Source: an optimization exercise on an open RTL-to-GDS flow (aim: small area and a short achievable clock period). Production flows keep margins and buffers that such runs may drop. At most, simulation tests tie the RTL to the original design; equivalence was not proved. Some runs may be left out. An edit can pass the tests and still lose a function that they never use. Only the layout flow was run in runs 1, 4 and 5; the RTL was not checked for function there. Power is estimated from default activity; no workload was simulated.

## flow/design.v in outline (module list and top-level ports)
// module regfile: 25 lines
// module exec: 17 lines
// module mulpipe: 1530 lines
// module fa: 6 lines
// module ha: 6 lines
// module pipelined_4stage: 76 lines
module pipelined_4stage(clk, rst, imem_addr, imem_data, aluout);
  // ...
==> flow/flow/run.sh <==
#!/bin/bash
set -euo pipefail
export SETUP_SLACK_MARGIN=${MARGIN:-6.5}
bash standard.sh finish > flow_make.log 2>&1
==> flow/standard.sh <==
#!/bin/bash
# synth_recipe.tcl (not shown) runs the flow's synth.tcl, then flattens the netlist and writes it again
# the make line also repeats each setting of config.mk as NAME=value (left out here)
make -C /OpenROAD-flow-scripts/flow DESIGN_CONFIG=/design/flow/config.mk WORK_HOME=/design/flow/orfs CLKGATE_MAP_FILE= SYNTH_SCRIPT=/design/flow/synth_recipe.tcl "${@:-finish}"
==> flow/config.mk <==
export PLATFORM = sky130hd
export DESIGN_NAME = pipelined_4stage
export DESIGN_NICKNAME = pipelined_4stage
export VERILOG_FILES = /design/flow/design.v
export SDC_FILE = /design/flow/constraint.sdc
export NUM_CORES = 4
export LEC_CHECK = 0
export CAP_MARGIN = 20
export CORE_MARGIN = 2
export CORE_UTILIZATION = 40
export SLEW_MARGIN = 20
export SYNTH_HIERARCHICAL = 1
==> flow/constraint.sdc <==
create_clock -name core_clock -period 10.0 [get_ports {clk}]
set_input_delay 2.0000 -clock core_clock [delete_from_list [all_inputs] [get_ports {clk}]]
set_output_delay 2.0000 -clock core_clock [all_outputs]
set_load 0.01 [all_outputs]
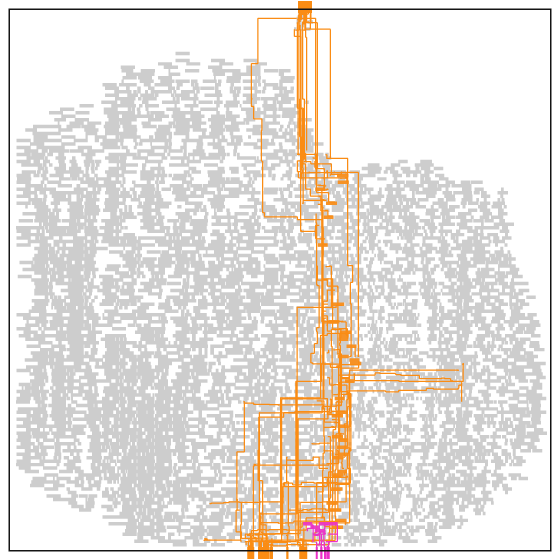
Run 1: port wiring
magenta -> imem_addr  # bits 5, direction output, end cells 5, wire 142 um
orange -> aluout  # bits 32, direction output, end cells 32, wire 8080 um

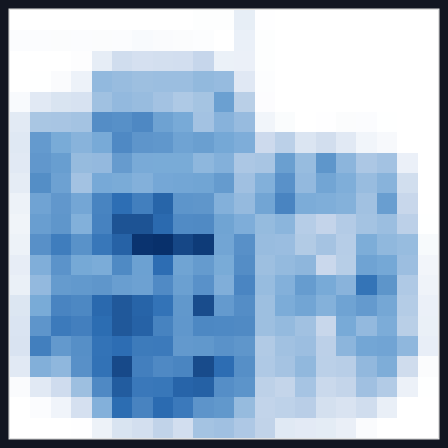
Run 1: wiring heat map
The die is cut into 21 by 21 equal tiles; white is low, dark blue is high, scaled to the fullest tile. Values are wire area over tile area, all layers added.
mean over tiles = 0.31
emptiest ninth of the die = north-east
nearly empty tiles = 22%
tiles over half the peak = 32%
fullest tile = 0.89

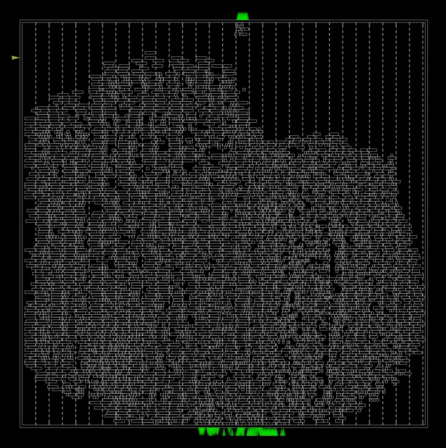
Run 1: cell placement
count of filler cells inserted in the layout: 14600
share of the core filled with cells: 50.2%

==> run_summary.xml, run 1 <==
<?xml version="1.0" encoding="UTF-8"?>
<metrics>
  <group name="status">
    <metric name="outcome" unit="">finished clean</metric>
  </group>
  <group name="cts">
    <metric name="cts_inserted_buffers" unit="">146</metric>
    <metric name="cts-hold-fix-buffers" unit="">0</metric>
    <metric name="htreeDepth" unit="">4</metric>
    <metric name="clk-insertion-delay-late" unit="ps">830</metric>
    <metric name="maximum_count_of_clock_buffers_along_a_single_path" unit="">3</metric>
    <metric name="clockRootBuffer" unit="">sky130_fd_sc_hd__clkbuf_16</metric>
    <metric name="clock-sinks" unit="">1332</metric>
    <metric name="cts.clk_slew.worst_paths" unit="ps">60</metric>
    <metric name="tritoncts" unit="">yes</metric>
  </group>
  <group name="timing">
    <metric name="tightest_slew" unit="ps">926</metric>
    <metric name="rsz0062_at_grt" unit="">yes</metric>
    <metric name="finalCriticalPeriod" unit="ps">4280</metric>
    <metric name="report.final.hold_viol_count" unit="">0</metric>
    <metric name="timing.final.max_slew_violations" unit="">0</metric>
    <metric name="final.period_utilization" unit="%">42.8</metric>
    <metric name="max_freq" unit="GHz">0.234</metric>
    <metric name="finalSetupViolCount" unit="">0</metric>
    <metric name="timing.clock.skew" unit="ps">52.0</metric>
    <metric name="sum_of_negative_setup_slack" unit="ps">0</metric>
    <metric name="layout_setup_ws" unit="ps">5720</metric>
    <metric name="timing.slew.headroom" unit="%">38.3</metric>
  </group>
  <group name="critical_path">
    <metric name="critPathRequiredTime" unit="ps">10720</metric>
    <metric name="worst_r2r_setup_slack" unit="ps">5810</metric>
    <metric name="data_arrival_time_of_the_worst_path" unit="ps">5000</metric>
    <metric name="timing_worst_setup_path_type" unit="">input port to flip-flop</metric>
    <metric name="critPathLaunchType" unit="">input port</metric>
    <metric name="worst-path-max-fanout" unit="">7</metric>
    <metric name="reg2reg_depth" unit="">16</metric>
    <metric name="cp-end-kind" unit="">flip-flop</metric>
  </group>
  <group name="global_route">
    <metric name="grt_max_degree" unit="">59</metric>
    <metric name="grt_pass1_wl" unit="um">390000</metric>
    <metric name="global_route.overflow_total" unit="">0</metric>
    <metric name="via_count_of_the_first_global_routing_pass" unit="">52600</metric>
    <metric name="globalRouteTotalUtil" unit="%">30.6</metric>
    <metric name="grt_antenna_before_repair" unit="">24</metric>
  </group>
  <group name="synthesis">
    <metric name="yosysUniqueCellTypes" unit="">96</metric>
    <metric name="synth_compound_gate_area_share" unit="%">15.0</metric>
    <metric name="share_of_the_synthesized_area_in_the_top_cell_type" unit="%">44.1</metric>
    <metric name="post_synth_edffs" unit="">1024</metric>
    <metric name="synth_area_per_cell" unit="um^2">13.1</metric>
    <metric name="post_synthesis_instance_area" unit="mm^2">0.0697</metric>
    <metric name="synth.area.top_cells" unit="">sky130_fd_sc_hd__edfxtp_1 44%, sky130_fd_sc_hd__fa_1 12%, sky130_fd_sc_hd__a22oi_1 11%</metric>
    <metric name="post_synth_fa_ha_maj_area_fraction" unit="%">14.6</metric>
    <metric name="synth_seq_area_share" unit="%">52.9</metric>
    <metric name="synth_top_family_by_area" unit="">compound AO/OA/AOI/OAI gates</metric>
    <metric name="yosys_warnings" unit="">10</metric>
    <metric name="synth_xor_area_share" unit="%">2.05</metric>
    <metric name="synth_fp_nets" unit="">5910</metric>
    <metric name="netlist_top_cells_count" unit="">1026 x sky130_fd_sc_hd__a22oi_1, 1024 x sky130_fd_sc_hd__edfxtp_1, 540 x sky130_fd_sc_hd__and2_1</metric>
    <metric name="synth_ff_type" unit="">sky130_fd_sc_hd__edfxtp_1</metric>
    <metric name="post-synth-top-area-cell" unit="">sky130_fd_sc_hd__edfxtp_1</metric>
    <metric name="synth_cells" unit="">5307</metric>
    <metric name="multiplexer_area_fraction_after_synthesis" unit="%">1.26</metric>
    <metric name="ys_async_sr_fraction" unit="%">0</metric>
    <metric name="ys_seq_elements" unit="">1332</metric>
    <metric name="post-synth-top-count-cell" unit="">sky130_fd_sc_hd__a22oi_1</metric>
    <metric name="synthSimpleGateAreaFrac" unit="%">11.5</metric>
  </group>
  <group name="floorplanning">
    <metric name="design.core.area" unit="mm^2">0.173</metric>
    <metric name="die-width" unit="um">421</metric>
    <metric name="initial_core_util" unit="%">40.2</metric>
    <metric name="io_pins" unit="">71</metric>
    <metric name="floorplan.rows" unit="">153</metric>
    <metric name="design.die.area" unit="mm^2">0.178</metric>
    <metric name="die_h" unit="um">421</metric>
  </group>
  <group name="detailed_routing">
    <metric name="routed-via-count" unit="">54500</metric>
    <metric name="dr.first_iter.drc_count" unit="">8725</metric>
    <metric name="routedWlPerCell" unit="um">36.2</metric>
    <metric name="detail_route.wirelength" unit="um">298000</metric>
    <metric name="via_density_per_instance" unit="">6.63</metric>
    <metric name="detail-route-antenna-nets" unit="">0</metric>
    <metric name="drc_errors" unit="">0</metric>
    <metric name="drt_pre_antenna_iters" unit="">9</metric>
  </group>
  <group name="final_layout">
    <metric name="seq_area" unit="mm^2">0.0370</metric>
    <metric name="ratio_of_cells_with_drive_above_1_in_the_final_layout" unit="%">27.3</metric>
    <metric name="syn_to_final_growth" unit="%">24.9</metric>
    <metric name="finalNonFillerCells" unit="">8216</metric>
    <metric name="largest_register_ff_count" unit="">1024</metric>
    <metric name="layout.cells.most_common" unit="">sky130_fd_sc_hd__edfxtp_1</metric>
    <metric name="final_net_count" unit="">6352</metric>
    <metric name="most-common-layout-cells" unit="">1024 x sky130_fd_sc_hd__edfxtp_1, 878 x sky130_fd_sc_hd__a22oi_1, 504 x sky130_fd_sc_hd__and2_1, 314 x sky130_fd_sc_hd__buf_4, 268 x sky130_fd_sc_hd__nand4_1</metric>
    <metric name="multi_input_comb_area" unit="mm^2">0.0345</metric>
  </group>
  <group name="placement">
    <metric name="numPortBuffers" unit="">70</metric>
    <metric name="detailed_placer_s_ending_hpwl" unit="um">160000</metric>
    <metric name="gp_congestion" unit="">0.920</metric>
    <metric name="post-place-cells" unit="">7493</metric>
    <metric name="preCtsSetupSlack" unit="ps">4270</metric>
  </group>
  <group name="job">
    <metric name="drv_cap" unit="">0</metric>
  </group>
  <group name="min_path">
    <metric name="worst_hold_path.num_cells" unit="">0</metric>
    <metric name="hold_path.class" unit="">flip-flop to flip-flop</metric>
  </group>
  <group name="power_and_ir_drop">
    <metric name="ir_worst_vdd" unit="mV">0.355</metric>
    <metric name="cellLeakagePower" unit="nW">32.5</metric>
    <metric name="power.density_cell_area" unit="mW/mm^2">223</metric>
    <metric name="post-layout-total-power" unit="W">0.0194</metric>
  </group>
</metrics>
run 1: logic make-up (layout without fill, tap and decap cells):
kind of cell	after synthesis	count (layout)
other	0	17
multiplexers	79	88
flip-flops	1332	1332
AO/OA/AOI/OAI	1403	1403
AND/OR/NAND/NOR	1345	1345
adder cells (fa/ha/maj)	569	569
buffers and inverters	416	974
XOR/XNOR	163	163
run 1: timing repair:
item,CTS,global route
pin swaps,200,248
cloned,30,34
endpoints found under the hold margin,0,0
gates resized for setup,790,378
buffers inserted,184,185
setup endpoints to repair,800,414
run 1: metal layers:
metal | share of wire, % | global-route usage (%)
met5 | 0.13 | 0.833
met4 | 8.0 | 18.3
met3 | 14 | 9.88
met2 | 44 | 46.5
met1 | 34 | 38.1
run 1: area by class of cell:
class	count	share of cell area, %
Multi-Input combinational cell	3568	39.6
Inverter	59	0.254
Tap cell	2325	3.34
Antenna cell	17	0.0488
Sequential cell	1332	42.5
Clock inverter	79	0.876
Clock buffer	194	4.59
Timing Repair Buffer	642	8.74
run 1: where the power goes:
part           switching [W]  internal, W  total [W]
Clock                0.00238      0.00305    0.00543
Sequential          0.000365      0.00655    0.00692
Combinational        0.00402      0.00306    0.00707
Total                0.00676       0.0127     0.0194
run 1: critical path, stage by stage:
cell,delay [ps]
sky130_fd_sc_hd__dlygate4sd2_1,260
sky130_fd_sc_hd__nor3_4,220
sky130_fd_sc_hd__buf_12,170
sky130_fd_sc_hd__buf_6,110
sky130_fd_sc_hd__or3_4,190
sky130_fd_sc_hd__buf_6,140
sky130_fd_sc_hd__nor3_4,70
sky130_fd_sc_hd__buf_6,230
sky130_fd_sc_hd__a22oi_2,160
sky130_fd_sc_hd__nand4_1,490
sky130_fd_sc_hd__or4_1,690
sky130_fd_sc_hd__a211o_1,240
run 1: through the flow:
stage	util, %	area [um^2]	hold WS (ps)
after floorplan	-	70700	310
after detailed placement	42.6	73900	312
after global routing	50.2	87100	331
final	50.2	87100	327
after global placement	42.6	73800	311
after CTS	48.1	83400	327
## Run 2: what changed since run 1
--- a/flow/design.v
+++ b/flow/design.v
@@ -23,21 +23,21 @@
   assign rdata1 = t1[32];
   assign rdata2 = t2[32];
 endmodule
-module exec (a, b, op, prod, y);
-  input  [31:0] a, b, prod;
+module alu_simple (a, b, op, y);
+  input  [31:0] a, b;
   input  [2:0]  op;
   output reg [31:0] y;
-  wire        sub  = (op == 3'd1);
-  wire [31:0] sum  = a + (sub ? ~b : b) + {31'd0, sub};
-  wire        le   = (a <= b);
+  wire        sub = (op == 3'd1) | (op == 3'd4);
+  wire [32:0] sum = {1'b0, a} + {1'b0, sub ? ~b : b} + {32'd0, sub};
+  wire [31:0] x   = a ^ b;
+  wire        le  = ~sum[32] | (x == 32'd0);
   always @(*)
     case (op)
-      3'd0, 3'd1, 3'd6: y = sum;
-      3'd2: y = a & b;
-      3'd3: y = a ^ b;
-      3'd4: y = {31'd0, le};
-      3'd5: y = prod;
-      default: y = 32'd0;
+      3'd2:    y = a & b;
+      3'd3:    y = x;
+      3'd4:    y = {31'd0, le};
+      3'd7:    y = 32'd0;
+      default: y = sum[31:0];
     endcase
 endmodule
 module mulpipe (clk, a, b, p);
@@ -1638,18 +1638,18 @@
   end
   wire [31:0] d_a = id_fa ? wb_res : id_a;
   wire [31:0] d_b = id_fb ? wb_res : id_b;
-  reg [31:0] ex_a, ex_b;
-  reg [2:0]  ex_op;
+  wire [31:0] d_alu;
+  alu_simple AL (.a(d_a), .b(d_b), .op(id_op), .y(d_alu));
+  reg [31:0] ex_alu;
+  reg        ex_mul;
   always @(posedge clk) begin
-    ex_a  <= d_a;
-    ex_b  <= d_b;
-    ex_op <= id_op;
-    ex_wa <= id_wa;
+    ex_alu <= d_alu;
+    ex_mul <= (id_op == 3'd5);
+    ex_wa  <= id_wa;
   end
   wire [31:0] prod;
   mulpipe M (.clk(clk), .a(d_a), .b(d_b), .p(prod));
-  wire [31:0] x_res;
-  exec EX (.a(ex_a), .b(ex_b), .op(ex_op), .prod(prod), .y(x_res));
+  wire [31:0] x_res = ex_mul ? prod : ex_alu;
   always @(posedge clk)
     if (kill) begin
       wb_res <= 32'd0; wb_wa <= 5'd0;
==> flow/flow/run.sh (replaced) <==
#!/bin/bash
set -euo pipefail
export SETUP_SLACK_MARGIN=6.0
bash standard.sh finish > flow_make.log 2>&1
--- a/flow/config.mk
+++ b/flow/config.mk
@@ -7,6 +7,7 @@
 export LEC_CHECK = 0
 export CAP_MARGIN = 20
 export CORE_MARGIN = 2
-export CORE_UTILIZATION = 40
+export CORE_UTILIZATION = 55
 export SLEW_MARGIN = 20
 export SYNTH_HIERARCHICAL = 1
+export TNS_END_PERCENT = 0
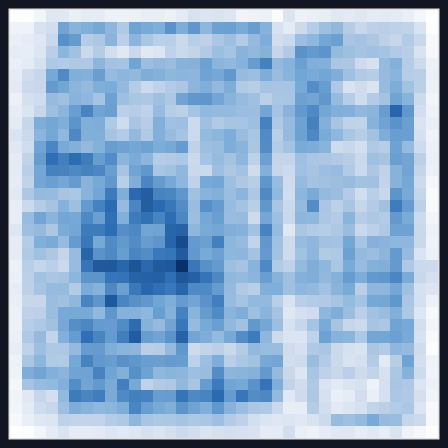
Run 2: wiring heat map
The die is cut into 36 by 36 equal tiles; white is low, dark blue is high, scaled to the fullest tile. Values are wire area over tile area, all layers added.
Via Count: 52000
total detailed-routing wirelength: 276000 um
detailed-route wire length per cell: 39.4 um
overall global routing resource usage: 43.2%

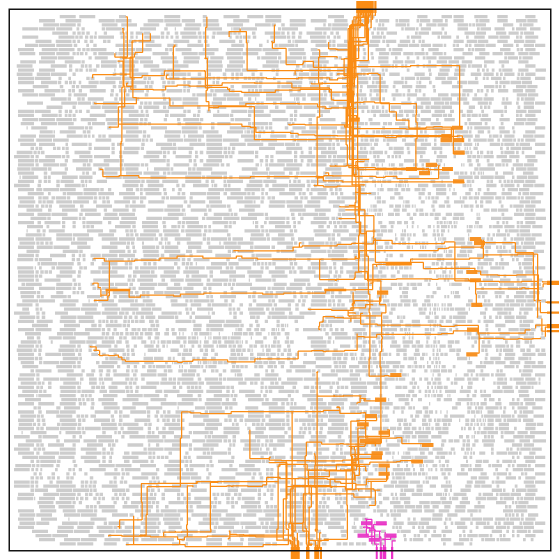
Run 2: port wiring
orange -> aluout  # bits 32, direction output, end cells 32, wire 9470 um
magenta -> imem_addr  # bits 5, direction output, end cells 5, wire 131 um

==> run 2 against run 1 <==
Against the previous run:
- register-to-register slack hardly changed
- non-clock buffer count is 345 lower
- first-iteration DRC count is 13% lower
- synthesized cell count is 2.8% lower
- design area is 11% lower
- utilization is 13 points higher
- total power is 4.3% lower
- clock power is 1% lower
- global-route usage is 13 points higher
- largest power group is now sequential cells
==> run_summary.xml, run 2 <==
<?xml version="1.0" encoding="UTF-8"?>
<metrics>
  <group name="synthesis">
    <metric name="multiplexer_area_fraction_after_synthesis" unit="%">2.07</metric>
    <metric name="synth_seq_area_share" unit="%">53.0</metric>
    <metric name="synth_ff_type" unit="">sky130_fd_sc_hd__edfxtp_1</metric>
    <metric name="post-synth-top-area-cell" unit="">sky130_fd_sc_hd__edfxtp_1</metric>
    <metric name="synth_area_per_cell" unit="um^2">13.3</metric>
    <metric name="synth.area.top_cells" unit="">sky130_fd_sc_hd__edfxtp_1 45%, sky130_fd_sc_hd__fa_1 12%, sky130_fd_sc_hd__a22oi_1 11%</metric>
    <metric name="post_synth_fa_ha_maj_area_fraction" unit="%">14.2</metric>
    <metric name="synthSimpleGateAreaFrac" unit="%">11.6</metric>
    <metric name="synth_cells" unit="">5158</metric>
    <metric name="post_synth_edffs" unit="">1024</metric>
    <metric name="netlist_top_cells_count" unit="">1025 x sky130_fd_sc_hd__a22oi_1, 1024 x sky130_fd_sc_hd__edfxtp_1, 506 x sky130_fd_sc_hd__and2_1</metric>
    <metric name="yosys_warnings" unit="">10</metric>
    <metric name="synth_top_family_by_area" unit="">compound AO/OA/AOI/OAI gates</metric>
    <metric name="synth_fp_nets" unit="">5723</metric>
    <metric name="post_synthesis_instance_area" unit="mm^2">0.0684</metric>
    <metric name="ys_async_sr_fraction" unit="%">0</metric>
    <metric name="share_of_the_synthesized_area_in_the_top_cell_type" unit="%">45.0</metric>
    <metric name="synth_xor_area_share" unit="%">2.01</metric>
    <metric name="post-synth-top-count-cell" unit="">sky130_fd_sc_hd__a22oi_1</metric>
    <metric name="ys_seq_elements" unit="">1298</metric>
    <metric name="synth_compound_gate_area_share" unit="%">14.8</metric>
    <metric name="yosysUniqueCellTypes" unit="">97</metric>
  </group>
  <group name="timing">
    <metric name="max_freq" unit="GHz">0.229</metric>
    <metric name="layout_setup_ws" unit="ps">5640</metric>
    <metric name="timing.final.max_slew_violations" unit="">0</metric>
    <metric name="timing.slew.headroom" unit="%">23.5</metric>
    <metric name="timing.clock.skew" unit="ps">49.3</metric>
    <metric name="finalSetupViolCount" unit="">0</metric>
    <metric name="rsz0062_at_grt" unit="">yes</metric>
    <metric name="finalCriticalPeriod" unit="ps">4360</metric>
    <metric name="final.period_utilization" unit="%">43.6</metric>
    <metric name="tightest_slew" unit="ps">1140</metric>
    <metric name="report.final.hold_viol_count" unit="">0</metric>
    <metric name="sum_of_negative_setup_slack" unit="ps">0</metric>
  </group>
  <group name="critical_path">
    <metric name="critPathRequiredTime" unit="ps">10690</metric>
    <metric name="largest_stage_delay_worst_path" unit="ps">640</metric>
    <metric name="path_cells" unit="">dlygate4sd2_1 -&gt; or3_1 -&gt; nor3_4 -&gt; buf_6 -&gt; a22oi_1 -&gt; nand4_1 -&gt; or4_1 -&gt; a221o_1</metric>
    <metric name="critPathLaunchType" unit="">input port</metric>
    <metric name="reg2reg_depth" unit="">15</metric>
    <metric name="worst-path-max-fanout" unit="">24</metric>
    <metric name="worst_r2r_setup_slack" unit="ps">5800</metric>
    <metric name="timing_worst_setup_path_type" unit="">input port to flip-flop</metric>
    <metric name="data_arrival_time_of_the_worst_path" unit="ps">5060</metric>
    <metric name="critical-path-slowest-cell" unit="">sky130_fd_sc_hd__dlygate4sd2_1</metric>
    <metric name="cp-end-kind" unit="">flip-flop</metric>
  </group>
  <group name="job">
    <metric name="drv_cap" unit="">0</metric>
  </group>
  <group name="cts">
    <metric name="clock-sinks" unit="">1298</metric>
    <metric name="tritoncts" unit="">yes</metric>
    <metric name="cts_post_setup_buffers_inserted" unit="">53</metric>
    <metric name="maximum_count_of_clock_buffers_along_a_single_path" unit="">3</metric>
    <metric name="cts.clk_slew.worst_paths" unit="ps">60</metric>
    <metric name="cts_inserted_buffers" unit="">142</metric>
    <metric name="clockRootBuffer" unit="">sky130_fd_sc_hd__clkbuf_16</metric>
    <metric name="clk-insertion-delay-late" unit="ps">810</metric>
    <metric name="cts_resized" unit="">110</metric>
    <metric name="cts-hold-fix-buffers" unit="">0</metric>
    <metric name="htreeDepth" unit="">4</metric>
  </group>
  <group name="placement">
    <metric name="detailed_placer_s_ending_hpwl" unit="um">168000</metric>
    <metric name="gp_congestion" unit="">1.08</metric>
    <metric name="preCtsSetupSlack" unit="ps">3940</metric>
    <metric name="numPortBuffers" unit="">70</metric>
  </group>
  <group name="detailed_routing">
    <metric name="dr.first_iter.drc_count" unit="">7611</metric>
    <metric name="via_density_per_instance" unit="">7.43</metric>
    <metric name="detail-route-antenna-nets" unit="">0</metric>
    <metric name="drc_errors" unit="">0</metric>
    <metric name="drt_pre_antenna_iters" unit="">7</metric>
  </group>
  <group name="final_layout">
    <metric name="final_core_util" unit="%">63.0</metric>
    <metric name="most-common-layout-cells" unit="">1024 x sky130_fd_sc_hd__edfxtp_1, 1018 x sky130_fd_sc_hd__a22oi_1, 506 x sky130_fd_sc_hd__and2_1, 408 x sky130_fd_sc_hd__fa_1, 267 x sky130_fd_sc_hd__nand4_1</metric>
    <metric name="final_net_count" unit="">5809</metric>
    <metric name="largest_register_ff_count" unit="">1024</metric>
    <metric name="ratio_of_cells_with_drive_above_1_in_the_final_layout" unit="%">13.7</metric>
    <metric name="syn_to_final_growth" unit="%">13.8</metric>
    <metric name="layout.cells.most_common" unit="">sky130_fd_sc_hd__edfxtp_1</metric>
  </group>
  <group name="floorplanning">
    <metric name="floorplan.rows" unit="">129</metric>
    <metric name="die-width" unit="um">357</metric>
    <metric name="initial_core_util" unit="%">55.4</metric>
    <metric name="io_pins" unit="">71</metric>
    <metric name="design.die.area" unit="mm^2">0.127</metric>
    <metric name="die_h" unit="um">357</metric>
    <metric name="design.core.area" unit="mm^2">0.123</metric>
  </group>
  <group name="power_and_ir_drop">
    <metric name="power.density_cell_area" unit="mW/mm^2">239</metric>
    <metric name="ir_worst_vdd" unit="mV">0.277</metric>
    <metric name="cellLeakagePower" unit="nW">29.5</metric>
  </group>
  <group name="global_route">
    <metric name="grt_antenna_before_repair" unit="">15</metric>
    <metric name="grt_max_degree" unit="">63</metric>
    <metric name="global_route.overflow_total" unit="">0</metric>
    <metric name="use_met2" unit="%">64.7</metric>
    <metric name="via_count_of_the_first_global_routing_pass" unit="">51200</metric>
    <metric name="global_route.peak_usage_layer" unit="">met2</metric>
    <metric name="groute.layer.met1.usage" unit="%">54.6</metric>
    <metric name="grt_pass1_wl" unit="um">382000</metric>
    <metric name="globalRouteMet3Util" unit="%">14.6</metric>
  </group>
  <group name="min_path">
    <metric name="worst_hold_path.num_cells" unit="">0</metric>
    <metric name="hold_path.class" unit="">flip-flop to flip-flop</metric>
  </group>
  <group name="status">
    <metric name="outcome" unit="">finished clean</metric>
  </group>
</metrics>
==> run 2: cell count changes after synthesis, moves of 12 or more <==
cell | before | now
sky130_fd_sc_hd__inv_1 | 59 | 21
sky130_fd_sc_hd__a211oi_1 | 20 | 8
sky130_fd_sc_hd__xnor2_1 | 118 | 86
sky130_fd_sc_hd__o21ai_0 | 53 | 25
sky130_fd_sc_hd__mux2i_1 | 10 | 64
sky130_fd_sc_hd__ha_1 | 161 | 123
sky130_fd_sc_hd__a21oi_1 | 84 | 50
sky130_fd_sc_hd__o22ai_1 | 7 | 20
sky130_fd_sc_hd__nand2_1 | 101 | 84
sky130_fd_sc_hd__and2_1 | 540 | 506
sky130_fd_sc_hd__xor2_1 | 45 | 69
sky130_fd_sc_hd__dfxtp_1 | 308 | 274
==> run 2: kinds of logic (layout without fill, tap and decap cells) <==
group,Yosys count,in the layout
AOI/OAI and AO/OA,1342,1342
xor gates and xnor gates,156,156
adders and majority gates,531,531
buffers and inverters,376,576
DFF,1298,1298
muxes,133,133
other,0,5
and+or+nand+nor,1322,1322
==> run 2: worst max-delay path, delay by kind of cell <==
family                 cells  cell delay (ps)
buffers and inverters      2              930
AOI/OAI and AO/OA          2              500
and+or+nand+nor            4             1570
==> run 2: report_power, final <==
part           switching, W  internal (W)  leakage (nW)  total (W)
Combinational       0.00390       0.00245          14.3    0.00635
Sequential         0.000375       0.00649          12.9    0.00687
Clock               0.00227       0.00309          2.32    0.00536
==> run 2: cell type report <==
class | count | area [um^2]
Inverter | 21 | 78.8
Sequential cell | 1298 | 36300
Tap cell | 1637 | 2050
Timing Repair Buffer | 297 | 3010
Clock buffer | 189 | 3990
Multi-Input combinational cell | 3484 | 31700
Antenna cell | 5 | 12.5
Clock inverter | 69 | 783
Fill cell | 9268 | 45600
==> run 2: metal layers <==
metal  vias to the layer above  share of wire [%]
li1                      20200                  -
met1                     26000                 35
met2                      4482                 43
met3                      1233                 14
met4                        12                7.6
met5                         -              0.028
==> run 2: stage by stage <==
stage	power [W]	hold slack, ps	area, um^2	instances
2_1_floorplan	0.0107	310	68400	5158
3_3_place_gp	0.0129	313	71400	6665
3_5_place_dp	0.0129	317	71500	6667
4_1_cts	0.0183	327	77500	6988
5_1_grt	0.0193	330	77800	6995
6_report	0.0186	327	77800	7000
## Run 3: what changed since run 2
==> flow/flow/run.sh (replaced) <==
#!/bin/bash
set -euo pipefail
export SETUP_SLACK_MARGIN=${MARGIN:-6.5}
bash standard.sh finish > flow_make.log 2>&1
--- a/flow/config.mk
+++ b/flow/config.mk
@@ -7,7 +7,6 @@
 export LEC_CHECK = 0
 export CAP_MARGIN = 20
 export CORE_MARGIN = 2
-export CORE_UTILIZATION = 55
+export CORE_UTILIZATION = 40
 export SLEW_MARGIN = 20
 export SYNTH_HIERARCHICAL = 1
-export TNS_END_PERCENT = 0
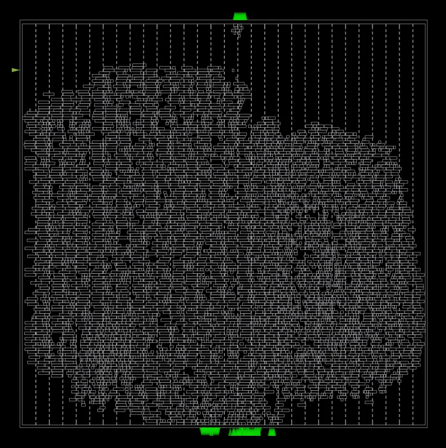
Run 3: cell placement
number of sequential storage elements: 1298
number of well-tap cells placed: 2218

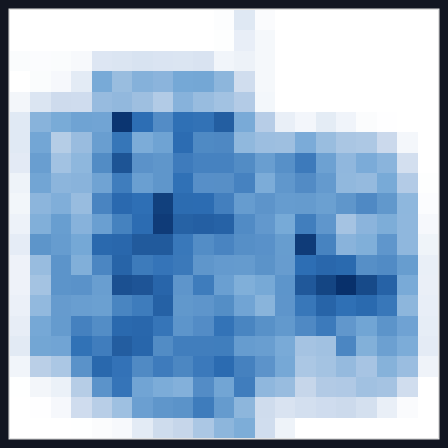
Run 3: wiring heat map
The die is cut into 21 by 21 equal tiles; white is low, dark blue is high, scaled to the fullest tile. Values are wire area over tile area, all layers added.
nearly empty tiles = 20%
mean over tiles = 0.31
emptiest ninth of the die = north-east
tiles over half the peak = 44%
fullest tile = 0.82
densest ninth of the die = centre

==> run 3 against run 2 <==
Against the previous run:
- sequential cell count did not move
- critical path type unchanged
- total power rose by 7.7%
- fmax rose by 4.3%
- worst hold slack barely moved
==> run_summary.xml, run 3 <==
<?xml version="1.0" encoding="UTF-8"?>
<metrics>
  <group name="synthesis">
    <metric name="ys_async_sr_fraction" unit="%">0</metric>
    <metric name="post_synth_edffs" unit="">1024</metric>
    <metric name="synth_area_per_cell" unit="um^2">13.3</metric>
    <metric name="post_synthesis_instance_area" unit="mm^2">0.0684</metric>
    <metric name="synth_fp_nets" unit="">5723</metric>
    <metric name="synth_xor_area_share" unit="%">2.01</metric>
    <metric name="post_synth_fa_ha_maj_area_fraction" unit="%">14.2</metric>
    <metric name="synthSimpleGateAreaFrac" unit="%">11.6</metric>
    <metric name="yosysUniqueCellTypes" unit="">97</metric>
    <metric name="synth_compound_gate_area_share" unit="%">14.8</metric>
    <metric name="multiplexer_area_fraction_after_synthesis" unit="%">2.07</metric>
    <metric name="synth_cells" unit="">5158</metric>
    <metric name="synth.area.top_cells" unit="">sky130_fd_sc_hd__edfxtp_1 45%, sky130_fd_sc_hd__fa_1 12%, sky130_fd_sc_hd__a22oi_1 11%</metric>
    <metric name="share_of_the_synthesized_area_in_the_top_cell_type" unit="%">45.0</metric>
    <metric name="netlist_top_cells_count" unit="">1025 x sky130_fd_sc_hd__a22oi_1, 1024 x sky130_fd_sc_hd__edfxtp_1, 506 x sky130_fd_sc_hd__and2_1</metric>
    <metric name="post-synth-top-area-cell" unit="">sky130_fd_sc_hd__edfxtp_1</metric>
    <metric name="synth_seq_area_share" unit="%">53.0</metric>
    <metric name="synth_ff_type" unit="">sky130_fd_sc_hd__edfxtp_1</metric>
    <metric name="synth_top_family_by_area" unit="">compound AO/OA/AOI/OAI gates</metric>
    <metric name="yosys_warnings" unit="">10</metric>
    <metric name="ys_seq_elements" unit="">1298</metric>
    <metric name="post-synth-top-count-cell" unit="">sky130_fd_sc_hd__a22oi_1</metric>
  </group>
  <group name="final_layout">
    <metric name="largest_register_ff_count" unit="">1024</metric>
    <metric name="most-common-layout-cells" unit="">1024 x sky130_fd_sc_hd__edfxtp_1, 896 x sky130_fd_sc_hd__a22oi_1, 463 x sky130_fd_sc_hd__and2_1, 284 x sky130_fd_sc_hd__buf_4, 267 x sky130_fd_sc_hd__nand4_1</metric>
    <metric name="ratio_of_cells_with_drive_above_1_in_the_final_layout" unit="%">28.4</metric>
    <metric name="final_net_count" unit="">6144</metric>
    <metric name="final_core_util" unit="%">50.4</metric>
    <metric name="layout.cells.most_common" unit="">sky130_fd_sc_hd__edfxtp_1</metric>
    <metric name="finalInstanceArea" unit="mm^2">0.0855</metric>
    <metric name="syn_to_final_growth" unit="%">25.1</metric>
  </group>
  <group name="status">
    <metric name="outcome" unit="">finished clean</metric>
  </group>
  <group name="critical_path">
    <metric name="critPathLaunchType" unit="">input port</metric>
    <metric name="worst_r2r_setup_slack" unit="ps">5960</metric>
    <metric name="timing_worst_setup_path_type" unit="">input port to flip-flop</metric>
    <metric name="critPathRequiredTime" unit="ps">10670</metric>
    <metric name="cp-end-kind" unit="">flip-flop</metric>
    <metric name="reg2reg_depth" unit="">13</metric>
    <metric name="data_arrival_time_of_the_worst_path" unit="ps">4850</metric>
    <metric name="worst-path-max-fanout" unit="">32</metric>
  </group>
  <group name="cts">
    <metric name="clock-sinks" unit="">1298</metric>
    <metric name="htreeDepth" unit="">4</metric>
    <metric name="cts-hold-fix-buffers" unit="">0</metric>
    <metric name="clk-insertion-delay-late" unit="ps">800</metric>
    <metric name="clockRootBuffer" unit="">sky130_fd_sc_hd__clkbuf_16</metric>
    <metric name="cts.clk_slew.worst_paths" unit="ps">60</metric>
    <metric name="tritoncts" unit="">yes</metric>
    <metric name="maximum_count_of_clock_buffers_along_a_single_path" unit="">3</metric>
    <metric name="cts_inserted_buffers" unit="">139</metric>
  </group>
  <group name="timing">
    <metric name="timing.slew.headroom" unit="%">31.3</metric>
    <metric name="timing.clock.skew" unit="ps">48.8</metric>
    <metric name="finalCriticalPeriod" unit="ps">4190</metric>
    <metric name="sum_of_negative_setup_slack" unit="ps">0</metric>
    <metric name="layout_setup_ws" unit="ps">5810</metric>
    <metric name="report.final.hold_viol_count" unit="">0</metric>
    <metric name="max_freq" unit="GHz">0.239</metric>
    <metric name="tightest_slew" unit="ps">1030</metric>
    <metric name="timing.final.max_slew_violations" unit="">0</metric>
    <metric name="rsz0062_at_grt" unit="">yes</metric>
    <metric name="finalSetupViolCount" unit="">0</metric>
    <metric name="final.period_utilization" unit="%">41.9</metric>
  </group>
  <group name="floorplanning">
    <metric name="die-width" unit="um">417</metric>
    <metric name="io_pins" unit="">71</metric>
    <metric name="initial_core_util" unit="%">40.3</metric>
    <metric name="design.core.area" unit="mm^2">0.170</metric>
    <metric name="floorplan.rows" unit="">151</metric>
    <metric name="die_h" unit="um">417</metric>
    <metric name="design.die.area" unit="mm^2">0.174</metric>
  </group>
  <group name="detailed_routing">
    <metric name="drc_errors" unit="">0</metric>
    <metric name="routed-via-count" unit="">54300</metric>
    <metric name="detail_route.wirelength" unit="um">300000</metric>
    <metric name="routedWlPerCell" unit="um">37.8</metric>
    <metric name="dr.first_iter.drc_count" unit="">8379</metric>
    <metric name="via_density_per_instance" unit="">6.84</metric>
    <metric name="detail-route-antenna-nets" unit="">0</metric>
    <metric name="drt_pre_antenna_iters" unit="">8</metric>
  </group>
  <group name="job">
    <metric name="drv_cap" unit="">0</metric>
  </group>
  <group name="placement">
    <metric name="preCtsSetupSlack" unit="ps">4110</metric>
    <metric name="detailed_placer_s_ending_hpwl" unit="um">153000</metric>
    <metric name="gp_congestion" unit="">0.928</metric>
    <metric name="numPortBuffers" unit="">70</metric>
    <metric name="dpl-instance-area" unit="mm^2">0.0723</metric>
  </group>
  <group name="power_and_ir_drop">
    <metric name="power.density_cell_area" unit="mW/mm^2">234</metric>
    <metric name="cellLeakagePower" unit="nW">31.7</metric>
    <metric name="post-layout-total-power" unit="W">0.0200</metric>
    <metric name="ir_worst_vdd" unit="mV">0.310</metric>
  </group>
  <group name="global_route">
    <metric name="grt_pass1_wl" unit="um">396000</metric>
    <metric name="global_route.peak_usage_layer" unit="">met2</metric>
    <metric name="globalRouteMet3Util" unit="%">10.8</metric>
    <metric name="grt_max_degree" unit="">48</metric>
    <metric name="global_route.overflow_total" unit="">0</metric>
    <metric name="grt_antenna_before_repair" unit="">26</metric>
    <metric name="groute.layer.met1.usage" unit="%">39.5</metric>
    <metric name="via_count_of_the_first_global_routing_pass" unit="">52100</metric>
    <metric name="use_met2" unit="%">48.2</metric>
    <metric name="globalRouteTotalUtil" unit="%">32.3</metric>
  </group>
  <group name="min_path">
    <metric name="hold_path.class" unit="">flip-flop to flip-flop</metric>
    <metric name="worst_hold_path.num_cells" unit="">0</metric>
  </group>
</metrics>
-- run 3: cell counts after synthesis --
No cell type changed its count.
-- run 3: where the power goes --
group	switching (W)	internal (W)
sequential	0.000389	0.00649
combinational	0.00450	0.00344
clock	0.00226	0.00293
-- run 3: stage by stage --
step / hold slack, ps / cells
after floorplan: 310 / 5158
after global placement: 311 / 7237
after detailed placement: 317 / 7237
after CTS: 328 / 7726
after global routing: 335 / 7911
final: 327 / 7932
-- run 3: metal layers --
layer / routed length (um) / vias up
met5: 81 / -
met4: 26400 / 14
met3: 42300 / 1298
met2: 129000 / 4642
met1: 102000 / 27300
li1: - / 21000
-- run 3: worst max-delay path, cell delays in order --
cell and delay, ps:
sky130_fd_sc_hd__buf_6 90, sky130_fd_sc_hd__nand4bb_4 220, sky130_fd_sc_hd__nor3_4 190, sky130_fd_sc_hd__buf_12 170, sky130_fd_sc_hd__or3b_4 190, sky130_fd_sc_hd__buf_4 160
sky130_fd_sc_hd__nor3_2 60, sky130_fd_sc_hd__buf_12 200, sky130_fd_sc_hd__a22oi_2 180, sky130_fd_sc_hd__nand4_1 460, sky130_fd_sc_hd__or4_1 640, sky130_fd_sc_hd__a221o_1 270
-- run 3: cells by family (layout without fill, tap and decap cells) --
kind of cell,after synthesis,after routing
buffers and inverters,376,884
AND/OR/NAND/NOR,1322,1322
XOR/XNOR,156,156
flip-flops,1298,1298
AO/OA/AOI/OAI,1342,1342
multiplexers,133,158
adder cells (fa/ha/maj),531,531
other,0,23
-- run 3: final cells by class --
class                      instances  area, um^2
antenna                           23        57.6
clock inverter                    70         694
multi-input combinational       3509       34500
tap                             2218        2780
fill                           14100       84100
timing repair buffer             610        7250
inverter                          21        78.8
clock buffer                     183        3830
sequential                      1298       36300
-- run 3: what timing repair did --
item / in CTS / in global routing
endpoints found under the setup margin: 243 / 302
pin swaps: 159 / 291
resized for setup: 727 / 493
endpoints found under the hold margin: 0 / 0
gates cloned: 50 / 31
buffers inserted: 186 / 152
==> run 4: too many edits to list; what changed since run 3 <==
flow/design.v: 1660 -> 1661 lines; modules unchanged: 5
  mulpipe: edited, 1530 -> 1531 lines
==> flow/flow/run.sh (replaced) <==
#!/bin/bash
set -euo pipefail
export SETUP_SLACK_MARGIN=6.0
export BUFFER_PORTS_ARGS="-buffer_cell sky130_fd_sc_hd__buf_4"
bash standard.sh finish > flow_make.log 2>&1
--- a/flow/config.mk
+++ b/flow/config.mk
@@ -8,5 +8,7 @@
 export CAP_MARGIN = 20
 export CORE_MARGIN = 2
-export CORE_UTILIZATION = 40
+export CORE_UTILIZATION = 55
+export CTS_BUF_LIST = sky130_fd_sc_hd__clkbuf_4 sky130_fd_sc_hd__clkbuf_8
 export SLEW_MARGIN = 20
 export SYNTH_HIERARCHICAL = 1
+export TNS_END_PERCENT = 0
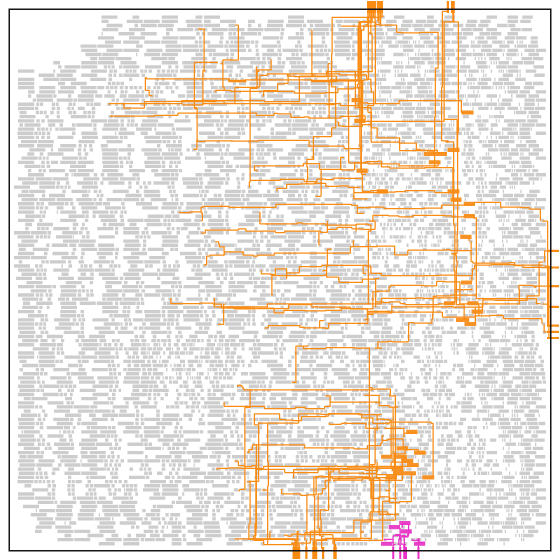
Run 4: port wiring
orange -> aluout  # bits 32, direction output, end cells 32, wire 9690 um
magenta -> imem_addr  # bits 5, direction output, end cells 5, wire 113 um

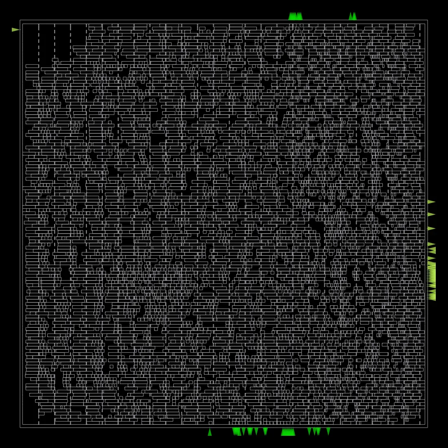
Run 4: cell placement
share of the core filled with cells: 62.5%
area of the core: 0.122 mm^2
number of well-tap cells placed: 1625

==> run 4 against run 3 <==
Against the previous run:
- via count decreased by 5.9%
- worst hold slack improved by 1.1 ps
- sequential cell count increased by 1
- global-route usage increased by 7.7 points
- register-to-register slack got worse by 70 ps
- clock skew decreased by 9.4 ps
- non-clock buffer count decreased by 326
- synthesized cell count increased by 2.1%
- final cell count decreased by 9.3%
- synthesized area decreased by 1.3%
- critical path depth unchanged
- largest power group is now sequential cells
- wire length decreased by 15%
==> run_summary.xml, run 4 <==
<?xml version="1.0" encoding="UTF-8"?>
<metrics>
  <group name="status">
    <metric name="outcome" unit="">finished clean</metric>
  </group>
  <group name="critical_path">
    <metric name="timing_worst_setup_path_type" unit="">input port to flip-flop</metric>
    <metric name="data_arrival_time_of_the_worst_path" unit="ps">5010</metric>
    <metric name="reg2reg_depth" unit="">12</metric>
    <metric name="worst-path-max-fanout" unit="">21</metric>
    <metric name="worst_r2r_setup_slack" unit="ps">5890</metric>
    <metric name="cp-end-kind" unit="">flip-flop</metric>
    <metric name="critPathRequiredTime" unit="ps">10820</metric>
    <metric name="critPathLaunchType" unit="">input port</metric>
  </group>
  <group name="global_route">
    <metric name="grt_antenna_before_repair" unit="">20</metric>
    <metric name="use_met2" unit="%">59.4</metric>
    <metric name="grt_max_degree" unit="">50</metric>
    <metric name="globalRouteTotalUtil" unit="%">40.0</metric>
    <metric name="global_route.overflow_total" unit="">0</metric>
    <metric name="via_count_of_the_first_global_routing_pass" unit="">50600</metric>
    <metric name="groute.layer.met1.usage" unit="%">51.0</metric>
    <metric name="global_route.peak_usage_layer" unit="">met2</metric>
    <metric name="grt_pass1_wl" unit="um">358000</metric>
    <metric name="globalRouteMet3Util" unit="%">15.2</metric>
  </group>
  <group name="power_and_ir_drop">
    <metric name="power.density_cell_area" unit="mW/mm^2">240</metric>
    <metric name="post-layout-total-power" unit="W">0.0182</metric>
    <metric name="power.share.combinational" unit="%">35.6</metric>
    <metric name="power.internal" unit="W">0.0117</metric>
    <metric name="cellLeakagePower" unit="nW">26.0</metric>
    <metric name="p_sw" unit="W">0.00657</metric>
    <metric name="power.share.sequential" unit="%">37.8</metric>
    <metric name="sw_frac_of_total" unit="%">36.0</metric>
    <metric name="ir_worst_vdd" unit="mV">0.277</metric>
    <metric name="clock_power_share" unit="%">26.7</metric>
  </group>
  <group name="detailed_routing">
    <metric name="detail_route.wirelength" unit="um">256000</metric>
    <metric name="routed-via-count" unit="">51100</metric>
    <metric name="via_density_per_instance" unit="">7.10</metric>
    <metric name="detail-route-antenna-nets" unit="">0</metric>
    <metric name="dr.first_iter.drc_count" unit="">7275</metric>
    <metric name="drc_errors" unit="">0</metric>
    <metric name="routedWlPerCell" unit="um">35.7</metric>
    <metric name="drt_pre_antenna_iters" unit="">6</metric>
  </group>
  <group name="synthesis">
    <metric name="post_synthesis_instance_area" unit="mm^2">0.0675</metric>
    <metric name="share_of_the_synthesized_area_in_the_top_cell_type" unit="%">45.6</metric>
    <metric name="yosysUniqueCellTypes" unit="">89</metric>
    <metric name="post-synth-top-area-cell" unit="">sky130_fd_sc_hd__edfxtp_1</metric>
    <metric name="synth_fp_nets" unit="">5832</metric>
    <metric name="synth_cells" unit="">5267</metric>
    <metric name="post_synth_edffs" unit="">1024</metric>
    <metric name="netlist_top_cells_count" unit="">1025 x sky130_fd_sc_hd__a22oi_1, 1024 x sky130_fd_sc_hd__edfxtp_1, 580 x sky130_fd_sc_hd__nand2_1</metric>
    <metric name="synth.area.top_cells" unit="">sky130_fd_sc_hd__edfxtp_1 46%, sky130_fd_sc_hd__fa_1 12%, sky130_fd_sc_hd__a22oi_1 11%</metric>
    <metric name="ys_seq_elements" unit="">1299</metric>
    <metric name="synth_ff_type" unit="">sky130_fd_sc_hd__edfxtp_1</metric>
    <metric name="synth_seq_area_share" unit="%">53.7</metric>
    <metric name="yosys_warnings" unit="">10</metric>
    <metric name="synth_area_per_cell" unit="um^2">12.8</metric>
    <metric name="post-synth-top-count-cell" unit="">sky130_fd_sc_hd__a22oi_1</metric>
    <metric name="ys_async_sr_fraction" unit="%">0</metric>
  </group>
  <group name="timing">
    <metric name="sum_of_negative_setup_slack" unit="ps">0</metric>
    <metric name="final.period_utilization" unit="%">41.9</metric>
    <metric name="timing.final.max_slew_violations" unit="">0</metric>
    <metric name="tightest_slew" unit="ps">1230</metric>
    <metric name="holdWs" unit="ps">328</metric>
    <metric name="timing.slew.headroom" unit="%">17.7</metric>
    <metric name="finalSetupViolCount" unit="">0</metric>
    <metric name="rsz0062_at_grt" unit="">yes</metric>
    <metric name="timing.clock.skew" unit="ps">39.4</metric>
    <metric name="finalCriticalPeriod" unit="ps">4190</metric>
    <metric name="max_freq" unit="GHz">0.239</metric>
    <metric name="report.final.hold_viol_count" unit="">0</metric>
    <metric name="layout_setup_ws" unit="ps">5810</metric>
  </group>
  <group name="placement">
    <metric name="detailed_placer_s_ending_hpwl" unit="um">155000</metric>
    <metric name="gp_congestion" unit="">0.931</metric>
    <metric name="preCtsSetupSlack" unit="ps">4310</metric>
    <metric name="numPortBuffers" unit="">70</metric>
  </group>
  <group name="floorplanning">
    <metric name="design.die.area" unit="mm^2">0.125</metric>
    <metric name="die-width" unit="um">354</metric>
    <metric name="io_pins" unit="">71</metric>
    <metric name="initial_core_util" unit="%">55.4</metric>
    <metric name="die_h" unit="um">354</metric>
    <metric name="floorplan.rows" unit="">128</metric>
  </group>
  <group name="final_layout">
    <metric name="final.fill_count" unit="">9399</metric>
    <metric name="seq_area" unit="mm^2">0.0363</metric>
    <metric name="final_net_count" unit="">5952</metric>
    <metric name="most-common-layout-cells" unit="">1024 x sky130_fd_sc_hd__edfxtp_1, 1018 x sky130_fd_sc_hd__a22oi_1, 579 x sky130_fd_sc_hd__nand2_1, 408 x sky130_fd_sc_hd__fa_1, 267 x sky130_fd_sc_hd__nand4_1</metric>
    <metric name="syn_to_final_growth" unit="%">12.8</metric>
    <metric name="ratio_of_cells_with_drive_above_1_in_the_final_layout" unit="%">16.5</metric>
    <metric name="layout.cells.most_common" unit="">sky130_fd_sc_hd__edfxtp_1</metric>
    <metric name="largest_register_ff_count" unit="">1024</metric>
    <metric name="multi_input_comb_area" unit="mm^2">0.0303</metric>
  </group>
  <group name="cts">
    <metric name="maximum_count_of_clock_buffers_along_a_single_path" unit="">3</metric>
    <metric name="clock-sinks" unit="">1299</metric>
    <metric name="clk-insertion-delay-late" unit="ps">960</metric>
    <metric name="htreeDepth" unit="">4</metric>
    <metric name="cts.clk_slew.worst_paths" unit="ps">60</metric>
    <metric name="tritoncts" unit="">yes</metric>
    <metric name="clockRootBuffer" unit="">sky130_fd_sc_hd__clkbuf_8</metric>
    <metric name="cts_inserted_buffers" unit="">211</metric>
    <metric name="cts-hold-fix-buffers" unit="">0</metric>
  </group>
  <group name="min_path">
    <metric name="worst_hold_path.num_cells" unit="">0</metric>
    <metric name="hold_path.class" unit="">flip-flop to flip-flop</metric>
  </group>
  <group name="job">
    <metric name="drv_cap" unit="">0</metric>
  </group>
</metrics>
## run 4: worst max-delay path, stage by stage
cell	delay (ps)
sky130_fd_sc_hd__buf_4	110
sky130_fd_sc_hd__nand4bb_4	220
sky130_fd_sc_hd__nor3_4	290
sky130_fd_sc_hd__buf_12	190
sky130_fd_sc_hd__or3b_4	210
sky130_fd_sc_hd__buf_4	150
sky130_fd_sc_hd__nor3_4	100
sky130_fd_sc_hd__buf_6	240
sky130_fd_sc_hd__a22oi_1	250
sky130_fd_sc_hd__nand4_1	380
sky130_fd_sc_hd__or4_1	620
sky130_fd_sc_hd__a211o_1	230
## run 4: power groups by stage
stage               combinational (W)  clock [W]  sequential [W]
global placement              0.00599          0         0.00697
floorplan                     0.00413          0         0.00683
global route                  0.00700    0.00511         0.00693
detailed placement            0.00605          0         0.00697
finish                        0.00648    0.00487         0.00689
CTS                           0.00620    0.00488         0.00687
## run 4: metal layers
metal  share of wire, %  up-vias
li1                   -    20500
met1                 35    25300
met2                 44     4172
met3                 15     1027
met4                6.1       20
met5              0.065        -
## run 4: cell families after synthesis
family	after synthesis	synth area share, %
xor gates and xnor gates	157	2.05
AOI/OAI and AO/OA	1351	14.9
DFF	1299	53.7
adders and majority gates	531	14.4
and+or+nand+nor	1326	9.83
buffers and inverters	469	2.93
muxes	134	2.12
## run 4: final cells by class
cell class / count / area share (%)
inverter: 90 / 0.444
sequential: 1299 / 47.7
timing repair buffer: 284 / 3.53
clock inverter: 73 / 0.709
tap: 1625 / 2.67
clock buffer: 314 / 5.09
antenna: 5 / 0.0164
multi-input combinational: 3501 / 39.9
## run 4: through the flow
stage / instances / instance area (um^2)
finish: 7191 / 76100
floorplan: 5267 / 67500
global route: 7188 / 76100
detailed placement: 6738 / 70200
global placement: 6736 / 70200
CTS: 7137 / 75100
## run 4: timing repair
item	in CTS	in global routing
pin swaps	9	24
setup buffers	10	41
setup endpoints to repair	134	62
resized for setup	99	110
gates cloned	2	6
--- run 5: outline of the changes from run 4 ---
flow/design.v: 1661 -> 1657 lines; modules unchanged: 3
  alu_simple: edited, 17 -> 10 lines
  mulpipe: edited, 1531 -> 1530 lines
  pipelined_4stage: edited, 76 -> 80 lines
==> module pipelined_4stage as of run 5 <==
module pipelined_4stage(clk, rst, imem_addr, imem_data, aluout);
  input         clk;
  input         rst;
  output [4:0]  imem_addr;
  input  [31:0] imem_data;
  output [31:0] aluout;
  reg rst_q, rst_qq;
  always @(posedge clk) begin
    rst_q  <= rst;
    rst_qq <= rst_q;
  end
  wire kill = rst | rst_q | rst_qq;
  reg [4:0] pc;
  always @(posedge clk)
    if (rst) pc <= 5'd0;
    else     pc <= pc + 5'd1;
  assign imem_addr = pc;
  reg  [31:0] wb_res;
  reg  [4:0]  wb_wa;
  reg  [4:0]  ex_wa;
  wire       f_addi = (imem_data[31:26] == 6'b000110);
  wire [4:0] f_rs   = imem_data[25:21];
  wire [4:0] f_rt   = imem_data[20:16];
  wire [4:0] f_wa   = f_addi ? f_rt : imem_data[15:11];
  wire [31:0] f_imm = {{16{imem_data[15]}}, imem_data[15:0]};
  wire f_fa1 = (f_rs == wb_wa);
  wire f_fb1 = (f_rt == wb_wa) & ~f_addi;
  wire [4:0] f_wa2 = kill ? 5'd0 : ex_wa;
  wire f_fa2 = (f_rs == f_wa2);
  wire f_fb2 = (f_rt == f_wa2) & ~f_addi;
  reg [31:0] f_s1, f_s2;
  integer k;
  always @(*)
    for (k = 0; k < 32; k = k + 1) begin
      f_s1[k] = (f_rs == k) & (wb_wa != k);
      f_s2[k] = (f_rt == k) & (wb_wa != k) & ~f_addi;
    end
  wire [31:0] rf_a, rf_b;
  regfile RF (.clk(clk), .rst(rst), .waddr(wb_wa), .wdata(wb_res),
              .sel1(f_s1), .sel2(f_s2), .rdata1(rf_a), .rdata2(rf_b));
  wire [31:0] f_a = rf_a | ({32{f_fa1}} & wb_res);
  wire [31:0] f_b = rf_b | ({32{f_fb1}} & wb_res) | ({32{f_addi}} & f_imm);
  wire [31:0] x_wb;
  wire [2:0] f_op = imem_data[28:26];
  reg [31:0] id_a, id_b;
  reg        id_sub, id_add, id_and, id_xor, id_le, id_mul;
  reg [4:0]  id_wa;
  always @(posedge clk) begin
    id_a   <= f_fa2 ? x_wb : f_a;
    id_b   <= f_fb2 ? x_wb : f_b;
    id_sub <= (f_op == 3'd1) | (f_op == 3'd4);
    id_add <= (f_op == 3'd0) | (f_op == 3'd1) | (f_op == 3'd6);
    id_and <= (f_op == 3'd2);
    id_xor <= (f_op == 3'd3);
    id_le  <= (f_op == 3'd4);
    id_mul <= (f_op == 3'd5);
    id_wa  <= f_wa;
  end
  wire [31:0] d_a = id_a;
  wire [31:0] d_b = id_b;
  wire [31:0] d_alu;
  alu_simple AL (.a(d_a), .b(d_b), .sub(id_sub), .sel_add(id_add), .sel_and(id_and),
                 .sel_xor(id_xor), .sel_le(id_le), .y(d_alu));
  reg [31:0] ex_alu;
  reg        ex_mul;
  always @(posedge clk) begin
    ex_alu <= d_alu;
    ex_mul <= id_mul;
    ex_wa  <= id_wa;
  end
  wire [31:0] prod;
  mulpipe M (.clk(clk), .a(d_a), .b(d_b), .p(prod));
  wire [31:0] x_res = ex_mul ? prod : ex_alu;
  assign x_wb = kill ? 32'd0 : x_res;
  always @(posedge clk) begin
    wb_res <= x_wb;
    wb_wa  <= kill ? 5'd0 : ex_wa;
  end
  assign aluout = wb_res;
endmodule
==> module alu_simple as of run 5 <==
module alu_simple (a, b, sub, sel_add, sel_and, sel_xor, sel_le, y);
  input  [31:0] a, b;
  input         sub, sel_add, sel_and, sel_xor, sel_le;
  output [31:0] y;
  wire [32:0] sum = {1'b0, a} + {1'b0, b ^ {32{sub}}} + {32'd0, sub};
  wire [31:0] x   = a ^ b;
  wire        le  = ~sum[32] | (x == 32'd0);
  assign y = ({32{sel_add}} & sum[31:0]) | ({32{sel_and}} & (a & b)) |
             ({32{sel_xor}} & x) | {31'd0, sel_le & le};
endmodule
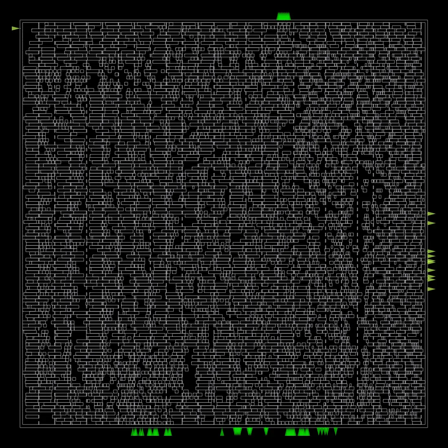
Run 5: cell placement
share of the core filled with cells: 61.7%
Seq area share: 47.8%
number of sequential storage elements: 1277
post-route insts no fill: 7138

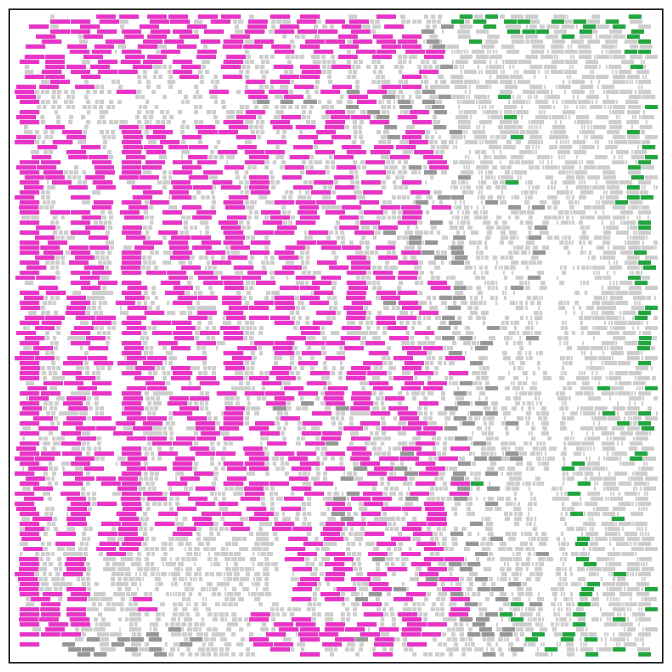
Run 5: hierarchy map of the flops
Other sequential cells in the stronger grey, the rest of the logic in the fainter grey.
magenta -> RF  # flops 1024
green -> M  # flops 96, where a vertical strip on the right

==> run 5 against run 4 <==
Against the previous run:
- worst hold slack worse by 1.0 ps
- first-iteration DRC count decreased by 3.5%
- final cell count fell by 0.74%
- fmax is 0.33% lower
- highest routed layer unchanged
- wire length is 2.4% lower
- non-clock buffer count fell by 39
- clock power hardly changed
- global-route usage shrank 0.19 points
- utilization shrank 0.84 points
- largest power group unchanged
- design area decreased by 1.6%
==> run_summary.xml, run 5 <==
<?xml version="1.0" encoding="UTF-8"?>
<metrics>
  <group name="global_route">
    <metric name="globalRouteTotalUtil" unit="%">39.8</metric>
    <metric name="grt_pass1_wl" unit="um">356000</metric>
  </group>
  <group name="synthesis">
    <metric name="synth_top_family_by_area" unit="">compound AO/OA/AOI/OAI gates</metric>
    <metric name="synth_cells" unit="">5262</metric>
    <metric name="synth_xor_area_share" unit="%">2.18</metric>
    <metric name="post_synth_fa_ha_maj_area_fraction" unit="%">14.6</metric>
    <metric name="ys_seq_elements" unit="">1277</metric>
    <metric name="synth_area_per_cell" unit="um^2">12.7</metric>
    <metric name="synth_seq_area_share" unit="%">53.4</metric>
    <metric name="synth_fp_nets" unit="">5835</metric>
    <metric name="share_of_the_synthesized_area_in_the_top_cell_type" unit="%">45.9</metric>
    <metric name="multiplexer_area_fraction_after_synthesis" unit="%">1.64</metric>
    <metric name="post_synthesis_instance_area" unit="mm^2">0.0670</metric>
    <metric name="post-synth-top-count-cell" unit="">sky130_fd_sc_hd__a22oi_1</metric>
    <metric name="yosys_warnings" unit="">9</metric>
    <metric name="ys_async_sr_fraction" unit="%">0</metric>
    <metric name="post_synth_edffs" unit="">1024</metric>
    <metric name="netlist_top_cells_count" unit="">1035 x sky130_fd_sc_hd__a22oi_1, 1024 x sky130_fd_sc_hd__edfxtp_1, 605 x sky130_fd_sc_hd__nand2_1</metric>
    <metric name="post-synth-top-area-cell" unit="">sky130_fd_sc_hd__edfxtp_1</metric>
    <metric name="synth_compound_gate_area_share" unit="%">15.0</metric>
    <metric name="synth_ff_type" unit="">sky130_fd_sc_hd__edfxtp_1</metric>
  </group>
  <group name="critical_path">
    <metric name="worst_r2r_setup_slack" unit="ps">6030</metric>
    <metric name="critPathRequiredTime" unit="ps">10870</metric>
    <metric name="critPathLaunchType" unit="">input port</metric>
    <metric name="timing_worst_setup_path_type" unit="">input port to flip-flop</metric>
    <metric name="cp-end-kind" unit="">flip-flop</metric>
    <metric name="reg2reg_depth" unit="">13</metric>
  </group>
  <group name="floorplanning">
    <metric name="die-width" unit="um">353</metric>
    <metric name="design.core.area" unit="mm^2">0.121</metric>
    <metric name="io_pins" unit="">71</metric>
    <metric name="design.die.area" unit="mm^2">0.125</metric>
    <metric name="die_h" unit="um">353</metric>
    <metric name="initial_core_util" unit="%">55.2</metric>
  </group>
  <group name="power_and_ir_drop">
    <metric name="clk-power" unit="W">0.00485</metric>
    <metric name="power.group.top" unit="">sequential cells</metric>
    <metric name="clock_power_share" unit="%">28.5</metric>
    <metric name="power.density_cell_area" unit="mW/mm^2">227</metric>
    <metric name="power.share.sequential" unit="%">39.8</metric>
    <metric name="cellLeakagePower" unit="nW">25.4</metric>
  </group>
  <group name="timing">
    <metric name="finalCriticalPeriod" unit="ps">4200</metric>
    <metric name="max_freq" unit="GHz">0.238</metric>
    <metric name="report.final.hold_viol_count" unit="">0</metric>
    <metric name="layout_setup_ws" unit="ps">5800</metric>
    <metric name="final.period_utilization" unit="%">42.0</metric>
    <metric name="tightest_slew" unit="ps">1210</metric>
    <metric name="finalSetupViolCount" unit="">0</metric>
  </group>
  <group name="job">
    <metric name="drv_cap" unit="">0</metric>
  </group>
  <group name="final_layout">
    <metric name="final_net_count" unit="">5914</metric>
    <metric name="finalInstanceArea" unit="mm^2">0.0749</metric>
    <metric name="largest_register_ff_count" unit="">1024</metric>
    <metric name="ratio_of_cells_with_drive_above_1_in_the_final_layout" unit="%">15.3</metric>
    <metric name="most-common-layout-cells" unit="">1024 x sky130_fd_sc_hd__edfxtp_1, 1015 x sky130_fd_sc_hd__a22oi_1, 604 x sky130_fd_sc_hd__nand2_1, 408 x sky130_fd_sc_hd__fa_1, 267 x sky130_fd_sc_hd__nand4_1</metric>
    <metric name="syn_to_final_growth" unit="%">11.7</metric>
  </group>
  <group name="cts">
    <metric name="cts_inserted_buffers" unit="">204</metric>
    <metric name="cts-hold-fix-buffers" unit="">0</metric>
    <metric name="tritoncts" unit="">yes</metric>
    <metric name="htreeDepth" unit="">4</metric>
    <metric name="clk-insertion-delay-late" unit="ps">960</metric>
    <metric name="clockRootBuffer" unit="">sky130_fd_sc_hd__clkbuf_8</metric>
  </group>
  <group name="detailed_routing">
    <metric name="drt_pre_antenna_iters" unit="">6</metric>
    <metric name="detail_route.wirelength" unit="um">250000</metric>
    <metric name="routedWlPerCell" unit="um">35.0</metric>
    <metric name="drc_errors" unit="">0</metric>
    <metric name="dr.first_iter.drc_count" unit="">7023</metric>
  </group>
  <group name="placement">
    <metric name="preCtsSetupSlack" unit="ps">4280</metric>
  </group>
  <group name="min_path">
    <metric name="hold_path.class" unit="">flip-flop to flip-flop</metric>
    <metric name="worst_hold_path.num_cells" unit="">0</metric>
  </group>
  <group name="status">
    <metric name="outcome" unit="">finished clean</metric>
  </group>
</metrics>
run 5: cell count changes after synthesis, moves of 18 or more:
cell and delta:
sky130_fd_sc_hd__a211o_1 -24, sky130_fd_sc_hd__a211oi_1 +23, sky130_fd_sc_hd__a21o_1 -33, sky130_fd_sc_hd__a21oi_1 +42, sky130_fd_sc_hd__a222oi_1 +19, sky130_fd_sc_hd__clkbuf_1 -20
sky130_fd_sc_hd__dfxtp_1 -22, sky130_fd_sc_hd__inv_1 +43, sky130_fd_sc_hd__mux2_2 -51, sky130_fd_sc_hd__nand2_1 +25, sky130_fd_sc_hd__nor2_1 -18
run 5: final cells by class:
class	count	area, um^2
Clock buffer	280	3470
Inverter	133	499
Sequential cell	1277	35800
Multi-Input combinational cell	3480	29900
Antenna cell	6	15.0
Fill cell	9594	46500
Clock inverter	92	903
Timing Repair Buffer	245	2250
Tap cell	1625	2030
run 5: worst max-delay path: stages:
cell,delay [ps]
sky130_fd_sc_hd__buf_4,150
sky130_fd_sc_hd__or3_1,530
sky130_fd_sc_hd__nor3_2,880
sky130_fd_sc_hd__buf_4,600
sky130_fd_sc_hd__a22oi_1,170
sky130_fd_sc_hd__nand4_1,210
sky130_fd_sc_hd__or4_1,240
sky130_fd_sc_hd__a21oi_1,70
sky130_fd_sc_hd__mux2i_1,160
run 5: per-stage QoR:
| stage | instances | power, W | hold WS [ps] | utilization [%] |
|---|---|---|---|---|
| 3_5_place_dp | 6742 | 0.0121 | 312 | 57.4 |
| 2_1_floorplan | 5262 | 0.0101 | 310 | - |
| 4_1_cts | 7131 | 0.0169 | 327 | 61.5 |
| 3_3_place_gp | 6742 | 0.0120 | 310 | 57.4 |
| 5_1_grt | 7133 | 0.0177 | 333 | 61.7 |
| 6_report | 7138 | 0.0170 | 327 | 61.7 |
run 5: repair_timing:
action | in CTS | in global routing
endpoints found under the hold margin | 0 | 0
cloned | 5 | 0
setup endpoints to repair | 35 | 56
buffers inserted | 12 | 1
pin swaps | 36 | 32
resized for setup | 92 | 37
run 5: layer usage:
layer	global-route usage, %	vias up	routed length (um)
li1	-	20400	-
met1	51.1	25200	90400
met2	62.4	3763	114000
met3	11.6	928	31500
met4	19.4	10	14000
met5	0	-	63
## Run 6: what changed since run 5
--- a/flow/design.v
+++ b/flow/design.v
@@ -1609,14 +1609,14 @@
   integer k;
   always @(*)
     for (k = 0; k < 32; k = k + 1) begin
-      f_s1[k] = (f_rs == k) & (wb_wa != k);
-      f_s2[k] = (f_rt == k) & (wb_wa != k) & ~f_addi;
+      f_s1[k] = (f_rs == k);
+      f_s2[k] = (f_rt == k);
     end
   wire [31:0] rf_a, rf_b;
   regfile RF (.clk(clk), .rst(rst), .waddr(wb_wa), .wdata(wb_res),
               .sel1(f_s1), .sel2(f_s2), .rdata1(rf_a), .rdata2(rf_b));
-  wire [31:0] f_a = rf_a | ({32{f_fa1}} & wb_res);
-  wire [31:0] f_b = rf_b | ({32{f_fb1}} & wb_res) | ({32{f_addi}} & f_imm);
+  wire [31:0] f_a = f_fa1 ? wb_res : rf_a;
+  wire [31:0] f_b = f_addi ? f_imm : f_fb1 ? wb_res : rf_b;
   wire [31:0] x_wb;
   wire [2:0] f_op = imem_data[28:26];
   reg [31:0] id_a, id_b;
--- a/flow/config.mk
+++ b/flow/config.mk
@@ -7,8 +7,9 @@
 export LEC_CHECK = 0
 export CAP_MARGIN = 20
 export CORE_MARGIN = 2
-export CORE_UTILIZATION = 55
-export CTS_BUF_LIST = sky130_fd_sc_hd__clkbuf_4 sky130_fd_sc_hd__clkbuf_8
+export CORE_UTILIZATION = 65
+export CTS_CLUSTER_DIAMETER = 60
+export CTS_CLUSTER_SIZE = 24
 export SLEW_MARGIN = 20
 export SYNTH_HIERARCHICAL = 1
 export TNS_END_PERCENT = 0
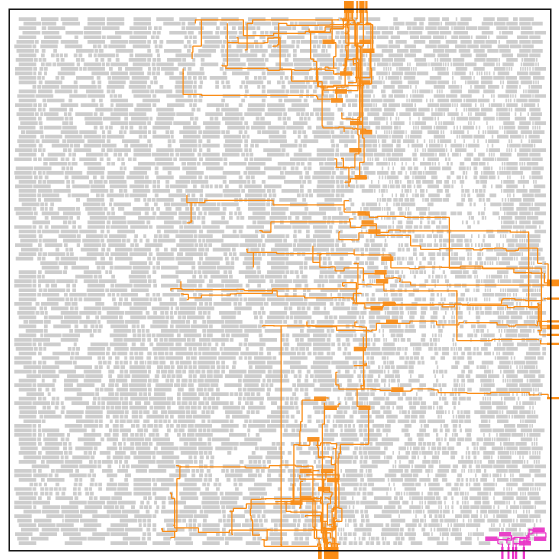
Run 6: port wiring
orange -> aluout  # bits 32, direction output, end cells 32, wire 5470 um
magenta -> imem_addr  # bits 5, direction output, end cells 5, wire 109 um

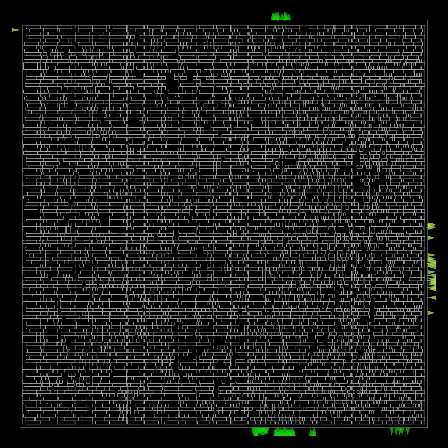
Run 6: cell placement
cell row count: 117
share of the core filled with cells: 72.9%
area of the core: 0.102 mm^2
Seq area share: 48.2%

==> run 6 against run 5 <==
Against the previous run:
- critical path type unchanged
- via count up 2.9%
- global-route usage grew 6.2 points
- largest power group unchanged
- die area shrank 15%
- non-clock buffer count rose by 19
==> run_summary.xml, run 6 <==
<?xml version="1.0" encoding="UTF-8"?>
<metrics>
  <group name="status">
    <metric name="outcome" unit="">finished clean</metric>
  </group>
  <group name="timing">
    <metric name="finalSetupViolCount" unit="">0</metric>
    <metric name="finalCriticalPeriod" unit="ps">4210</metric>
    <metric name="report.final.hold_viol_count" unit="">0</metric>
    <metric name="rsz0062_at_grt" unit="">yes</metric>
    <metric name="timing.clock.skew" unit="ps">46.4</metric>
    <metric name="holdWs" unit="ps">321</metric>
    <metric name="tightest_slew" unit="ps">1300</metric>
    <metric name="sum_of_negative_setup_slack" unit="ps">0</metric>
    <metric name="max_freq" unit="GHz">0.238</metric>
    <metric name="timing.final.max_slew_violations" unit="">0</metric>
    <metric name="timing.slew.headroom" unit="%">13.5</metric>
    <metric name="final.period_utilization" unit="%">42.1</metric>
    <metric name="layout_setup_ws" unit="ps">5790</metric>
  </group>
  <group name="critical_path">
    <metric name="critPathLaunchType" unit="">input port</metric>
    <metric name="cp-end-kind" unit="">flip-flop</metric>
    <metric name="worst-path-max-fanout" unit="">32</metric>
    <metric name="critPathRequiredTime" unit="ps">10610</metric>
    <metric name="timing_worst_setup_path_type" unit="">input port to flip-flop</metric>
    <metric name="worst_r2r_setup_slack" unit="ps">5940</metric>
    <metric name="data_arrival_time_of_the_worst_path" unit="ps">4820</metric>
    <metric name="reg2reg_depth" unit="">12</metric>
  </group>
  <group name="detailed_routing">
    <metric name="routedWlPerCell" unit="um">36.7</metric>
    <metric name="via_density_per_instance" unit="">7.65</metric>
    <metric name="detail_route.wirelength" unit="um">248000</metric>
    <metric name="detail-route-antenna-nets" unit="">0</metric>
    <metric name="drt_pre_antenna_iters" unit="">8</metric>
    <metric name="dr.first_iter.drc_count" unit="">8642</metric>
    <metric name="drc_errors" unit="">0</metric>
    <metric name="routed-via-count" unit="">51700</metric>
  </group>
  <group name="synthesis">
    <metric name="synth_cells" unit="">5286</metric>
    <metric name="yosys_warnings" unit="">9</metric>
    <metric name="share_of_the_synthesized_area_in_the_top_cell_type" unit="%">45.9</metric>
    <metric name="netlist_top_cells_count" unit="">1036 x sky130_fd_sc_hd__a22oi_1, 1024 x sky130_fd_sc_hd__edfxtp_1, 612 x sky130_fd_sc_hd__nand2_1</metric>
    <metric name="synth.area.top_cells" unit="">sky130_fd_sc_hd__edfxtp_1 46%, sky130_fd_sc_hd__fa_1 12%, sky130_fd_sc_hd__a22oi_1 12%</metric>
    <metric name="synth_area_per_cell" unit="um^2">12.7</metric>
    <metric name="ys_seq_elements" unit="">1277</metric>
    <metric name="post_synth_edffs" unit="">1024</metric>
    <metric name="synth_ff_type" unit="">sky130_fd_sc_hd__edfxtp_1</metric>
    <metric name="ys_async_sr_fraction" unit="%">0</metric>
    <metric name="post-synth-top-area-cell" unit="">sky130_fd_sc_hd__edfxtp_1</metric>
    <metric name="synth_seq_area_share" unit="%">53.4</metric>
    <metric name="post_synthesis_instance_area" unit="mm^2">0.0670</metric>
    <metric name="synth_fp_nets" unit="">5859</metric>
    <metric name="yosysUniqueCellTypes" unit="">91</metric>
    <metric name="post-synth-top-count-cell" unit="">sky130_fd_sc_hd__a22oi_1</metric>
  </group>
  <group name="placement">
    <metric name="numPortBuffers" unit="">70</metric>
    <metric name="preCtsSetupSlack" unit="ps">4690</metric>
    <metric name="dpl-instance-area" unit="mm^2">0.0695</metric>
    <metric name="gp_congestion" unit="">1.00</metric>
    <metric name="detailed_placer_s_ending_hpwl" unit="um">153000</metric>
    <metric name="post-place-cells" unit="">6467</metric>
  </group>
  <group name="power_and_ir_drop">
    <metric name="power.density_cell_area" unit="mW/mm^2">224</metric>
    <metric name="ir_worst_vdd" unit="mV">0.257</metric>
    <metric name="post-layout-total-power" unit="W">0.0166</metric>
    <metric name="cellLeakagePower" unit="nW">25.3</metric>
  </group>
  <group name="cts">
    <metric name="cts.clk_slew.worst_paths" unit="ps">90</metric>
    <metric name="clock-sinks" unit="">1277</metric>
    <metric name="cts_inserted_buffers" unit="">103</metric>
    <metric name="clk-insertion-delay-late" unit="ps">760</metric>
    <metric name="clockRootBuffer" unit="">sky130_fd_sc_hd__clkbuf_16</metric>
    <metric name="maximum_count_of_clock_buffers_along_a_single_path" unit="">3</metric>
    <metric name="tritoncts" unit="">yes</metric>
    <metric name="htreeDepth" unit="">3</metric>
  </group>
  <group name="min_path">
    <metric name="worst_hold_path.num_cells" unit="">0</metric>
    <metric name="hold_path.class" unit="">flip-flop to flip-flop</metric>
  </group>
  <group name="final_layout">
    <metric name="syn_to_final_growth" unit="%">11.0</metric>
    <metric name="finalInstanceArea" unit="mm^2">0.0744</metric>
    <metric name="ratio_of_cells_with_drive_above_1_in_the_final_layout" unit="%">13.1</metric>
    <metric name="finalNonFillerCells" unit="">6756</metric>
    <metric name="final_net_count" unit="">5864</metric>
    <metric name="largest_register_ff_count" unit="">1024</metric>
    <metric name="most-common-layout-cells" unit="">1035 x sky130_fd_sc_hd__a22oi_1, 1024 x sky130_fd_sc_hd__edfxtp_1, 608 x sky130_fd_sc_hd__nand2_1, 407 x sky130_fd_sc_hd__fa_1, 267 x sky130_fd_sc_hd__nand4_1</metric>
    <metric name="layout.cells.most_common" unit="">sky130_fd_sc_hd__a22oi_1</metric>
  </group>
  <group name="global_route">
    <metric name="grt_max_degree" unit="">49</metric>
    <metric name="global_route.overflow_total" unit="">0</metric>
    <metric name="via_count_of_the_first_global_routing_pass" unit="">51200</metric>
    <metric name="grt_pass1_wl" unit="um">350000</metric>
    <metric name="globalRouteTotalUtil" unit="%">46.0</metric>
    <metric name="grt_antenna_before_repair" unit="">18</metric>
  </group>
  <group name="floorplanning">
    <metric name="io_pins" unit="">71</metric>
    <metric name="initial_core_util" unit="%">65.7</metric>
    <metric name="die_h" unit="um">325</metric>
    <metric name="design.die.area" unit="mm^2">0.106</metric>
    <metric name="die-width" unit="um">325</metric>
  </group>
  <group name="job">
    <metric name="drv_cap" unit="">0</metric>
  </group>
</metrics>
==> run 6: cell types whose count changed in the layout (fill, tap and decap cells not counted), moves of 25 or more <==
cell,previous run,this run
sky130_fd_sc_hd__clkinv_1,35,2
sky130_fd_sc_hd__clkinv_2,29,3
sky130_fd_sc_hd__clkbuf_16,0,104
sky130_fd_sc_hd__clkbuf_8,218,0
sky130_fd_sc_hd__clkbuf_4,62,0
sky130_fd_sc_hd__nor3_2,62,1
sky130_fd_sc_hd__nor2_4,0,73
sky130_fd_sc_hd__mux2_1,24,49
==> run 6: layout make-up <==
type | count | area, um^2
Clock inverter | 86 | 1130
Timing Repair Buffer | 264 | 2370
Fill cell | 6723 | 27600
Tap cell | 1368 | 1710
Clock buffer | 108 | 2620
Antenna cell | 8 | 20.0
Multi-Input combinational cell | 3522 | 30200
Inverter | 123 | 462
Sequential cell | 1277 | 35900
==> run 6: critical path, stage by stage <==
cell and delay [ps]:
sky130_fd_sc_hd__buf_4 210, sky130_fd_sc_hd__nand2b_4 300, sky130_fd_sc_hd__nor2_4 60, sky130_fd_sc_hd__buf_4 320, sky130_fd_sc_hd__a22oi_1 320, sky130_fd_sc_hd__nand4_1 310, sky130_fd_sc_hd__or4_4 640, sky130_fd_sc_hd__mux2_1 320
sky130_fd_sc_hd__mux2_1 300
==> run 6: metal layers <==
metal  vias up  GRT usage [%]  wire length, um
li1      20300              -                -
met1     25200           56.9            79700
met2      4878           68.1           107000
met3      1342           18.4            40500
met4        19           28.4            20600
met5         -              0              132
==> run 6: repair_timing <==
action                                  CTS  global route
hold buffers                              0             0
setup buffers                            16            52
cloned                                    9             7
gates resized for setup                  25            59
pin swaps                                13            31
endpoints found under the setup margin   65            70
==> run 6: where the power goes <==
part,switching (W),internal (W)
sequential,0.000478,0.00632
combinational,0.00334,0.00204
clock,0.00231,0.00214
==> run 6: cells by family after synthesis <==
family                   synth area share (%)
adder cells (fa/ha/maj)                  14.6
XOR/XNOR                                 2.18
multiplexers                             1.82
AO/OA/AOI/OAI                            15.2
buffers and inverters                    3.19
AND/OR/NAND/NOR                          9.55
flip-flops                               53.4
## Run 7: what changed since run 6
--- a/flow/config.mk
+++ b/flow/config.mk
@@ -7,7 +7,7 @@
 export LEC_CHECK = 0
 export CAP_MARGIN = 20
 export CORE_MARGIN = 2
-export CORE_UTILIZATION = 65
+export CORE_UTILIZATION = 55
 export CTS_CLUSTER_DIAMETER = 60
 export CTS_CLUSTER_SIZE = 24
 export SLEW_MARGIN = 20
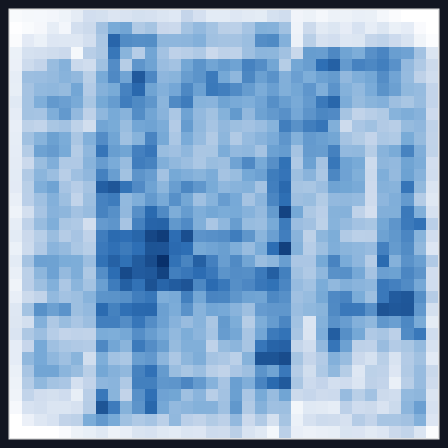
Run 7: wiring heat map
The die is cut into 35 by 35 equal tiles; white is low, dark blue is high, scaled to the fullest tile. Values are wire area over tile area, all layers added.
mean over tiles = 0.37
fullest tile = 0.86
densest ninth of the die = centre
nearly empty tiles = 1.0%
tiles over half the peak = 35%

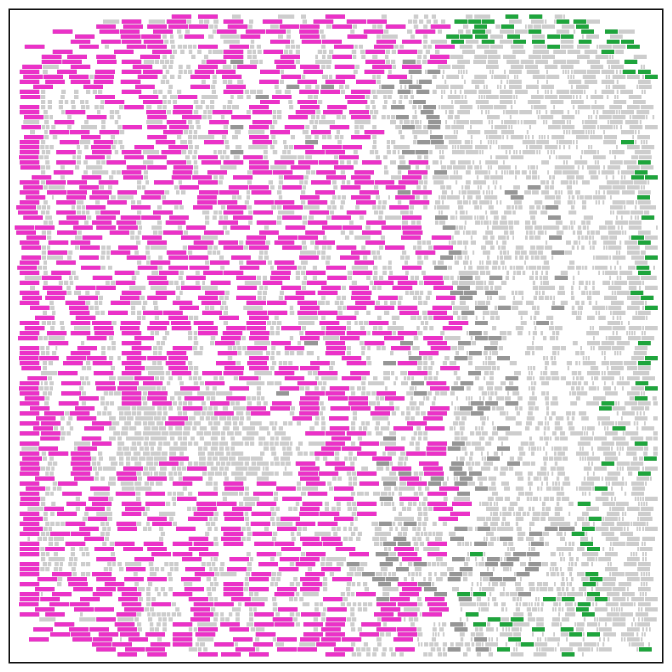
Run 7: hierarchy map of the flops
Other sequential cells in the stronger grey, the rest of the logic in the fainter grey.
magenta -> RF  # flops 1024
green -> M  # flops 96
not coloured = 157

==> run 7 against run 6 <==
Against the previous run:
- clock skew up 25 ps
- die area rose by 18%
- synthesized area did not move
- critical path depth increased by 1
- largest cell class unchanged
- largest power group unchanged
==> run_summary.xml, run 7 <==
<?xml version="1.0" encoding="UTF-8"?>
<metrics>
  <group name="critical_path">
    <metric name="critPathBufInv" unit="">3</metric>
    <metric name="data_arrival_time_of_the_worst_path" unit="ps">4820</metric>
    <metric name="path_cells" unit="">buf_4 -&gt; nand2b_4 -&gt; buf_4 -&gt; nor2_4 -&gt; buf_4 -&gt; a22oi_1 -&gt; nand4_1 -&gt; or4_1 -&gt; mux2_1 -&gt; mux2_1</metric>
    <metric name="worst_r2r_setup_slack" unit="ps">6030</metric>
    <metric name="critical-path-slowest-cell" unit="">sky130_fd_sc_hd__or4_1</metric>
    <metric name="largest_stage_delay_worst_path" unit="ps">720</metric>
    <metric name="worst-path-max-fanout" unit="">32</metric>
    <metric name="reg2reg_depth" unit="">12</metric>
    <metric name="crit_family" unit="">simple AND/OR/NAND/NOR gates</metric>
    <metric name="critPathLaunchType" unit="">input port</metric>
    <metric name="critPathRequiredTime" unit="ps">10640</metric>
    <metric name="critical-path-top-cell-by-count" unit="">sky130_fd_sc_hd__buf_4</metric>
    <metric name="cp-end-kind" unit="">flip-flop</metric>
    <metric name="cp.depth" unit="">10</metric>
    <metric name="timing_worst_setup_path_type" unit="">input port to flip-flop</metric>
  </group>
  <group name="synthesis">
    <metric name="yosys_warnings" unit="">9</metric>
    <metric name="yosysUniqueCellTypes" unit="">91</metric>
    <metric name="synth_seq_area_share" unit="%">53.4</metric>
    <metric name="post_synth_edffs" unit="">1024</metric>
    <metric name="synth_cells" unit="">5286</metric>
    <metric name="synth_ff_type" unit="">sky130_fd_sc_hd__edfxtp_1</metric>
    <metric name="post_synthesis_instance_area" unit="mm^2">0.0670</metric>
    <metric name="netlist_top_cells_count" unit="">1036 x sky130_fd_sc_hd__a22oi_1, 1024 x sky130_fd_sc_hd__edfxtp_1, 612 x sky130_fd_sc_hd__nand2_1</metric>
    <metric name="share_of_the_synthesized_area_in_the_top_cell_type" unit="%">45.9</metric>
    <metric name="synth_fp_nets" unit="">5859</metric>
    <metric name="synth_area_per_cell" unit="um^2">12.7</metric>
    <metric name="ys_seq_elements" unit="">1277</metric>
    <metric name="post-synth-top-area-cell" unit="">sky130_fd_sc_hd__edfxtp_1</metric>
    <metric name="ys_async_sr_fraction" unit="%">0</metric>
    <metric name="post-synth-top-count-cell" unit="">sky130_fd_sc_hd__a22oi_1</metric>
    <metric name="synth.area.top_cells" unit="">sky130_fd_sc_hd__edfxtp_1 46%, sky130_fd_sc_hd__fa_1 12%, sky130_fd_sc_hd__a22oi_1 12%</metric>
  </group>
  <group name="min_path">
    <metric name="hold_path.class" unit="">flip-flop to flip-flop</metric>
    <metric name="worst_hold_path.num_cells" unit="">0</metric>
  </group>
  <group name="floorplanning">
    <metric name="die-width" unit="um">353</metric>
    <metric name="io_pins" unit="">71</metric>
    <metric name="die_h" unit="um">353</metric>
    <metric name="floorplan.rows" unit="">128</metric>
    <metric name="design.die.area" unit="mm^2">0.125</metric>
    <metric name="design.core.area" unit="mm^2">0.121</metric>
    <metric name="initial_core_util" unit="%">55.2</metric>
  </group>
  <group name="placement">
    <metric name="gp_congestion" unit="">0.956</metric>
    <metric name="post-place-cells" unit="">6743</metric>
    <metric name="numPortBuffers" unit="">70</metric>
    <metric name="preCtsSetupSlack" unit="ps">4720</metric>
    <metric name="detailed_placer_s_ending_hpwl" unit="um">163000</metric>
  </group>
  <group name="cts">
    <metric name="clk-insertion-delay-late" unit="ps">770</metric>
    <metric name="cts.clk_slew.worst_paths" unit="ps">70</metric>
    <metric name="htreeDepth" unit="">3</metric>
    <metric name="cts_inserted_buffers" unit="">109</metric>
    <metric name="clock-sinks" unit="">1277</metric>
    <metric name="maximum_count_of_clock_buffers_along_a_single_path" unit="">3</metric>
    <metric name="cts-hold-fix-buffers" unit="">0</metric>
    <metric name="tritoncts" unit="">yes</metric>
    <metric name="clockRootBuffer" unit="">sky130_fd_sc_hd__clkbuf_16</metric>
  </group>
  <group name="final_layout">
    <metric name="most-common-layout-cells" unit="">1035 x sky130_fd_sc_hd__a22oi_1, 1024 x sky130_fd_sc_hd__edfxtp_1, 608 x sky130_fd_sc_hd__nand2_1, 408 x sky130_fd_sc_hd__fa_1, 267 x sky130_fd_sc_hd__nand4_1</metric>
    <metric name="finalNonFillerCells" unit="">7012</metric>
    <metric name="final.fill_count" unit="">9490</metric>
    <metric name="largest_register_ff_count" unit="">1024</metric>
    <metric name="syn_to_final_growth" unit="%">11.6</metric>
    <metric name="layout.cells.most_common" unit="">sky130_fd_sc_hd__a22oi_1</metric>
    <metric name="ratio_of_cells_with_drive_above_1_in_the_final_layout" unit="%">12.7</metric>
    <metric name="final_net_count" unit="">5860</metric>
  </group>
  <group name="detailed_routing">
    <metric name="via_density_per_instance" unit="">7.25</metric>
    <metric name="drc_errors" unit="">0</metric>
    <metric name="dr.first_iter.drc_count" unit="">7272</metric>
    <metric name="routedWlPerCell" unit="um">36.8</metric>
    <metric name="routed-via-count" unit="">50800</metric>
    <metric name="drt_pre_antenna_iters" unit="">8</metric>
    <metric name="detail_route.wirelength" unit="um">258000</metric>
    <metric name="detail-route-antenna-nets" unit="">0</metric>
  </group>
  <group name="global_route">
    <metric name="grt_pass1_wl" unit="um">362000</metric>
    <metric name="global_route.overflow_total" unit="">0</metric>
    <metric name="globalRouteTotalUtil" unit="%">40.8</metric>
    <metric name="via_count_of_the_first_global_routing_pass" unit="">50200</metric>
    <metric name="grt_antenna_before_repair" unit="">15</metric>
    <metric name="grt_max_degree" unit="">64</metric>
  </group>
  <group name="timing">
    <metric name="timing.slew.headroom" unit="%">16.0</metric>
    <metric name="finalSetupViolCount" unit="">0</metric>
    <metric name="timing.final.max_slew_violations" unit="">0</metric>
    <metric name="sum_of_negative_setup_slack" unit="ps">0</metric>
    <metric name="max_freq" unit="GHz">0.239</metric>
    <metric name="final.period_utilization" unit="%">41.8</metric>
    <metric name="report.final.hold_viol_count" unit="">0</metric>
    <metric name="tightest_slew" unit="ps">1260</metric>
    <metric name="rsz0062_at_grt" unit="">yes</metric>
    <metric name="finalCriticalPeriod" unit="ps">4180</metric>
    <metric name="layout_setup_ws" unit="ps">5820</metric>
    <metric name="timing.clock.skew" unit="ps">71.9</metric>
  </group>
  <group name="power_and_ir_drop">
    <metric name="sw_frac_of_total" unit="%">36.5</metric>
    <metric name="power.internal" unit="W">0.0107</metric>
    <metric name="ir_worst_vdd" unit="mV">0.192</metric>
    <metric name="clock_power_share" unit="%">27.6</metric>
    <metric name="power.share.combinational" unit="%">32.7</metric>
    <metric name="power.share.sequential" unit="%">39.7</metric>
    <metric name="p_sw" unit="W">0.00616</metric>
    <metric name="power.density_cell_area" unit="mW/mm^2">225</metric>
    <metric name="cellLeakagePower" unit="nW">25.4</metric>
  </group>
  <group name="job">
    <metric name="drv_cap" unit="">0</metric>
  </group>
  <group name="status">
    <metric name="outcome" unit="">finished clean</metric>
  </group>
</metrics>
run 7: cell counts after synthesis:
No cell type changed its count.
run 7: layer usage:
layer  track usage [%]  part of all wire (%)
met5                 0                 0.018
met2              61.9                    44
met3              13.1                    13
met4              22.8                   6.8
met1              52.0                    36
run 7: cells by family (layout without fill, tap and decap cells):
family          Yosys count  after routing  share of synthesized area [%]
other cells               0              6                              0
xor+xnor                165            165                           2.18
fa+ha+maj               539            539                           14.6
buf+inv                 503            592                           3.19
compound gates         1384           1384                           15.2
flops                  1277           1277                           53.4
mux                     114            114                           1.82
simple gates           1304           1310                           9.55
run 7: cell type report:
cell class / instances / area [um^2] / share of cell area (%)
clock buffers: 118 / 2840 / 3.79
flip-flops and latches: 1277 / 35800 / 47.9
inverters: 123 / 462 / 0.617
repair buffers: 264 / 2400 / 3.21
diodes: 6 / 15.0 / 0.0201
well taps: 1625 / 2030 / 2.72
clock inverters: 87 / 1090 / 1.46
multi-input cells: 3512 / 30200 / 40.3
run 7: repair_timing:
action | CTS | global route
setup buffers | 3 | 48
pin swaps | 4 | 17
gates cloned | 4 | 2
gates resized for setup | 18 | 45
setup endpoints to repair | 385 | 129
run 7: worst reg2reg max path: cells and delay by family, from the launching register on:
kind | cells | cell delay [ps]
AND/OR/NAND/NOR | 1 | 220
XOR/XNOR | 7 | 1270
adder cells (fa/ha/maj) | 3 | 1510
buffers and inverters | 1 | 550
flip-flops | 1 | 320
run 7: power groups by stage:
stage / Clock [W] / Combinational [W] / Sequential (W)
after floorplan: 0 / 0.00348 / 0.00666
final: 0.00465 / 0.00552 / 0.00671
after detailed placement: 0 / 0.00530 / 0.00681
after global placement: 0 / 0.00525 / 0.00680
after CTS: 0.00468 / 0.00535 / 0.00669
after global routing: 0.00487 / 0.00597 / 0.00675
run 7: per-stage QoR:
step	power [W]	hold WS [ps]	util, %	area (um^2)
finish	0.0169	331	61.6	74800
global route	0.0176	337	61.6	74800
CTS	0.0167	332	61.1	74100
detailed placement	0.0121	315	57.7	70100
global placement	0.0121	311	57.4	69700
floorplan	0.0101	310	-	67000
## Run 8: what changed since run 7
--- a/flow/config.mk
+++ b/flow/config.mk
@@ -8,8 +8,8 @@
 export CAP_MARGIN = 20
 export CORE_MARGIN = 2
 export CORE_UTILIZATION = 55
-export CTS_CLUSTER_DIAMETER = 60
-export CTS_CLUSTER_SIZE = 24
+export CTS_CLUSTER_DIAMETER = 70
+export CTS_CLUSTER_SIZE = 32
 export SLEW_MARGIN = 20
 export SYNTH_HIERARCHICAL = 1
 export TNS_END_PERCENT = 0
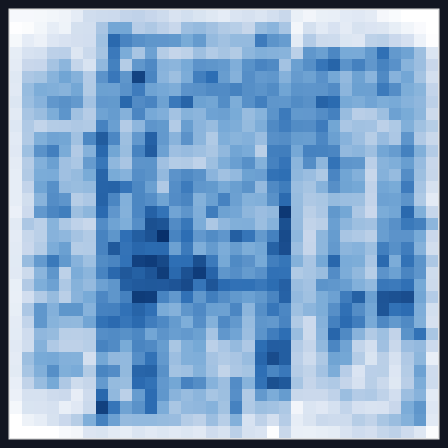
Run 8: wiring heat map
The die is cut into 35 by 35 equal tiles; white is low, dark blue is high, scaled to the fullest tile. Values are wire area over tile area, all layers added.
densest ninth of the die = centre
tiles over half the peak = 42%
fullest tile = 0.82
mean over tiles = 0.37

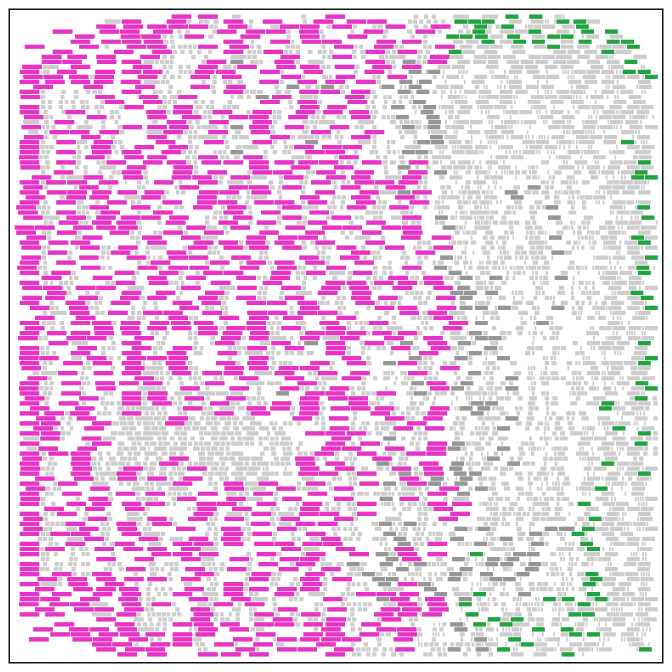
Run 8: hierarchy map of the flops
Other sequential cells in the stronger grey, the rest of the logic in the fainter grey.
post-route insts no fill: 6971
share of the core filled with cells: 61.1%

==> run 8 against run 7 <==
Against the previous run:
- global-route usage fell by 0.079 points
- utilization decreased by 0.51 points
- worst setup slack improved by 62 ps
- die area did not move
- fmax grew 1.5%
- wire length is 0.16% lower
- worst hold slack gained 3.6 ps
- register-to-register slack lost 40 ps
- design area shrank 0.82%
- count of clock-buffer cells in the layout decreased by 24
- clock skew decreased by 10 ps
- critical path type unchanged
- still clean on timing, DRC and antenna
==> run_summary.xml, run 8 <==
<?xml version="1.0" encoding="UTF-8"?>
<metrics>
  <group name="synthesis">
    <metric name="post_synth_edffs" unit="">1024</metric>
    <metric name="synth_ff_type" unit="">sky130_fd_sc_hd__edfxtp_1</metric>
    <metric name="yosys_warnings" unit="">9</metric>
    <metric name="yosysUniqueCellTypes" unit="">91</metric>
    <metric name="post-synth-top-count-cell" unit="">sky130_fd_sc_hd__a22oi_1</metric>
    <metric name="synth_fp_nets" unit="">5859</metric>
    <metric name="synth_seq_area_share" unit="%">53.4</metric>
    <metric name="post_synthesis_instance_area" unit="mm^2">0.0670</metric>
    <metric name="synth.area.top_cells" unit="">sky130_fd_sc_hd__edfxtp_1 46%, sky130_fd_sc_hd__fa_1 12%, sky130_fd_sc_hd__a22oi_1 12%</metric>
    <metric name="ys_seq_elements" unit="">1277</metric>
    <metric name="synth_area_per_cell" unit="um^2">12.7</metric>
    <metric name="share_of_the_synthesized_area_in_the_top_cell_type" unit="%">45.9</metric>
    <metric name="post-synth-top-area-cell" unit="">sky130_fd_sc_hd__edfxtp_1</metric>
    <metric name="synth_cells" unit="">5286</metric>
    <metric name="netlist_top_cells_count" unit="">1036 x sky130_fd_sc_hd__a22oi_1, 1024 x sky130_fd_sc_hd__edfxtp_1, 612 x sky130_fd_sc_hd__nand2_1</metric>
    <metric name="ys_async_sr_fraction" unit="%">0</metric>
  </group>
  <group name="placement">
    <metric name="numPortBuffers" unit="">70</metric>
    <metric name="gp_congestion" unit="">0.956</metric>
    <metric name="preCtsSetupSlack" unit="ps">4720</metric>
    <metric name="dpl-instance-area" unit="mm^2">0.0701</metric>
    <metric name="detailed_placer_s_ending_hpwl" unit="um">163000</metric>
  </group>
  <group name="cts">
    <metric name="maximum_count_of_clock_buffers_along_a_single_path" unit="">3</metric>
    <metric name="clk-insertion-delay-late" unit="ps">760</metric>
    <metric name="clockRootBuffer" unit="">sky130_fd_sc_hd__clkbuf_16</metric>
    <metric name="clock-sinks" unit="">1277</metric>
    <metric name="htreeDepth" unit="">3</metric>
    <metric name="cts.clk_slew.worst_paths" unit="ps">90</metric>
    <metric name="tritoncts" unit="">yes</metric>
    <metric name="cts_inserted_buffers" unit="">88</metric>
  </group>
  <group name="global_route">
    <metric name="grt_max_degree" unit="">64</metric>
    <metric name="globalRouteTotalUtil" unit="%">40.7</metric>
    <metric name="global_route.overflow_total" unit="">0</metric>
    <metric name="grt_antenna_before_repair" unit="">16</metric>
    <metric name="via_count_of_the_first_global_routing_pass" unit="">49900</metric>
    <metric name="grt_pass1_wl" unit="um">360000</metric>
  </group>
  <group name="critical_path">
    <metric name="data_arrival_time_of_the_worst_path" unit="ps">4790</metric>
    <metric name="reg2reg_depth" unit="">12</metric>
    <metric name="worst_r2r_setup_slack" unit="ps">5990</metric>
    <metric name="cp-end-kind" unit="">flip-flop</metric>
    <metric name="critPathLaunchType" unit="">input port</metric>
    <metric name="critPathRequiredTime" unit="ps">10670</metric>
    <metric name="worst-path-max-fanout" unit="">22</metric>
    <metric name="timing_worst_setup_path_type" unit="">input port to flip-flop</metric>
  </group>
  <group name="timing">
    <metric name="sum_of_negative_setup_slack" unit="ps">0</metric>
    <metric name="tightest_slew" unit="ps">1250</metric>
    <metric name="final.period_utilization" unit="%">41.2</metric>
    <metric name="report.final.hold_viol_count" unit="">0</metric>
    <metric name="max_freq" unit="GHz">0.243</metric>
    <metric name="holdWs" unit="ps">335</metric>
    <metric name="rsz0062_at_grt" unit="">yes</metric>
    <metric name="timing.clock.skew" unit="ps">61.6</metric>
    <metric name="finalSetupViolCount" unit="">0</metric>
    <metric name="layout_setup_ws" unit="ps">5880</metric>
    <metric name="finalCriticalPeriod" unit="ps">4120</metric>
    <metric name="timing.final.max_slew_violations" unit="">0</metric>
    <metric name="timing.slew.headroom" unit="%">16.3</metric>
  </group>
  <group name="detailed_routing">
    <metric name="detail_route.wirelength" unit="um">258000</metric>
    <metric name="detail-route-antenna-nets" unit="">0</metric>
    <metric name="routed-via-count" unit="">50600</metric>
    <metric name="via_density_per_instance" unit="">7.26</metric>
    <metric name="drc_errors" unit="">0</metric>
    <metric name="routedWlPerCell" unit="um">37.0</metric>
    <metric name="drt_pre_antenna_iters" unit="">8</metric>
    <metric name="dr.first_iter.drc_count" unit="">7388</metric>
  </group>
  <group name="power_and_ir_drop">
    <metric name="power.share.combinational" unit="%">33.6</metric>
    <metric name="sw_frac_of_total" unit="%">37.5</metric>
    <metric name="cellLeakagePower" unit="nW">25.1</metric>
    <metric name="power.internal" unit="W">0.0102</metric>
    <metric name="ir_worst_vdd" unit="mV">0.221</metric>
    <metric name="power.density_cell_area" unit="mW/mm^2">220</metric>
    <metric name="p_sw" unit="W">0.00614</metric>
    <metric name="clock_power_share" unit="%">25.4</metric>
    <metric name="power.share.sequential" unit="%">41.0</metric>
  </group>
  <group name="final_layout">
    <metric name="layout.cells.most_common" unit="">sky130_fd_sc_hd__a22oi_1</metric>
    <metric name="final_net_count" unit="">5842</metric>
    <metric name="syn_to_final_growth" unit="%">10.7</metric>
    <metric name="finalInstanceArea" unit="mm^2">0.0742</metric>
    <metric name="ratio_of_cells_with_drive_above_1_in_the_final_layout" unit="%">12.2</metric>
    <metric name="largest_register_ff_count" unit="">1024</metric>
    <metric name="most-common-layout-cells" unit="">1036 x sky130_fd_sc_hd__a22oi_1, 1024 x sky130_fd_sc_hd__edfxtp_1, 607 x sky130_fd_sc_hd__nand2_1, 408 x sky130_fd_sc_hd__fa_1, 267 x sky130_fd_sc_hd__nand4_1</metric>
  </group>
  <group name="floorplanning">
    <metric name="floorplan.rows" unit="">128</metric>
    <metric name="die-width" unit="um">353</metric>
    <metric name="die_h" unit="um">353</metric>
    <metric name="io_pins" unit="">71</metric>
    <metric name="design.core.area" unit="mm^2">0.121</metric>
    <metric name="design.die.area" unit="mm^2">0.125</metric>
    <metric name="initial_core_util" unit="%">55.2</metric>
  </group>
  <group name="min_path">
    <metric name="hold_path.class" unit="">flip-flop to flip-flop</metric>
    <metric name="worst_hold_path.num_cells" unit="">0</metric>
  </group>
  <group name="status">
    <metric name="outcome" unit="">finished clean</metric>
  </group>
  <group name="job">
    <metric name="drv_cap" unit="">0</metric>
  </group>
</metrics>
run 8: through the flow:
stage | cells | power, W
after floorplan | 5286 | 0.0101
after global placement | 6728 | 0.0121
after detailed placement | 6743 | 0.0121
after CTS | 6917 | 0.0162
after global routing | 6969 | 0.0171
final | 6971 | 0.0164
run 8: per-layer routing:
layer | global-route usage, % | wire (um) | vias up | share of wire [%]
met3 | 13.6 | 35200 | 1038 | 14
li1 | - | - | 20200 | -
met4 | 23.1 | 18700 | 10 | 7.3
met1 | 51.5 | 90300 | 25300 | 35
met2 | 61.6 | 113000 | 4004 | 44
met5 | 0 | 63 | - | 0.024
run 8: repair_timing:
action / 4_1_cts / 5_1_grt
endpoints found under the setup margin: 417 / 167
gates cloned: 4 / 4
pin swaps: 4 / 16
gates resized for setup: 18 / 42
hold buffers: 0 / 0
buffers inserted: 6 / 46
run 8: power groups by stage:
stage / Combinational, W / Sequential [W] / Clock [W]
2_1_floorplan: 0.00348 / 0.00666 / 0
3_3_place_gp: 0.00525 / 0.00680 / 0
3_5_place_dp: 0.00530 / 0.00681 / 0
4_1_cts: 0.00535 / 0.00669 / 0.00418
5_1_grt: 0.00595 / 0.00675 / 0.00436
6_report: 0.00550 / 0.00670 / 0.00415
run 8: cell families (layout without fill, tap and decap cells):
family | Yosys count | in the layout | synth area share (%)
AOI/OAI and AO/OA | 1384 | 1384 | 15.2
and+or+nand+nor | 1304 | 1312 | 9.55
DFF | 1277 | 1277 | 53.4
adders and majority gates | 539 | 539 | 14.6
buffers and inverters | 503 | 552 | 3.19
xor gates and xnor gates | 165 | 165 | 2.18
muxes | 114 | 114 | 1.82
other | 0 | 3 | 0
run 8: worst max-delay path, cell delays in order:
cell and delay (ps):
sky130_fd_sc_hd__buf_4 270, sky130_fd_sc_hd__or3b_4 530, sky130_fd_sc_hd__nor2_4 390, sky130_fd_sc_hd__buf_4 520, sky130_fd_sc_hd__a22oi_1 180, sky130_fd_sc_hd__nand4_1 140
sky130_fd_sc_hd__or4_1 280, sky130_fd_sc_hd__o21ai_0 140, sky130_fd_sc_hd__a21oi_1 150, sky130_fd_sc_hd__mux2_1 150
run 8: area by class of cell:
type / count / area [um^2]
fill: 9506 / 47200
sequential: 1277 / 35800
multi-input combinational: 3514 / 30200
timing repair buffer: 265 / 2400
clock buffer: 94 / 2280
tap: 1625 / 2030
clock inverter: 70 / 1030
inverter: 123 / 462
antenna: 3 / 7.51
## Run 9: what changed since run 8
--- a/flow/design.v
+++ b/flow/design.v
@@ -1,13 +1,11 @@
-module regfile (clk, rst, waddr, wdata, sel1, sel2, rdata1, rdata2);
-  input         clk, rst;
-  input  [4:0]  waddr;
-  input  [31:0] wdata;
-  input  [31:0] sel1, sel2;
-  output [31:0] rdata1, rdata2;
-  wire [31:0] t1 [0:32];
-  wire [31:0] t2 [0:32];
-  assign t1[0] = 32'd0;
-  assign t2[0] = 32'd0;
+module regfile (clk, rst, waddr, wdata, sel1, sel2, rn1, rn2);
+  input          clk, rst;
+  input  [4:0]   waddr;
+  input  [31:0]  wdata;
+  input  [31:0]  sel1, sel2;
+  output [127:0] rn1, rn2;
+  wire [31:0] t1 [1:32];
+  wire [31:0] t2 [1:32];
   genvar g;
   generate
     for (g = 0; g < 32; g = g + 1) begin : R
@@ -16,12 +14,19 @@
       wire [31:0] d  = rst ? ((g == 3) ? 32'd2 : (g == 8) ? 32'd5 : 32'd0) : wdata;
       always @(posedge clk)
         if (we) r <= d;
-      assign t1[g + 1] = t1[g] | ({32{sel1[g]}} & r);
-      assign t2[g + 1] = t2[g] | ({32{sel2[g]}} & r);
+      if (g % 8 == 0) begin : first
+        assign t1[g + 1] = {32{sel1[g]}} & r;
+        assign t2[g + 1] = {32{sel2[g]}} & r;
+      end else begin : next
+        assign t1[g + 1] = t1[g] | ({32{sel1[g]}} & r);
+        assign t2[g + 1] = t2[g] | ({32{sel2[g]}} & r);
+      end
+    end
+    for (g = 0; g < 4; g = g + 1) begin : P
+      assign rn1[32 * g +: 32] = ~t1[8 * g + 8];
+      assign rn2[32 * g +: 32] = ~t2[8 * g + 8];
     end
   endgenerate
-  assign rdata1 = t1[32];
-  assign rdata2 = t2[32];
 endmodule
 module alu_simple (a, b, sub, sel_add, sel_and, sel_xor, sel_le, y);
   input  [31:0] a, b;
@@ -1601,30 +1606,34 @@
   wire [4:0] f_wa   = f_addi ? f_rt : imem_data[15:11];
   wire [31:0] f_imm = {{16{imem_data[15]}}, imem_data[15:0]};
   wire f_fa1 = (f_rs == wb_wa);
-  wire f_fb1 = (f_rt == wb_wa) & ~f_addi;
-  wire [4:0] f_wa2 = kill ? 5'd0 : ex_wa;
+  wire f_fb1 = (f_rt == wb_wa);
+  wire [4:0] f_wa2 = (rst_q | rst_qq) ? 5'd0 : ex_wa;
   wire f_fa2 = (f_rs == f_wa2);
-  wire f_fb2 = (f_rt == f_wa2) & ~f_addi;
+  wire f_fb2 = (f_rt == f_wa2);
   reg [31:0] f_s1, f_s2;
   integer k;
   always @(*)
     for (k = 0; k < 32; k = k + 1) begin
-      f_s1[k] = (f_rs == k);
-      f_s2[k] = (f_rt == k);
+      f_s1[k] = (f_rs == k) & (wb_wa != k) & (f_wa2 != k);
+      f_s2[k] = (f_rt == k) & (wb_wa != k) & (f_wa2 != k);
     end
-  wire [31:0] rf_a, rf_b;
+  wire [127:0] rn_a, rn_b;
   regfile RF (.clk(clk), .rst(rst), .waddr(wb_wa), .wdata(wb_res),
-              .sel1(f_s1), .sel2(f_s2), .rdata1(rf_a), .rdata2(rf_b));
-  wire [31:0] f_a = f_fa1 ? wb_res : rf_a;
-  wire [31:0] f_b = f_addi ? f_imm : f_fb1 ? wb_res : rf_b;
+              .sel1(f_s1), .sel2(f_s2), .rn1(rn_a), .rn2(rn_b));
+  wire [31:0] rf_a = ~(rn_a[31:0] & rn_a[63:32] & rn_a[95:64] & rn_a[127:96]);
+  wire [31:0] rf_b = ~(rn_b[31:0] & rn_b[63:32] & rn_b[95:64] & rn_b[127:96]);
+  wire f_xa = f_fa2;
+  wire f_wba = f_fa1 & ~f_fa2;
+  wire f_xb = f_fb2 & ~f_addi;
+  wire f_wbb = f_fb1 & ~f_fb2 & ~f_addi;
   wire [31:0] x_wb;
   wire [2:0] f_op = imem_data[28:26];
   reg [31:0] id_a, id_b;
   reg        id_sub, id_add, id_and, id_xor, id_le, id_mul;
   reg [4:0]  id_wa;
   always @(posedge clk) begin
-    id_a   <= f_fa2 ? x_wb : f_a;
-    id_b   <= f_fb2 ? x_wb : f_b;
+    id_a   <= rf_a | ({32{f_wba}} & wb_res) | ({32{f_xa}} & x_wb);
+    id_b   <= ({32{~f_addi}} & rf_b) | ({32{f_wbb}} & wb_res) | ({32{f_xb}} & x_wb) | ({32{f_addi}} & f_imm);
     id_sub <= (f_op == 3'd1) | (f_op == 3'd4);
     id_add <= (f_op == 3'd0) | (f_op == 3'd1) | (f_op == 3'd6);
     id_and <= (f_op == 3'd2);
--- a/flow/config.mk
+++ b/flow/config.mk
@@ -12,4 +12,4 @@
 export CTS_CLUSTER_SIZE = 32
 export SLEW_MARGIN = 20
 export SYNTH_HIERARCHICAL = 1
-export TNS_END_PERCENT = 0
+export TNS_END_PERCENT = 10
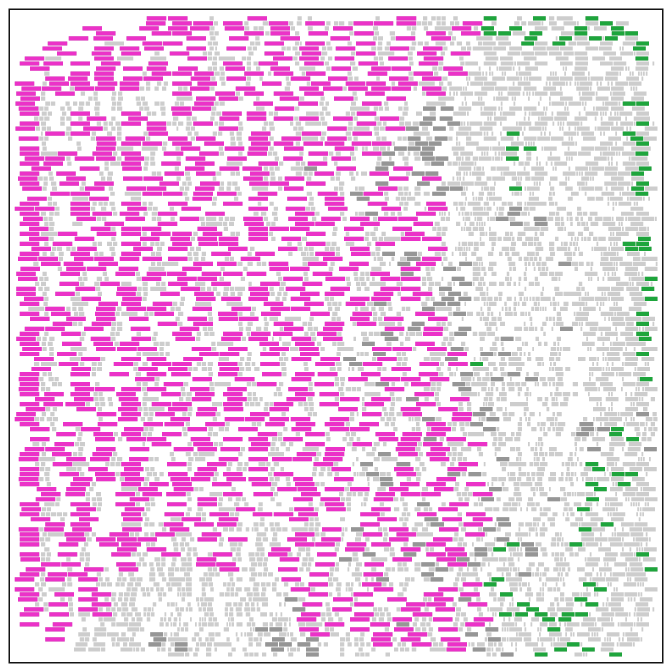
Run 9: hierarchy map of the flops
Other sequential cells in the stronger grey, the rest of the logic in the fainter grey.
magenta -> RF  # flops 1024
green -> M  # flops 96, where a vertical strip on the right

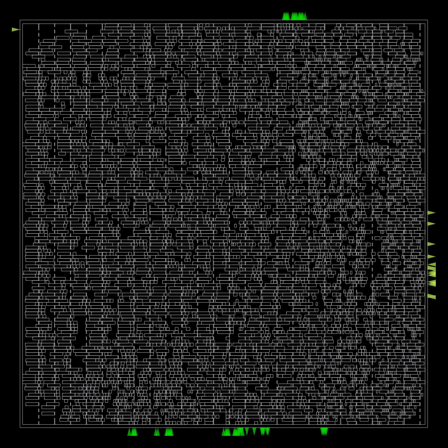
Run 9: cell placement
Seq area share: 48.8%
post-route insts no fill: 6860
count of filler cells inserted in the layout: 9558

==> run 9 against run 8 <==
Against the previous run:
- wire length decreased by 4.1%
- register-to-register slack about the same
- design area decreased by 1.0%
- worst hold slack improved by 4.3 ps
- via count decreased by 1.7%
- fmax increased by 2.9%
- sequential share of layout area increased by 0.50 points
- synthesized area increased by 0.57%
- combinational power decreased by 1%
- first-iteration DRC count decreased by 3.8%
- critical path depth increased by 6
- global-route usage decreased by 1.5 points
- critical path type is now flip-flop to flip-flop
- largest cell class unchanged
- highest routed layer unchanged
==> run_summary.xml, run 9 <==
<?xml version="1.0" encoding="UTF-8"?>
<metrics>
  <group name="status">
    <metric name="outcome" unit="">finished clean</metric>
  </group>
  <group name="final_layout">
    <metric name="final_net_count" unit="">5735</metric>
    <metric name="seq_area" unit="mm^2">0.0358</metric>
    <metric name="multi_input_comb_area" unit="mm^2">0.0302</metric>
    <metric name="most-common-layout-cells" unit="">1040 x sky130_fd_sc_hd__a22oi_1, 1024 x sky130_fd_sc_hd__edfxtp_1, 584 x sky130_fd_sc_hd__nand2_1, 408 x sky130_fd_sc_hd__fa_1, 287 x sky130_fd_sc_hd__and4_1</metric>
    <metric name="largest_register_ff_count" unit="">1024</metric>
    <metric name="layout.cells.most_common" unit="">sky130_fd_sc_hd__a22oi_1</metric>
    <metric name="syn_to_final_growth" unit="%">8.93</metric>
    <metric name="finalInstanceArea" unit="mm^2">0.0734</metric>
    <metric name="ratio_of_cells_with_drive_above_1_in_the_final_layout" unit="%">10.8</metric>
  </group>
  <group name="detailed_routing">
    <metric name="dr.first_iter.drc_count" unit="">7104</metric>
    <metric name="routed.top_layer" unit="">met5</metric>
    <metric name="drc_errors" unit="">0</metric>
    <metric name="routed-via-count" unit="">49700</metric>
    <metric name="via_density_per_instance" unit="">7.25</metric>
    <metric name="m1_wire_length" unit="um">89600</metric>
    <metric name="detail-route-antenna-nets" unit="">0</metric>
    <metric name="detail_route.wirelength" unit="um">247000</metric>
    <metric name="route.met2.wl" unit="um">111000</metric>
    <metric name="routedWlPerCell" unit="um">36.0</metric>
    <metric name="dr_wl_met3" unit="um">33200</metric>
    <metric name="drt_pre_antenna_iters" unit="">9</metric>
  </group>
  <group name="cts">
    <metric name="maximum_count_of_clock_buffers_along_a_single_path" unit="">3</metric>
    <metric name="cts-hold-fix-buffers" unit="">0</metric>
    <metric name="clk-insertion-delay-late" unit="ps">750</metric>
    <metric name="htreeDepth" unit="">3</metric>
    <metric name="cts_inserted_buffers" unit="">86</metric>
    <metric name="cts_resized" unit="">0</metric>
    <metric name="clockRootBuffer" unit="">sky130_fd_sc_hd__clkbuf_16</metric>
    <metric name="cts.clk_slew.worst_paths" unit="ps">100</metric>
    <metric name="cts_post_setup_buffers_inserted" unit="">0</metric>
    <metric name="tritoncts" unit="">yes</metric>
    <metric name="clock-sinks" unit="">1277</metric>
  </group>
  <group name="placement">
    <metric name="post-place-cells" unit="">6698</metric>
    <metric name="preCtsSetupSlack" unit="ps">5210</metric>
    <metric name="dpl-instance-area" unit="mm^2">0.0700</metric>
    <metric name="detailed_placer_s_ending_hpwl" unit="um">152000</metric>
    <metric name="numPortBuffers" unit="">70</metric>
    <metric name="gp_congestion" unit="">0.959</metric>
  </group>
  <group name="timing">
    <metric name="timing.slew.headroom" unit="%">21.7</metric>
    <metric name="finalSetupViolCount" unit="">0</metric>
    <metric name="report.final.hold_viol_count" unit="">0</metric>
    <metric name="layout_setup_ws" unit="ps">6000</metric>
    <metric name="rsz0062_at_grt" unit="">yes</metric>
    <metric name="finalCriticalPeriod" unit="ps">4000</metric>
    <metric name="final.period_utilization" unit="%">40.0</metric>
    <metric name="sum_of_negative_setup_slack" unit="ps">0</metric>
    <metric name="tightest_slew" unit="ps">1170</metric>
    <metric name="timing.clock.skew" unit="ps">51.8</metric>
    <metric name="holdWs" unit="ps">339</metric>
    <metric name="max_freq" unit="GHz">0.250</metric>
    <metric name="timing.final.max_slew_violations" unit="">0</metric>
  </group>
  <group name="synthesis">
    <metric name="synth_ff_type" unit="">sky130_fd_sc_hd__edfxtp_1</metric>
    <metric name="share_of_the_synthesized_area_in_the_top_cell_type" unit="%">45.6</metric>
    <metric name="post-synth-top-area-cell" unit="">sky130_fd_sc_hd__edfxtp_1</metric>
    <metric name="netlist_top_cells_count" unit="">1040 x sky130_fd_sc_hd__a22oi_1, 1024 x sky130_fd_sc_hd__edfxtp_1, 584 x sky130_fd_sc_hd__nand2_1</metric>
    <metric name="yosysUniqueCellTypes" unit="">90</metric>
    <metric name="synth_cells" unit="">5224</metric>
    <metric name="ys_async_sr_fraction" unit="%">0</metric>
    <metric name="yosys_warnings" unit="">9</metric>
    <metric name="synth_area_per_cell" unit="um^2">12.9</metric>
    <metric name="synth.area.top_cells" unit="">sky130_fd_sc_hd__edfxtp_1 46%, sky130_fd_sc_hd__fa_1 12%, sky130_fd_sc_hd__a22oi_1 12%</metric>
    <metric name="post_synth_edffs" unit="">1024</metric>
    <metric name="synth_seq_area_share" unit="%">53.1</metric>
    <metric name="post-synth-top-count-cell" unit="">sky130_fd_sc_hd__a22oi_1</metric>
    <metric name="post_synthesis_instance_area" unit="mm^2">0.0674</metric>
    <metric name="ys_seq_elements" unit="">1277</metric>
    <metric name="synth_fp_nets" unit="">5797</metric>
  </group>
  <group name="critical_path">
    <metric name="timing_worst_setup_path_type" unit="">flip-flop to flip-flop</metric>
    <metric name="worst-path-max-fanout" unit="">4</metric>
    <metric name="worst_r2r_setup_slack" unit="ps">6000</metric>
    <metric name="reg2reg_depth" unit="">16</metric>
    <metric name="critPathLaunchType" unit="">flip-flop</metric>
    <metric name="data_arrival_time_of_the_worst_path" unit="ps">4700</metric>
    <metric name="critPathRequiredTime" unit="ps">10690</metric>
    <metric name="cp-end-kind" unit="">flip-flop</metric>
  </group>
  <group name="global_route">
    <metric name="grt_max_degree" unit="">53</metric>
    <metric name="grt_antenna_before_repair" unit="">10</metric>
    <metric name="via_count_of_the_first_global_routing_pass" unit="">49700</metric>
    <metric name="global_route.overflow_total" unit="">0</metric>
    <metric name="grt_pass1_wl" unit="um">352000</metric>
    <metric name="globalRouteTotalUtil" unit="%">39.1</metric>
  </group>
  <group name="job">
    <metric name="drv_cap" unit="">0</metric>
  </group>
  <group name="power_and_ir_drop">
    <metric name="cellLeakagePower" unit="nW">22.9</metric>
    <metric name="ir_worst_vdd" unit="mV">0.239</metric>
    <metric name="power.density_cell_area" unit="mW/mm^2">222</metric>
  </group>
  <group name="floorplanning">
    <metric name="design.core.area" unit="mm^2">0.122</metric>
    <metric name="floorplan.rows" unit="">128</metric>
    <metric name="die_h" unit="um">354</metric>
    <metric name="design.die.area" unit="mm^2">0.125</metric>
    <metric name="io_pins" unit="">71</metric>
    <metric name="initial_core_util" unit="%">55.4</metric>
    <metric name="die-width" unit="um">354</metric>
  </group>
  <group name="min_path">
    <metric name="hold_path.class" unit="">flip-flop to flip-flop</metric>
    <metric name="worst_hold_path.num_cells" unit="">0</metric>
  </group>
</metrics>
==> run 9: cell types whose count changed after synthesis, sizes merged, moves of 40 or more <==
cell and delta:
a221o +63, or4 -64, mux2 -56, clkbuf -114, buf +115, nand4 -218, and4 +286, nor2 -40
nor3 +58
==> run 9: routing by layer <==
layer	GRT usage, %	up-vias
li1	-	20000
met1	50.7	25300
met2	60.1	3581
met3	12.1	805
met4	19.1	6
met5	0	-
==> run 9: metrics by stage <==
step / power, W / util (%)
2_1_floorplan: 0.0101 / -
3_3_place_gp: 0.0120 / 57.5
3_5_place_dp: 0.0121 / 57.5
4_1_cts: 0.0162 / 60.3
5_1_grt: 0.0170 / 60.3
6_report: 0.0163 / 60.3
==> run 9: layout make-up <==
cell class / instances / area share (%)
inverters: 93 / 0.475
repair buffers: 231 / 2.37
well taps: 1625 / 2.77
diodes: 2 / 0.00682
multi-input cells: 3473 / 41.1
flip-flops and latches: 1277 / 48.8
clock buffers: 93 / 3.04
clock inverters: 66 / 1.48
==> run 9: worst max-delay path: stages, from the launching register on <==
cell	delay, ps
sky130_fd_sc_hd__dfxtp_1	330
sky130_fd_sc_hd__fa_1	530
sky130_fd_sc_hd__inv_1	50
sky130_fd_sc_hd__ha_1	280
sky130_fd_sc_hd__ha_1	350
sky130_fd_sc_hd__inv_1	80
sky130_fd_sc_hd__nor2_1	120
sky130_fd_sc_hd__o211ai_1	90
sky130_fd_sc_hd__a21oi_1	460
sky130_fd_sc_hd__a2111oi_4	140
sky130_fd_sc_hd__nor3_2	240
sky130_fd_sc_hd__a221oi_2	60
sky130_fd_sc_hd__and2b_1	170
sky130_fd_sc_hd__xnor2_1	380
sky130_fd_sc_hd__mux2i_1	150
sky130_fd_sc_hd__nor2_1	300
sky130_fd_sc_hd__a221o_1	210
==> run 9: logic make-up after synthesis <==
kind of cell             after synthesis  synth area share (%)
buffers and inverters                474                  3.16
XOR/XNOR                             164                  2.13
adder cells (fa/ha/maj)              539                  14.5
AND/OR/NAND/NOR                     1304                  10.6
AO/OA/AOI/OAI                       1425                  15.8
flip-flops                          1277                  53.1
multiplexers                          41                 0.620
==> run 9: power breakdown <==
group | internal (W) | total, W | switching (W)
clock | 0.00187 | 0.00412 | 0.00225
sequential | 0.00632 | 0.00674 | 0.000412
combinational | 0.00201 | 0.00542 | 0.00341
total | 0.0102 | 0.0163 | 0.00607
## Run 10: what changed since run 9
--- a/flow/config.mk
+++ b/flow/config.mk
@@ -7,9 +7,9 @@
 export LEC_CHECK = 0
 export CAP_MARGIN = 20
 export CORE_MARGIN = 2
-export CORE_UTILIZATION = 55
+export CORE_UTILIZATION = 62
 export CTS_CLUSTER_DIAMETER = 70
 export CTS_CLUSTER_SIZE = 32
 export SLEW_MARGIN = 20
 export SYNTH_HIERARCHICAL = 1
-export TNS_END_PERCENT = 10
+export TNS_END_PERCENT = 0
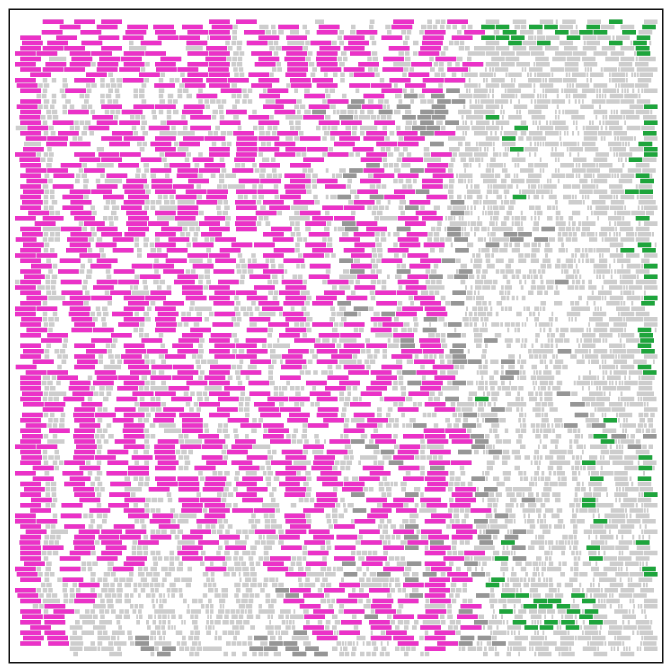
Run 10: hierarchy map of the flops
Other sequential cells in the stronger grey, the rest of the logic in the fainter grey.
post-route insts no fill: 6601
share of the core filled with cells: 67.6%

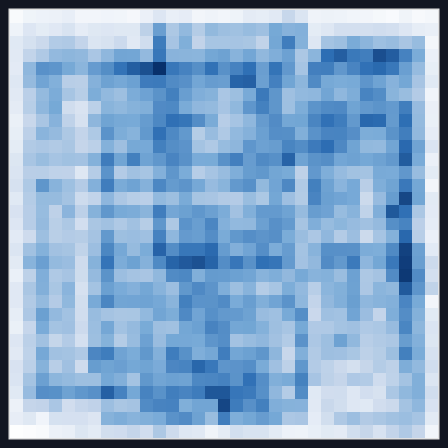
Run 10: wiring heat map
The die is cut into 33 by 33 equal tiles; white is low, dark blue is high, scaled to the fullest tile. Values are wire area over tile area, all layers added.
tiles over half the peak = 37%
nearly empty tiles = 0.20%
mean over tiles = 0.38

==> run 10 against run 9 <==
Against the previous run:
- fmax hardly changed
- via count hardly changed
- wire length is 4.9% lower
- utilization is 7.3 points higher
- total power is 2.5% lower
- first-iteration DRC count is 1.5% lower
- sequential power hardly changed
- count of clock-buffer cells in the layout is 18 lower
- critical path depth is 7 lower
- final cell count is 3.8% lower
==> run_summary.xml, run 10 <==
<?xml version="1.0" encoding="UTF-8"?>
<metrics>
  <group name="status">
    <metric name="outcome" unit="">finished clean</metric>
  </group>
  <group name="global_route">
    <metric name="grt_antenna_before_repair" unit="">11</metric>
    <metric name="grt_pass1_wl" unit="um">337000</metric>
    <metric name="grt_max_degree" unit="">62</metric>
  </group>
  <group name="power_and_ir_drop">
    <metric name="power.internal" unit="W">0.00999</metric>
    <metric name="p_sw" unit="W">0.00588</metric>
    <metric name="sw_frac_of_total" unit="%">37.1</metric>
    <metric name="power.density_cell_area" unit="mW/mm^2">218</metric>
    <metric name="ir_worst_vdd" unit="mV">0.202</metric>
  </group>
  <group name="cts">
    <metric name="tritoncts" unit="">yes</metric>
    <metric name="maximum_count_of_clock_buffers_along_a_single_path" unit="">3</metric>
    <metric name="cts.clk_slew.worst_paths" unit="ps">100</metric>
    <metric name="cts-hold-fix-buffers" unit="">0</metric>
  </group>
  <group name="synthesis">
    <metric name="ys_seq_elements" unit="">1277</metric>
    <metric name="multiplexer_area_fraction_after_synthesis" unit="%">0.620</metric>
    <metric name="netlist_top_cells_count" unit="">1040 x sky130_fd_sc_hd__a22oi_1, 1024 x sky130_fd_sc_hd__edfxtp_1, 584 x sky130_fd_sc_hd__nand2_1</metric>
    <metric name="synth_compound_gate_area_share" unit="%">15.8</metric>
    <metric name="synthSimpleGateAreaFrac" unit="%">10.6</metric>
    <metric name="post_synth_edffs" unit="">1024</metric>
  </group>
  <group name="detailed_routing">
    <metric name="drc_errors" unit="">0</metric>
    <metric name="drt_pre_antenna_iters" unit="">7</metric>
    <metric name="via_density_per_instance" unit="">7.53</metric>
  </group>
  <group name="timing">
    <metric name="timing.final.max_slew_violations" unit="">0</metric>
    <metric name="timing.clock.skew" unit="ps">44.8</metric>
    <metric name="finalCriticalPeriod" unit="ps">4000</metric>
    <metric name="holdWs" unit="ps">335</metric>
    <metric name="rsz0062_at_grt" unit="">yes</metric>
  </group>
  <group name="floorplanning">
    <metric name="die-width" unit="um">334</metric>
    <metric name="design.die.area" unit="mm^2">0.111</metric>
    <metric name="design.core.area" unit="mm^2">0.108</metric>
  </group>
  <group name="critical_path">
    <metric name="cp-end-kind" unit="">flip-flop</metric>
    <metric name="data_arrival_time_of_the_worst_path" unit="ps">4640</metric>
    <metric name="critPathRequiredTime" unit="ps">10640</metric>
  </group>
  <group name="placement">
    <metric name="detailed_placer_s_ending_hpwl" unit="um">147000</metric>
  </group>
  <group name="final_layout">
    <metric name="most-common-layout-cells" unit="">1040 x sky130_fd_sc_hd__a22oi_1, 1024 x sky130_fd_sc_hd__edfxtp_1, 584 x sky130_fd_sc_hd__nand2_1, 408 x sky130_fd_sc_hd__fa_1, 287 x sky130_fd_sc_hd__and4_1</metric>
  </group>
  <group name="job">
    <metric name="drv_cap" unit="">0</metric>
  </group>
  <group name="min_path">
    <metric name="hold_path.class" unit="">flip-flop to flip-flop</metric>
  </group>
</metrics>
run 10: cell types whose count changed in the layout (fill, tap and decap cells not counted), sizes merged:
cell / previous run / this run
bufinv: 2 / 5
diode: 2 / 1
inv: 122 / 119
buf: 231 / 219
clkinv: 34 / 28
clkbuf: 93 / 75
run 10: logic make-up after synthesis:
group,count (synthesis)
muxes,41
DFF,1277
adders and majority gates,539
xor gates and xnor gates,164
and+or+nand+nor,1304
AOI/OAI and AO/OA,1425
buffers and inverters,474
run 10: power groups by stage:
| stage | sequential [W] | combinational [W] | clock [W] |
|---|---|---|---|
| after floorplan | 0.00667 | 0.00342 | 0 |
| after global placement | 0.00686 | 0.00505 | 0 |
| after detailed placement | 0.00687 | 0.00511 | 0 |
| after CTS | 0.00676 | 0.00517 | 0.00384 |
| after global routing | 0.00682 | 0.00569 | 0.00403 |
| final | 0.00677 | 0.00527 | 0.00383 |
run 10: cell type report:
class                           instances  area (um^2)
Sequential cell                      1277        35800
Antenna cell                            1         2.50
Timing Repair Buffer                  219         1650
Fill cell                            7722        34800
Clock buffer                           75         1880
Multi-Input combinational cell       3473        30100
Inverter                               93          349
Clock inverter                         60         1090
Tap cell                             1403         1760
run 10: through the flow:
stage	cells	total power (W)
4_1_cts	6600	0.0158
3_3_place_gp	6464	0.0119
3_5_place_dp	6465	0.0120
6_report	6601	0.0159
5_1_grt	6600	0.0165
2_1_floorplan	5224	0.0101
run 10: routing by layer:
| layer | GRT usage (%) | wire length [um] | up-vias |
|---|---|---|---|
| li1 | - | - | 20000 |
| met1 | 54.4 | 81200 | 24800 |
| met2 | 64.9 | 105000 | 3993 |
| met3 | 13.1 | 34500 | 932 |
| met4 | 20.5 | 13900 | 8 |
| met5 | 0.0434 | 49 | - |
run 10: worst max-delay path: stages:
cell	delay, ps
sky130_fd_sc_hd__buf_4	170
sky130_fd_sc_hd__or3_1	510
sky130_fd_sc_hd__nor4b_4	290
sky130_fd_sc_hd__buf_4	510
sky130_fd_sc_hd__a22oi_1	180
sky130_fd_sc_hd__and4_1	240
sky130_fd_sc_hd__and4_1	190
sky130_fd_sc_hd__a21oi_1	330
sky130_fd_sc_hd__a221o_1	170

==> screenshots <==
Port wiring.
shot_01.png
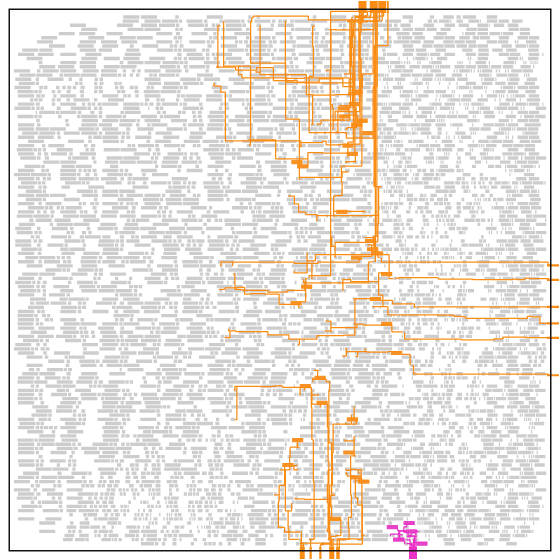
shot_02.png
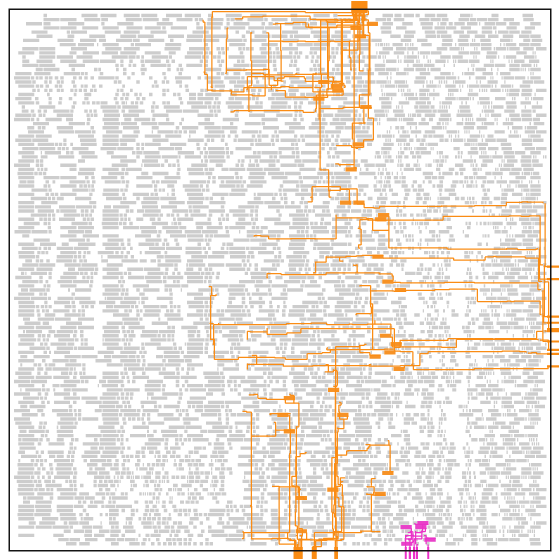
shot_03.png
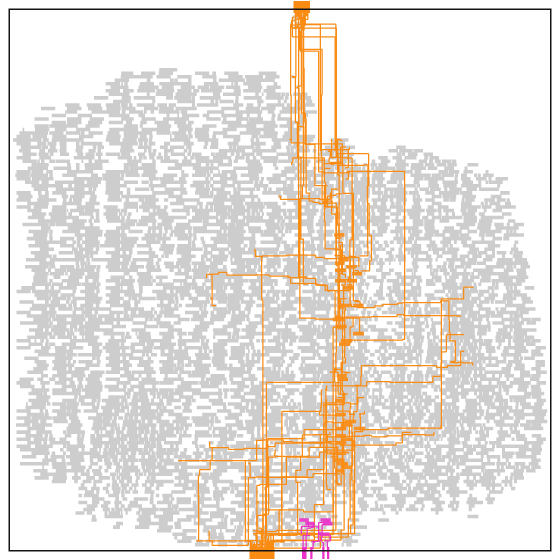
run 5 -> shot_02.png
run 3 -> shot_03.png
run 9 -> shot_01.png


==> screenshots <==
Port wiring.
Plate I
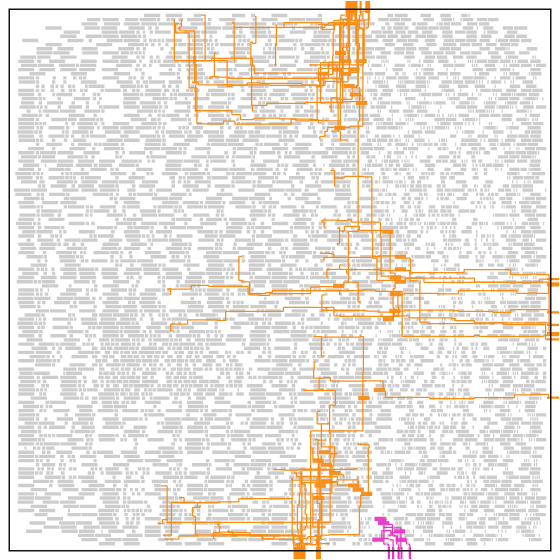
Plate II
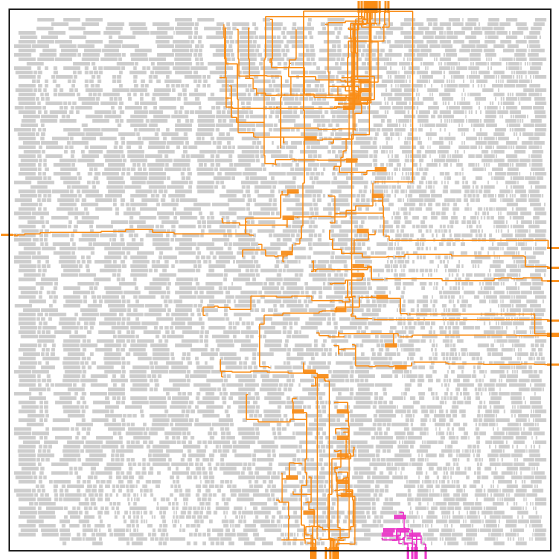
Plate II: run 10
Plate I: run 7

Key to Plate I:
orange -> aluout  # bits 32, direction output, end cells 32, wire 6460 um
magenta -> imem_addr  # bits 5, direction output, end cells 5, wire 125 um

afterwards: timing with drivers on the ports:
Ports are ideal in the flow. The routed layouts listed here were re-timed in OpenROAD.
Step 1 (the two cells are an assumption about what drives the block):
set clk [get_ports {clk}]
set_driving_cell -lib_cell sky130_fd_sc_hd__clkbuf_16 $clk
set_driving_cell -lib_cell sky130_fd_sc_hd__buf_2 [delete_from_list [all_inputs] $clk]
Step 2, shift: input delay + t, output delay - t, t = (earliest + latest rising clock arrival at the registers) / 2. This alone moves slack from input paths to output paths.
Slacks: no drivers / after step 1 / after step 2; pairs: no drivers / after step 1.
| run | shift t [ns] | setup WS [ns] | worst setup path after step 2 | pins driven straight from the clock port |
|---|---|---|---|---|
| run 1 | 0.891 | 5.719 / 5.769 / 4.879 | input to register | 1 |
| run 2 | 0.860 | 5.636 / 5.670 / 4.810 | input to register | 1 |
| run 3 | 0.865 | 5.814 / 5.872 / 5.006 | input to register | 1 |
| run 4 | 1.012 | 5.809 / 5.853 / 4.841 | input to register | 1 |
| run 5 | 0.998 | 5.795 / 5.843 / 4.846 | input to register | 1 |
| run 6 | 0.815 | 5.792 / 5.746 / 4.931 | input to register | 1 |
| run 7 | 0.827 | 5.819 / 5.807 / 4.980 | input to register | 1 |
| run 8 | 0.811 | 5.881 / 5.871 / 5.060 | input to register | 1 |
| run 9 | 0.817 | 5.997 / 5.997 / 5.313 | input to register | 1 |
| run 10 | 0.768 | 6.001 / 6.040 / 5.292 | input to register | 1 |
After both steps setup and hold are still met in every run listed. For run 4, which loses most, drivers alone change the setup slack by +0.044 ns; drivers and shift together by -0.968 ns.
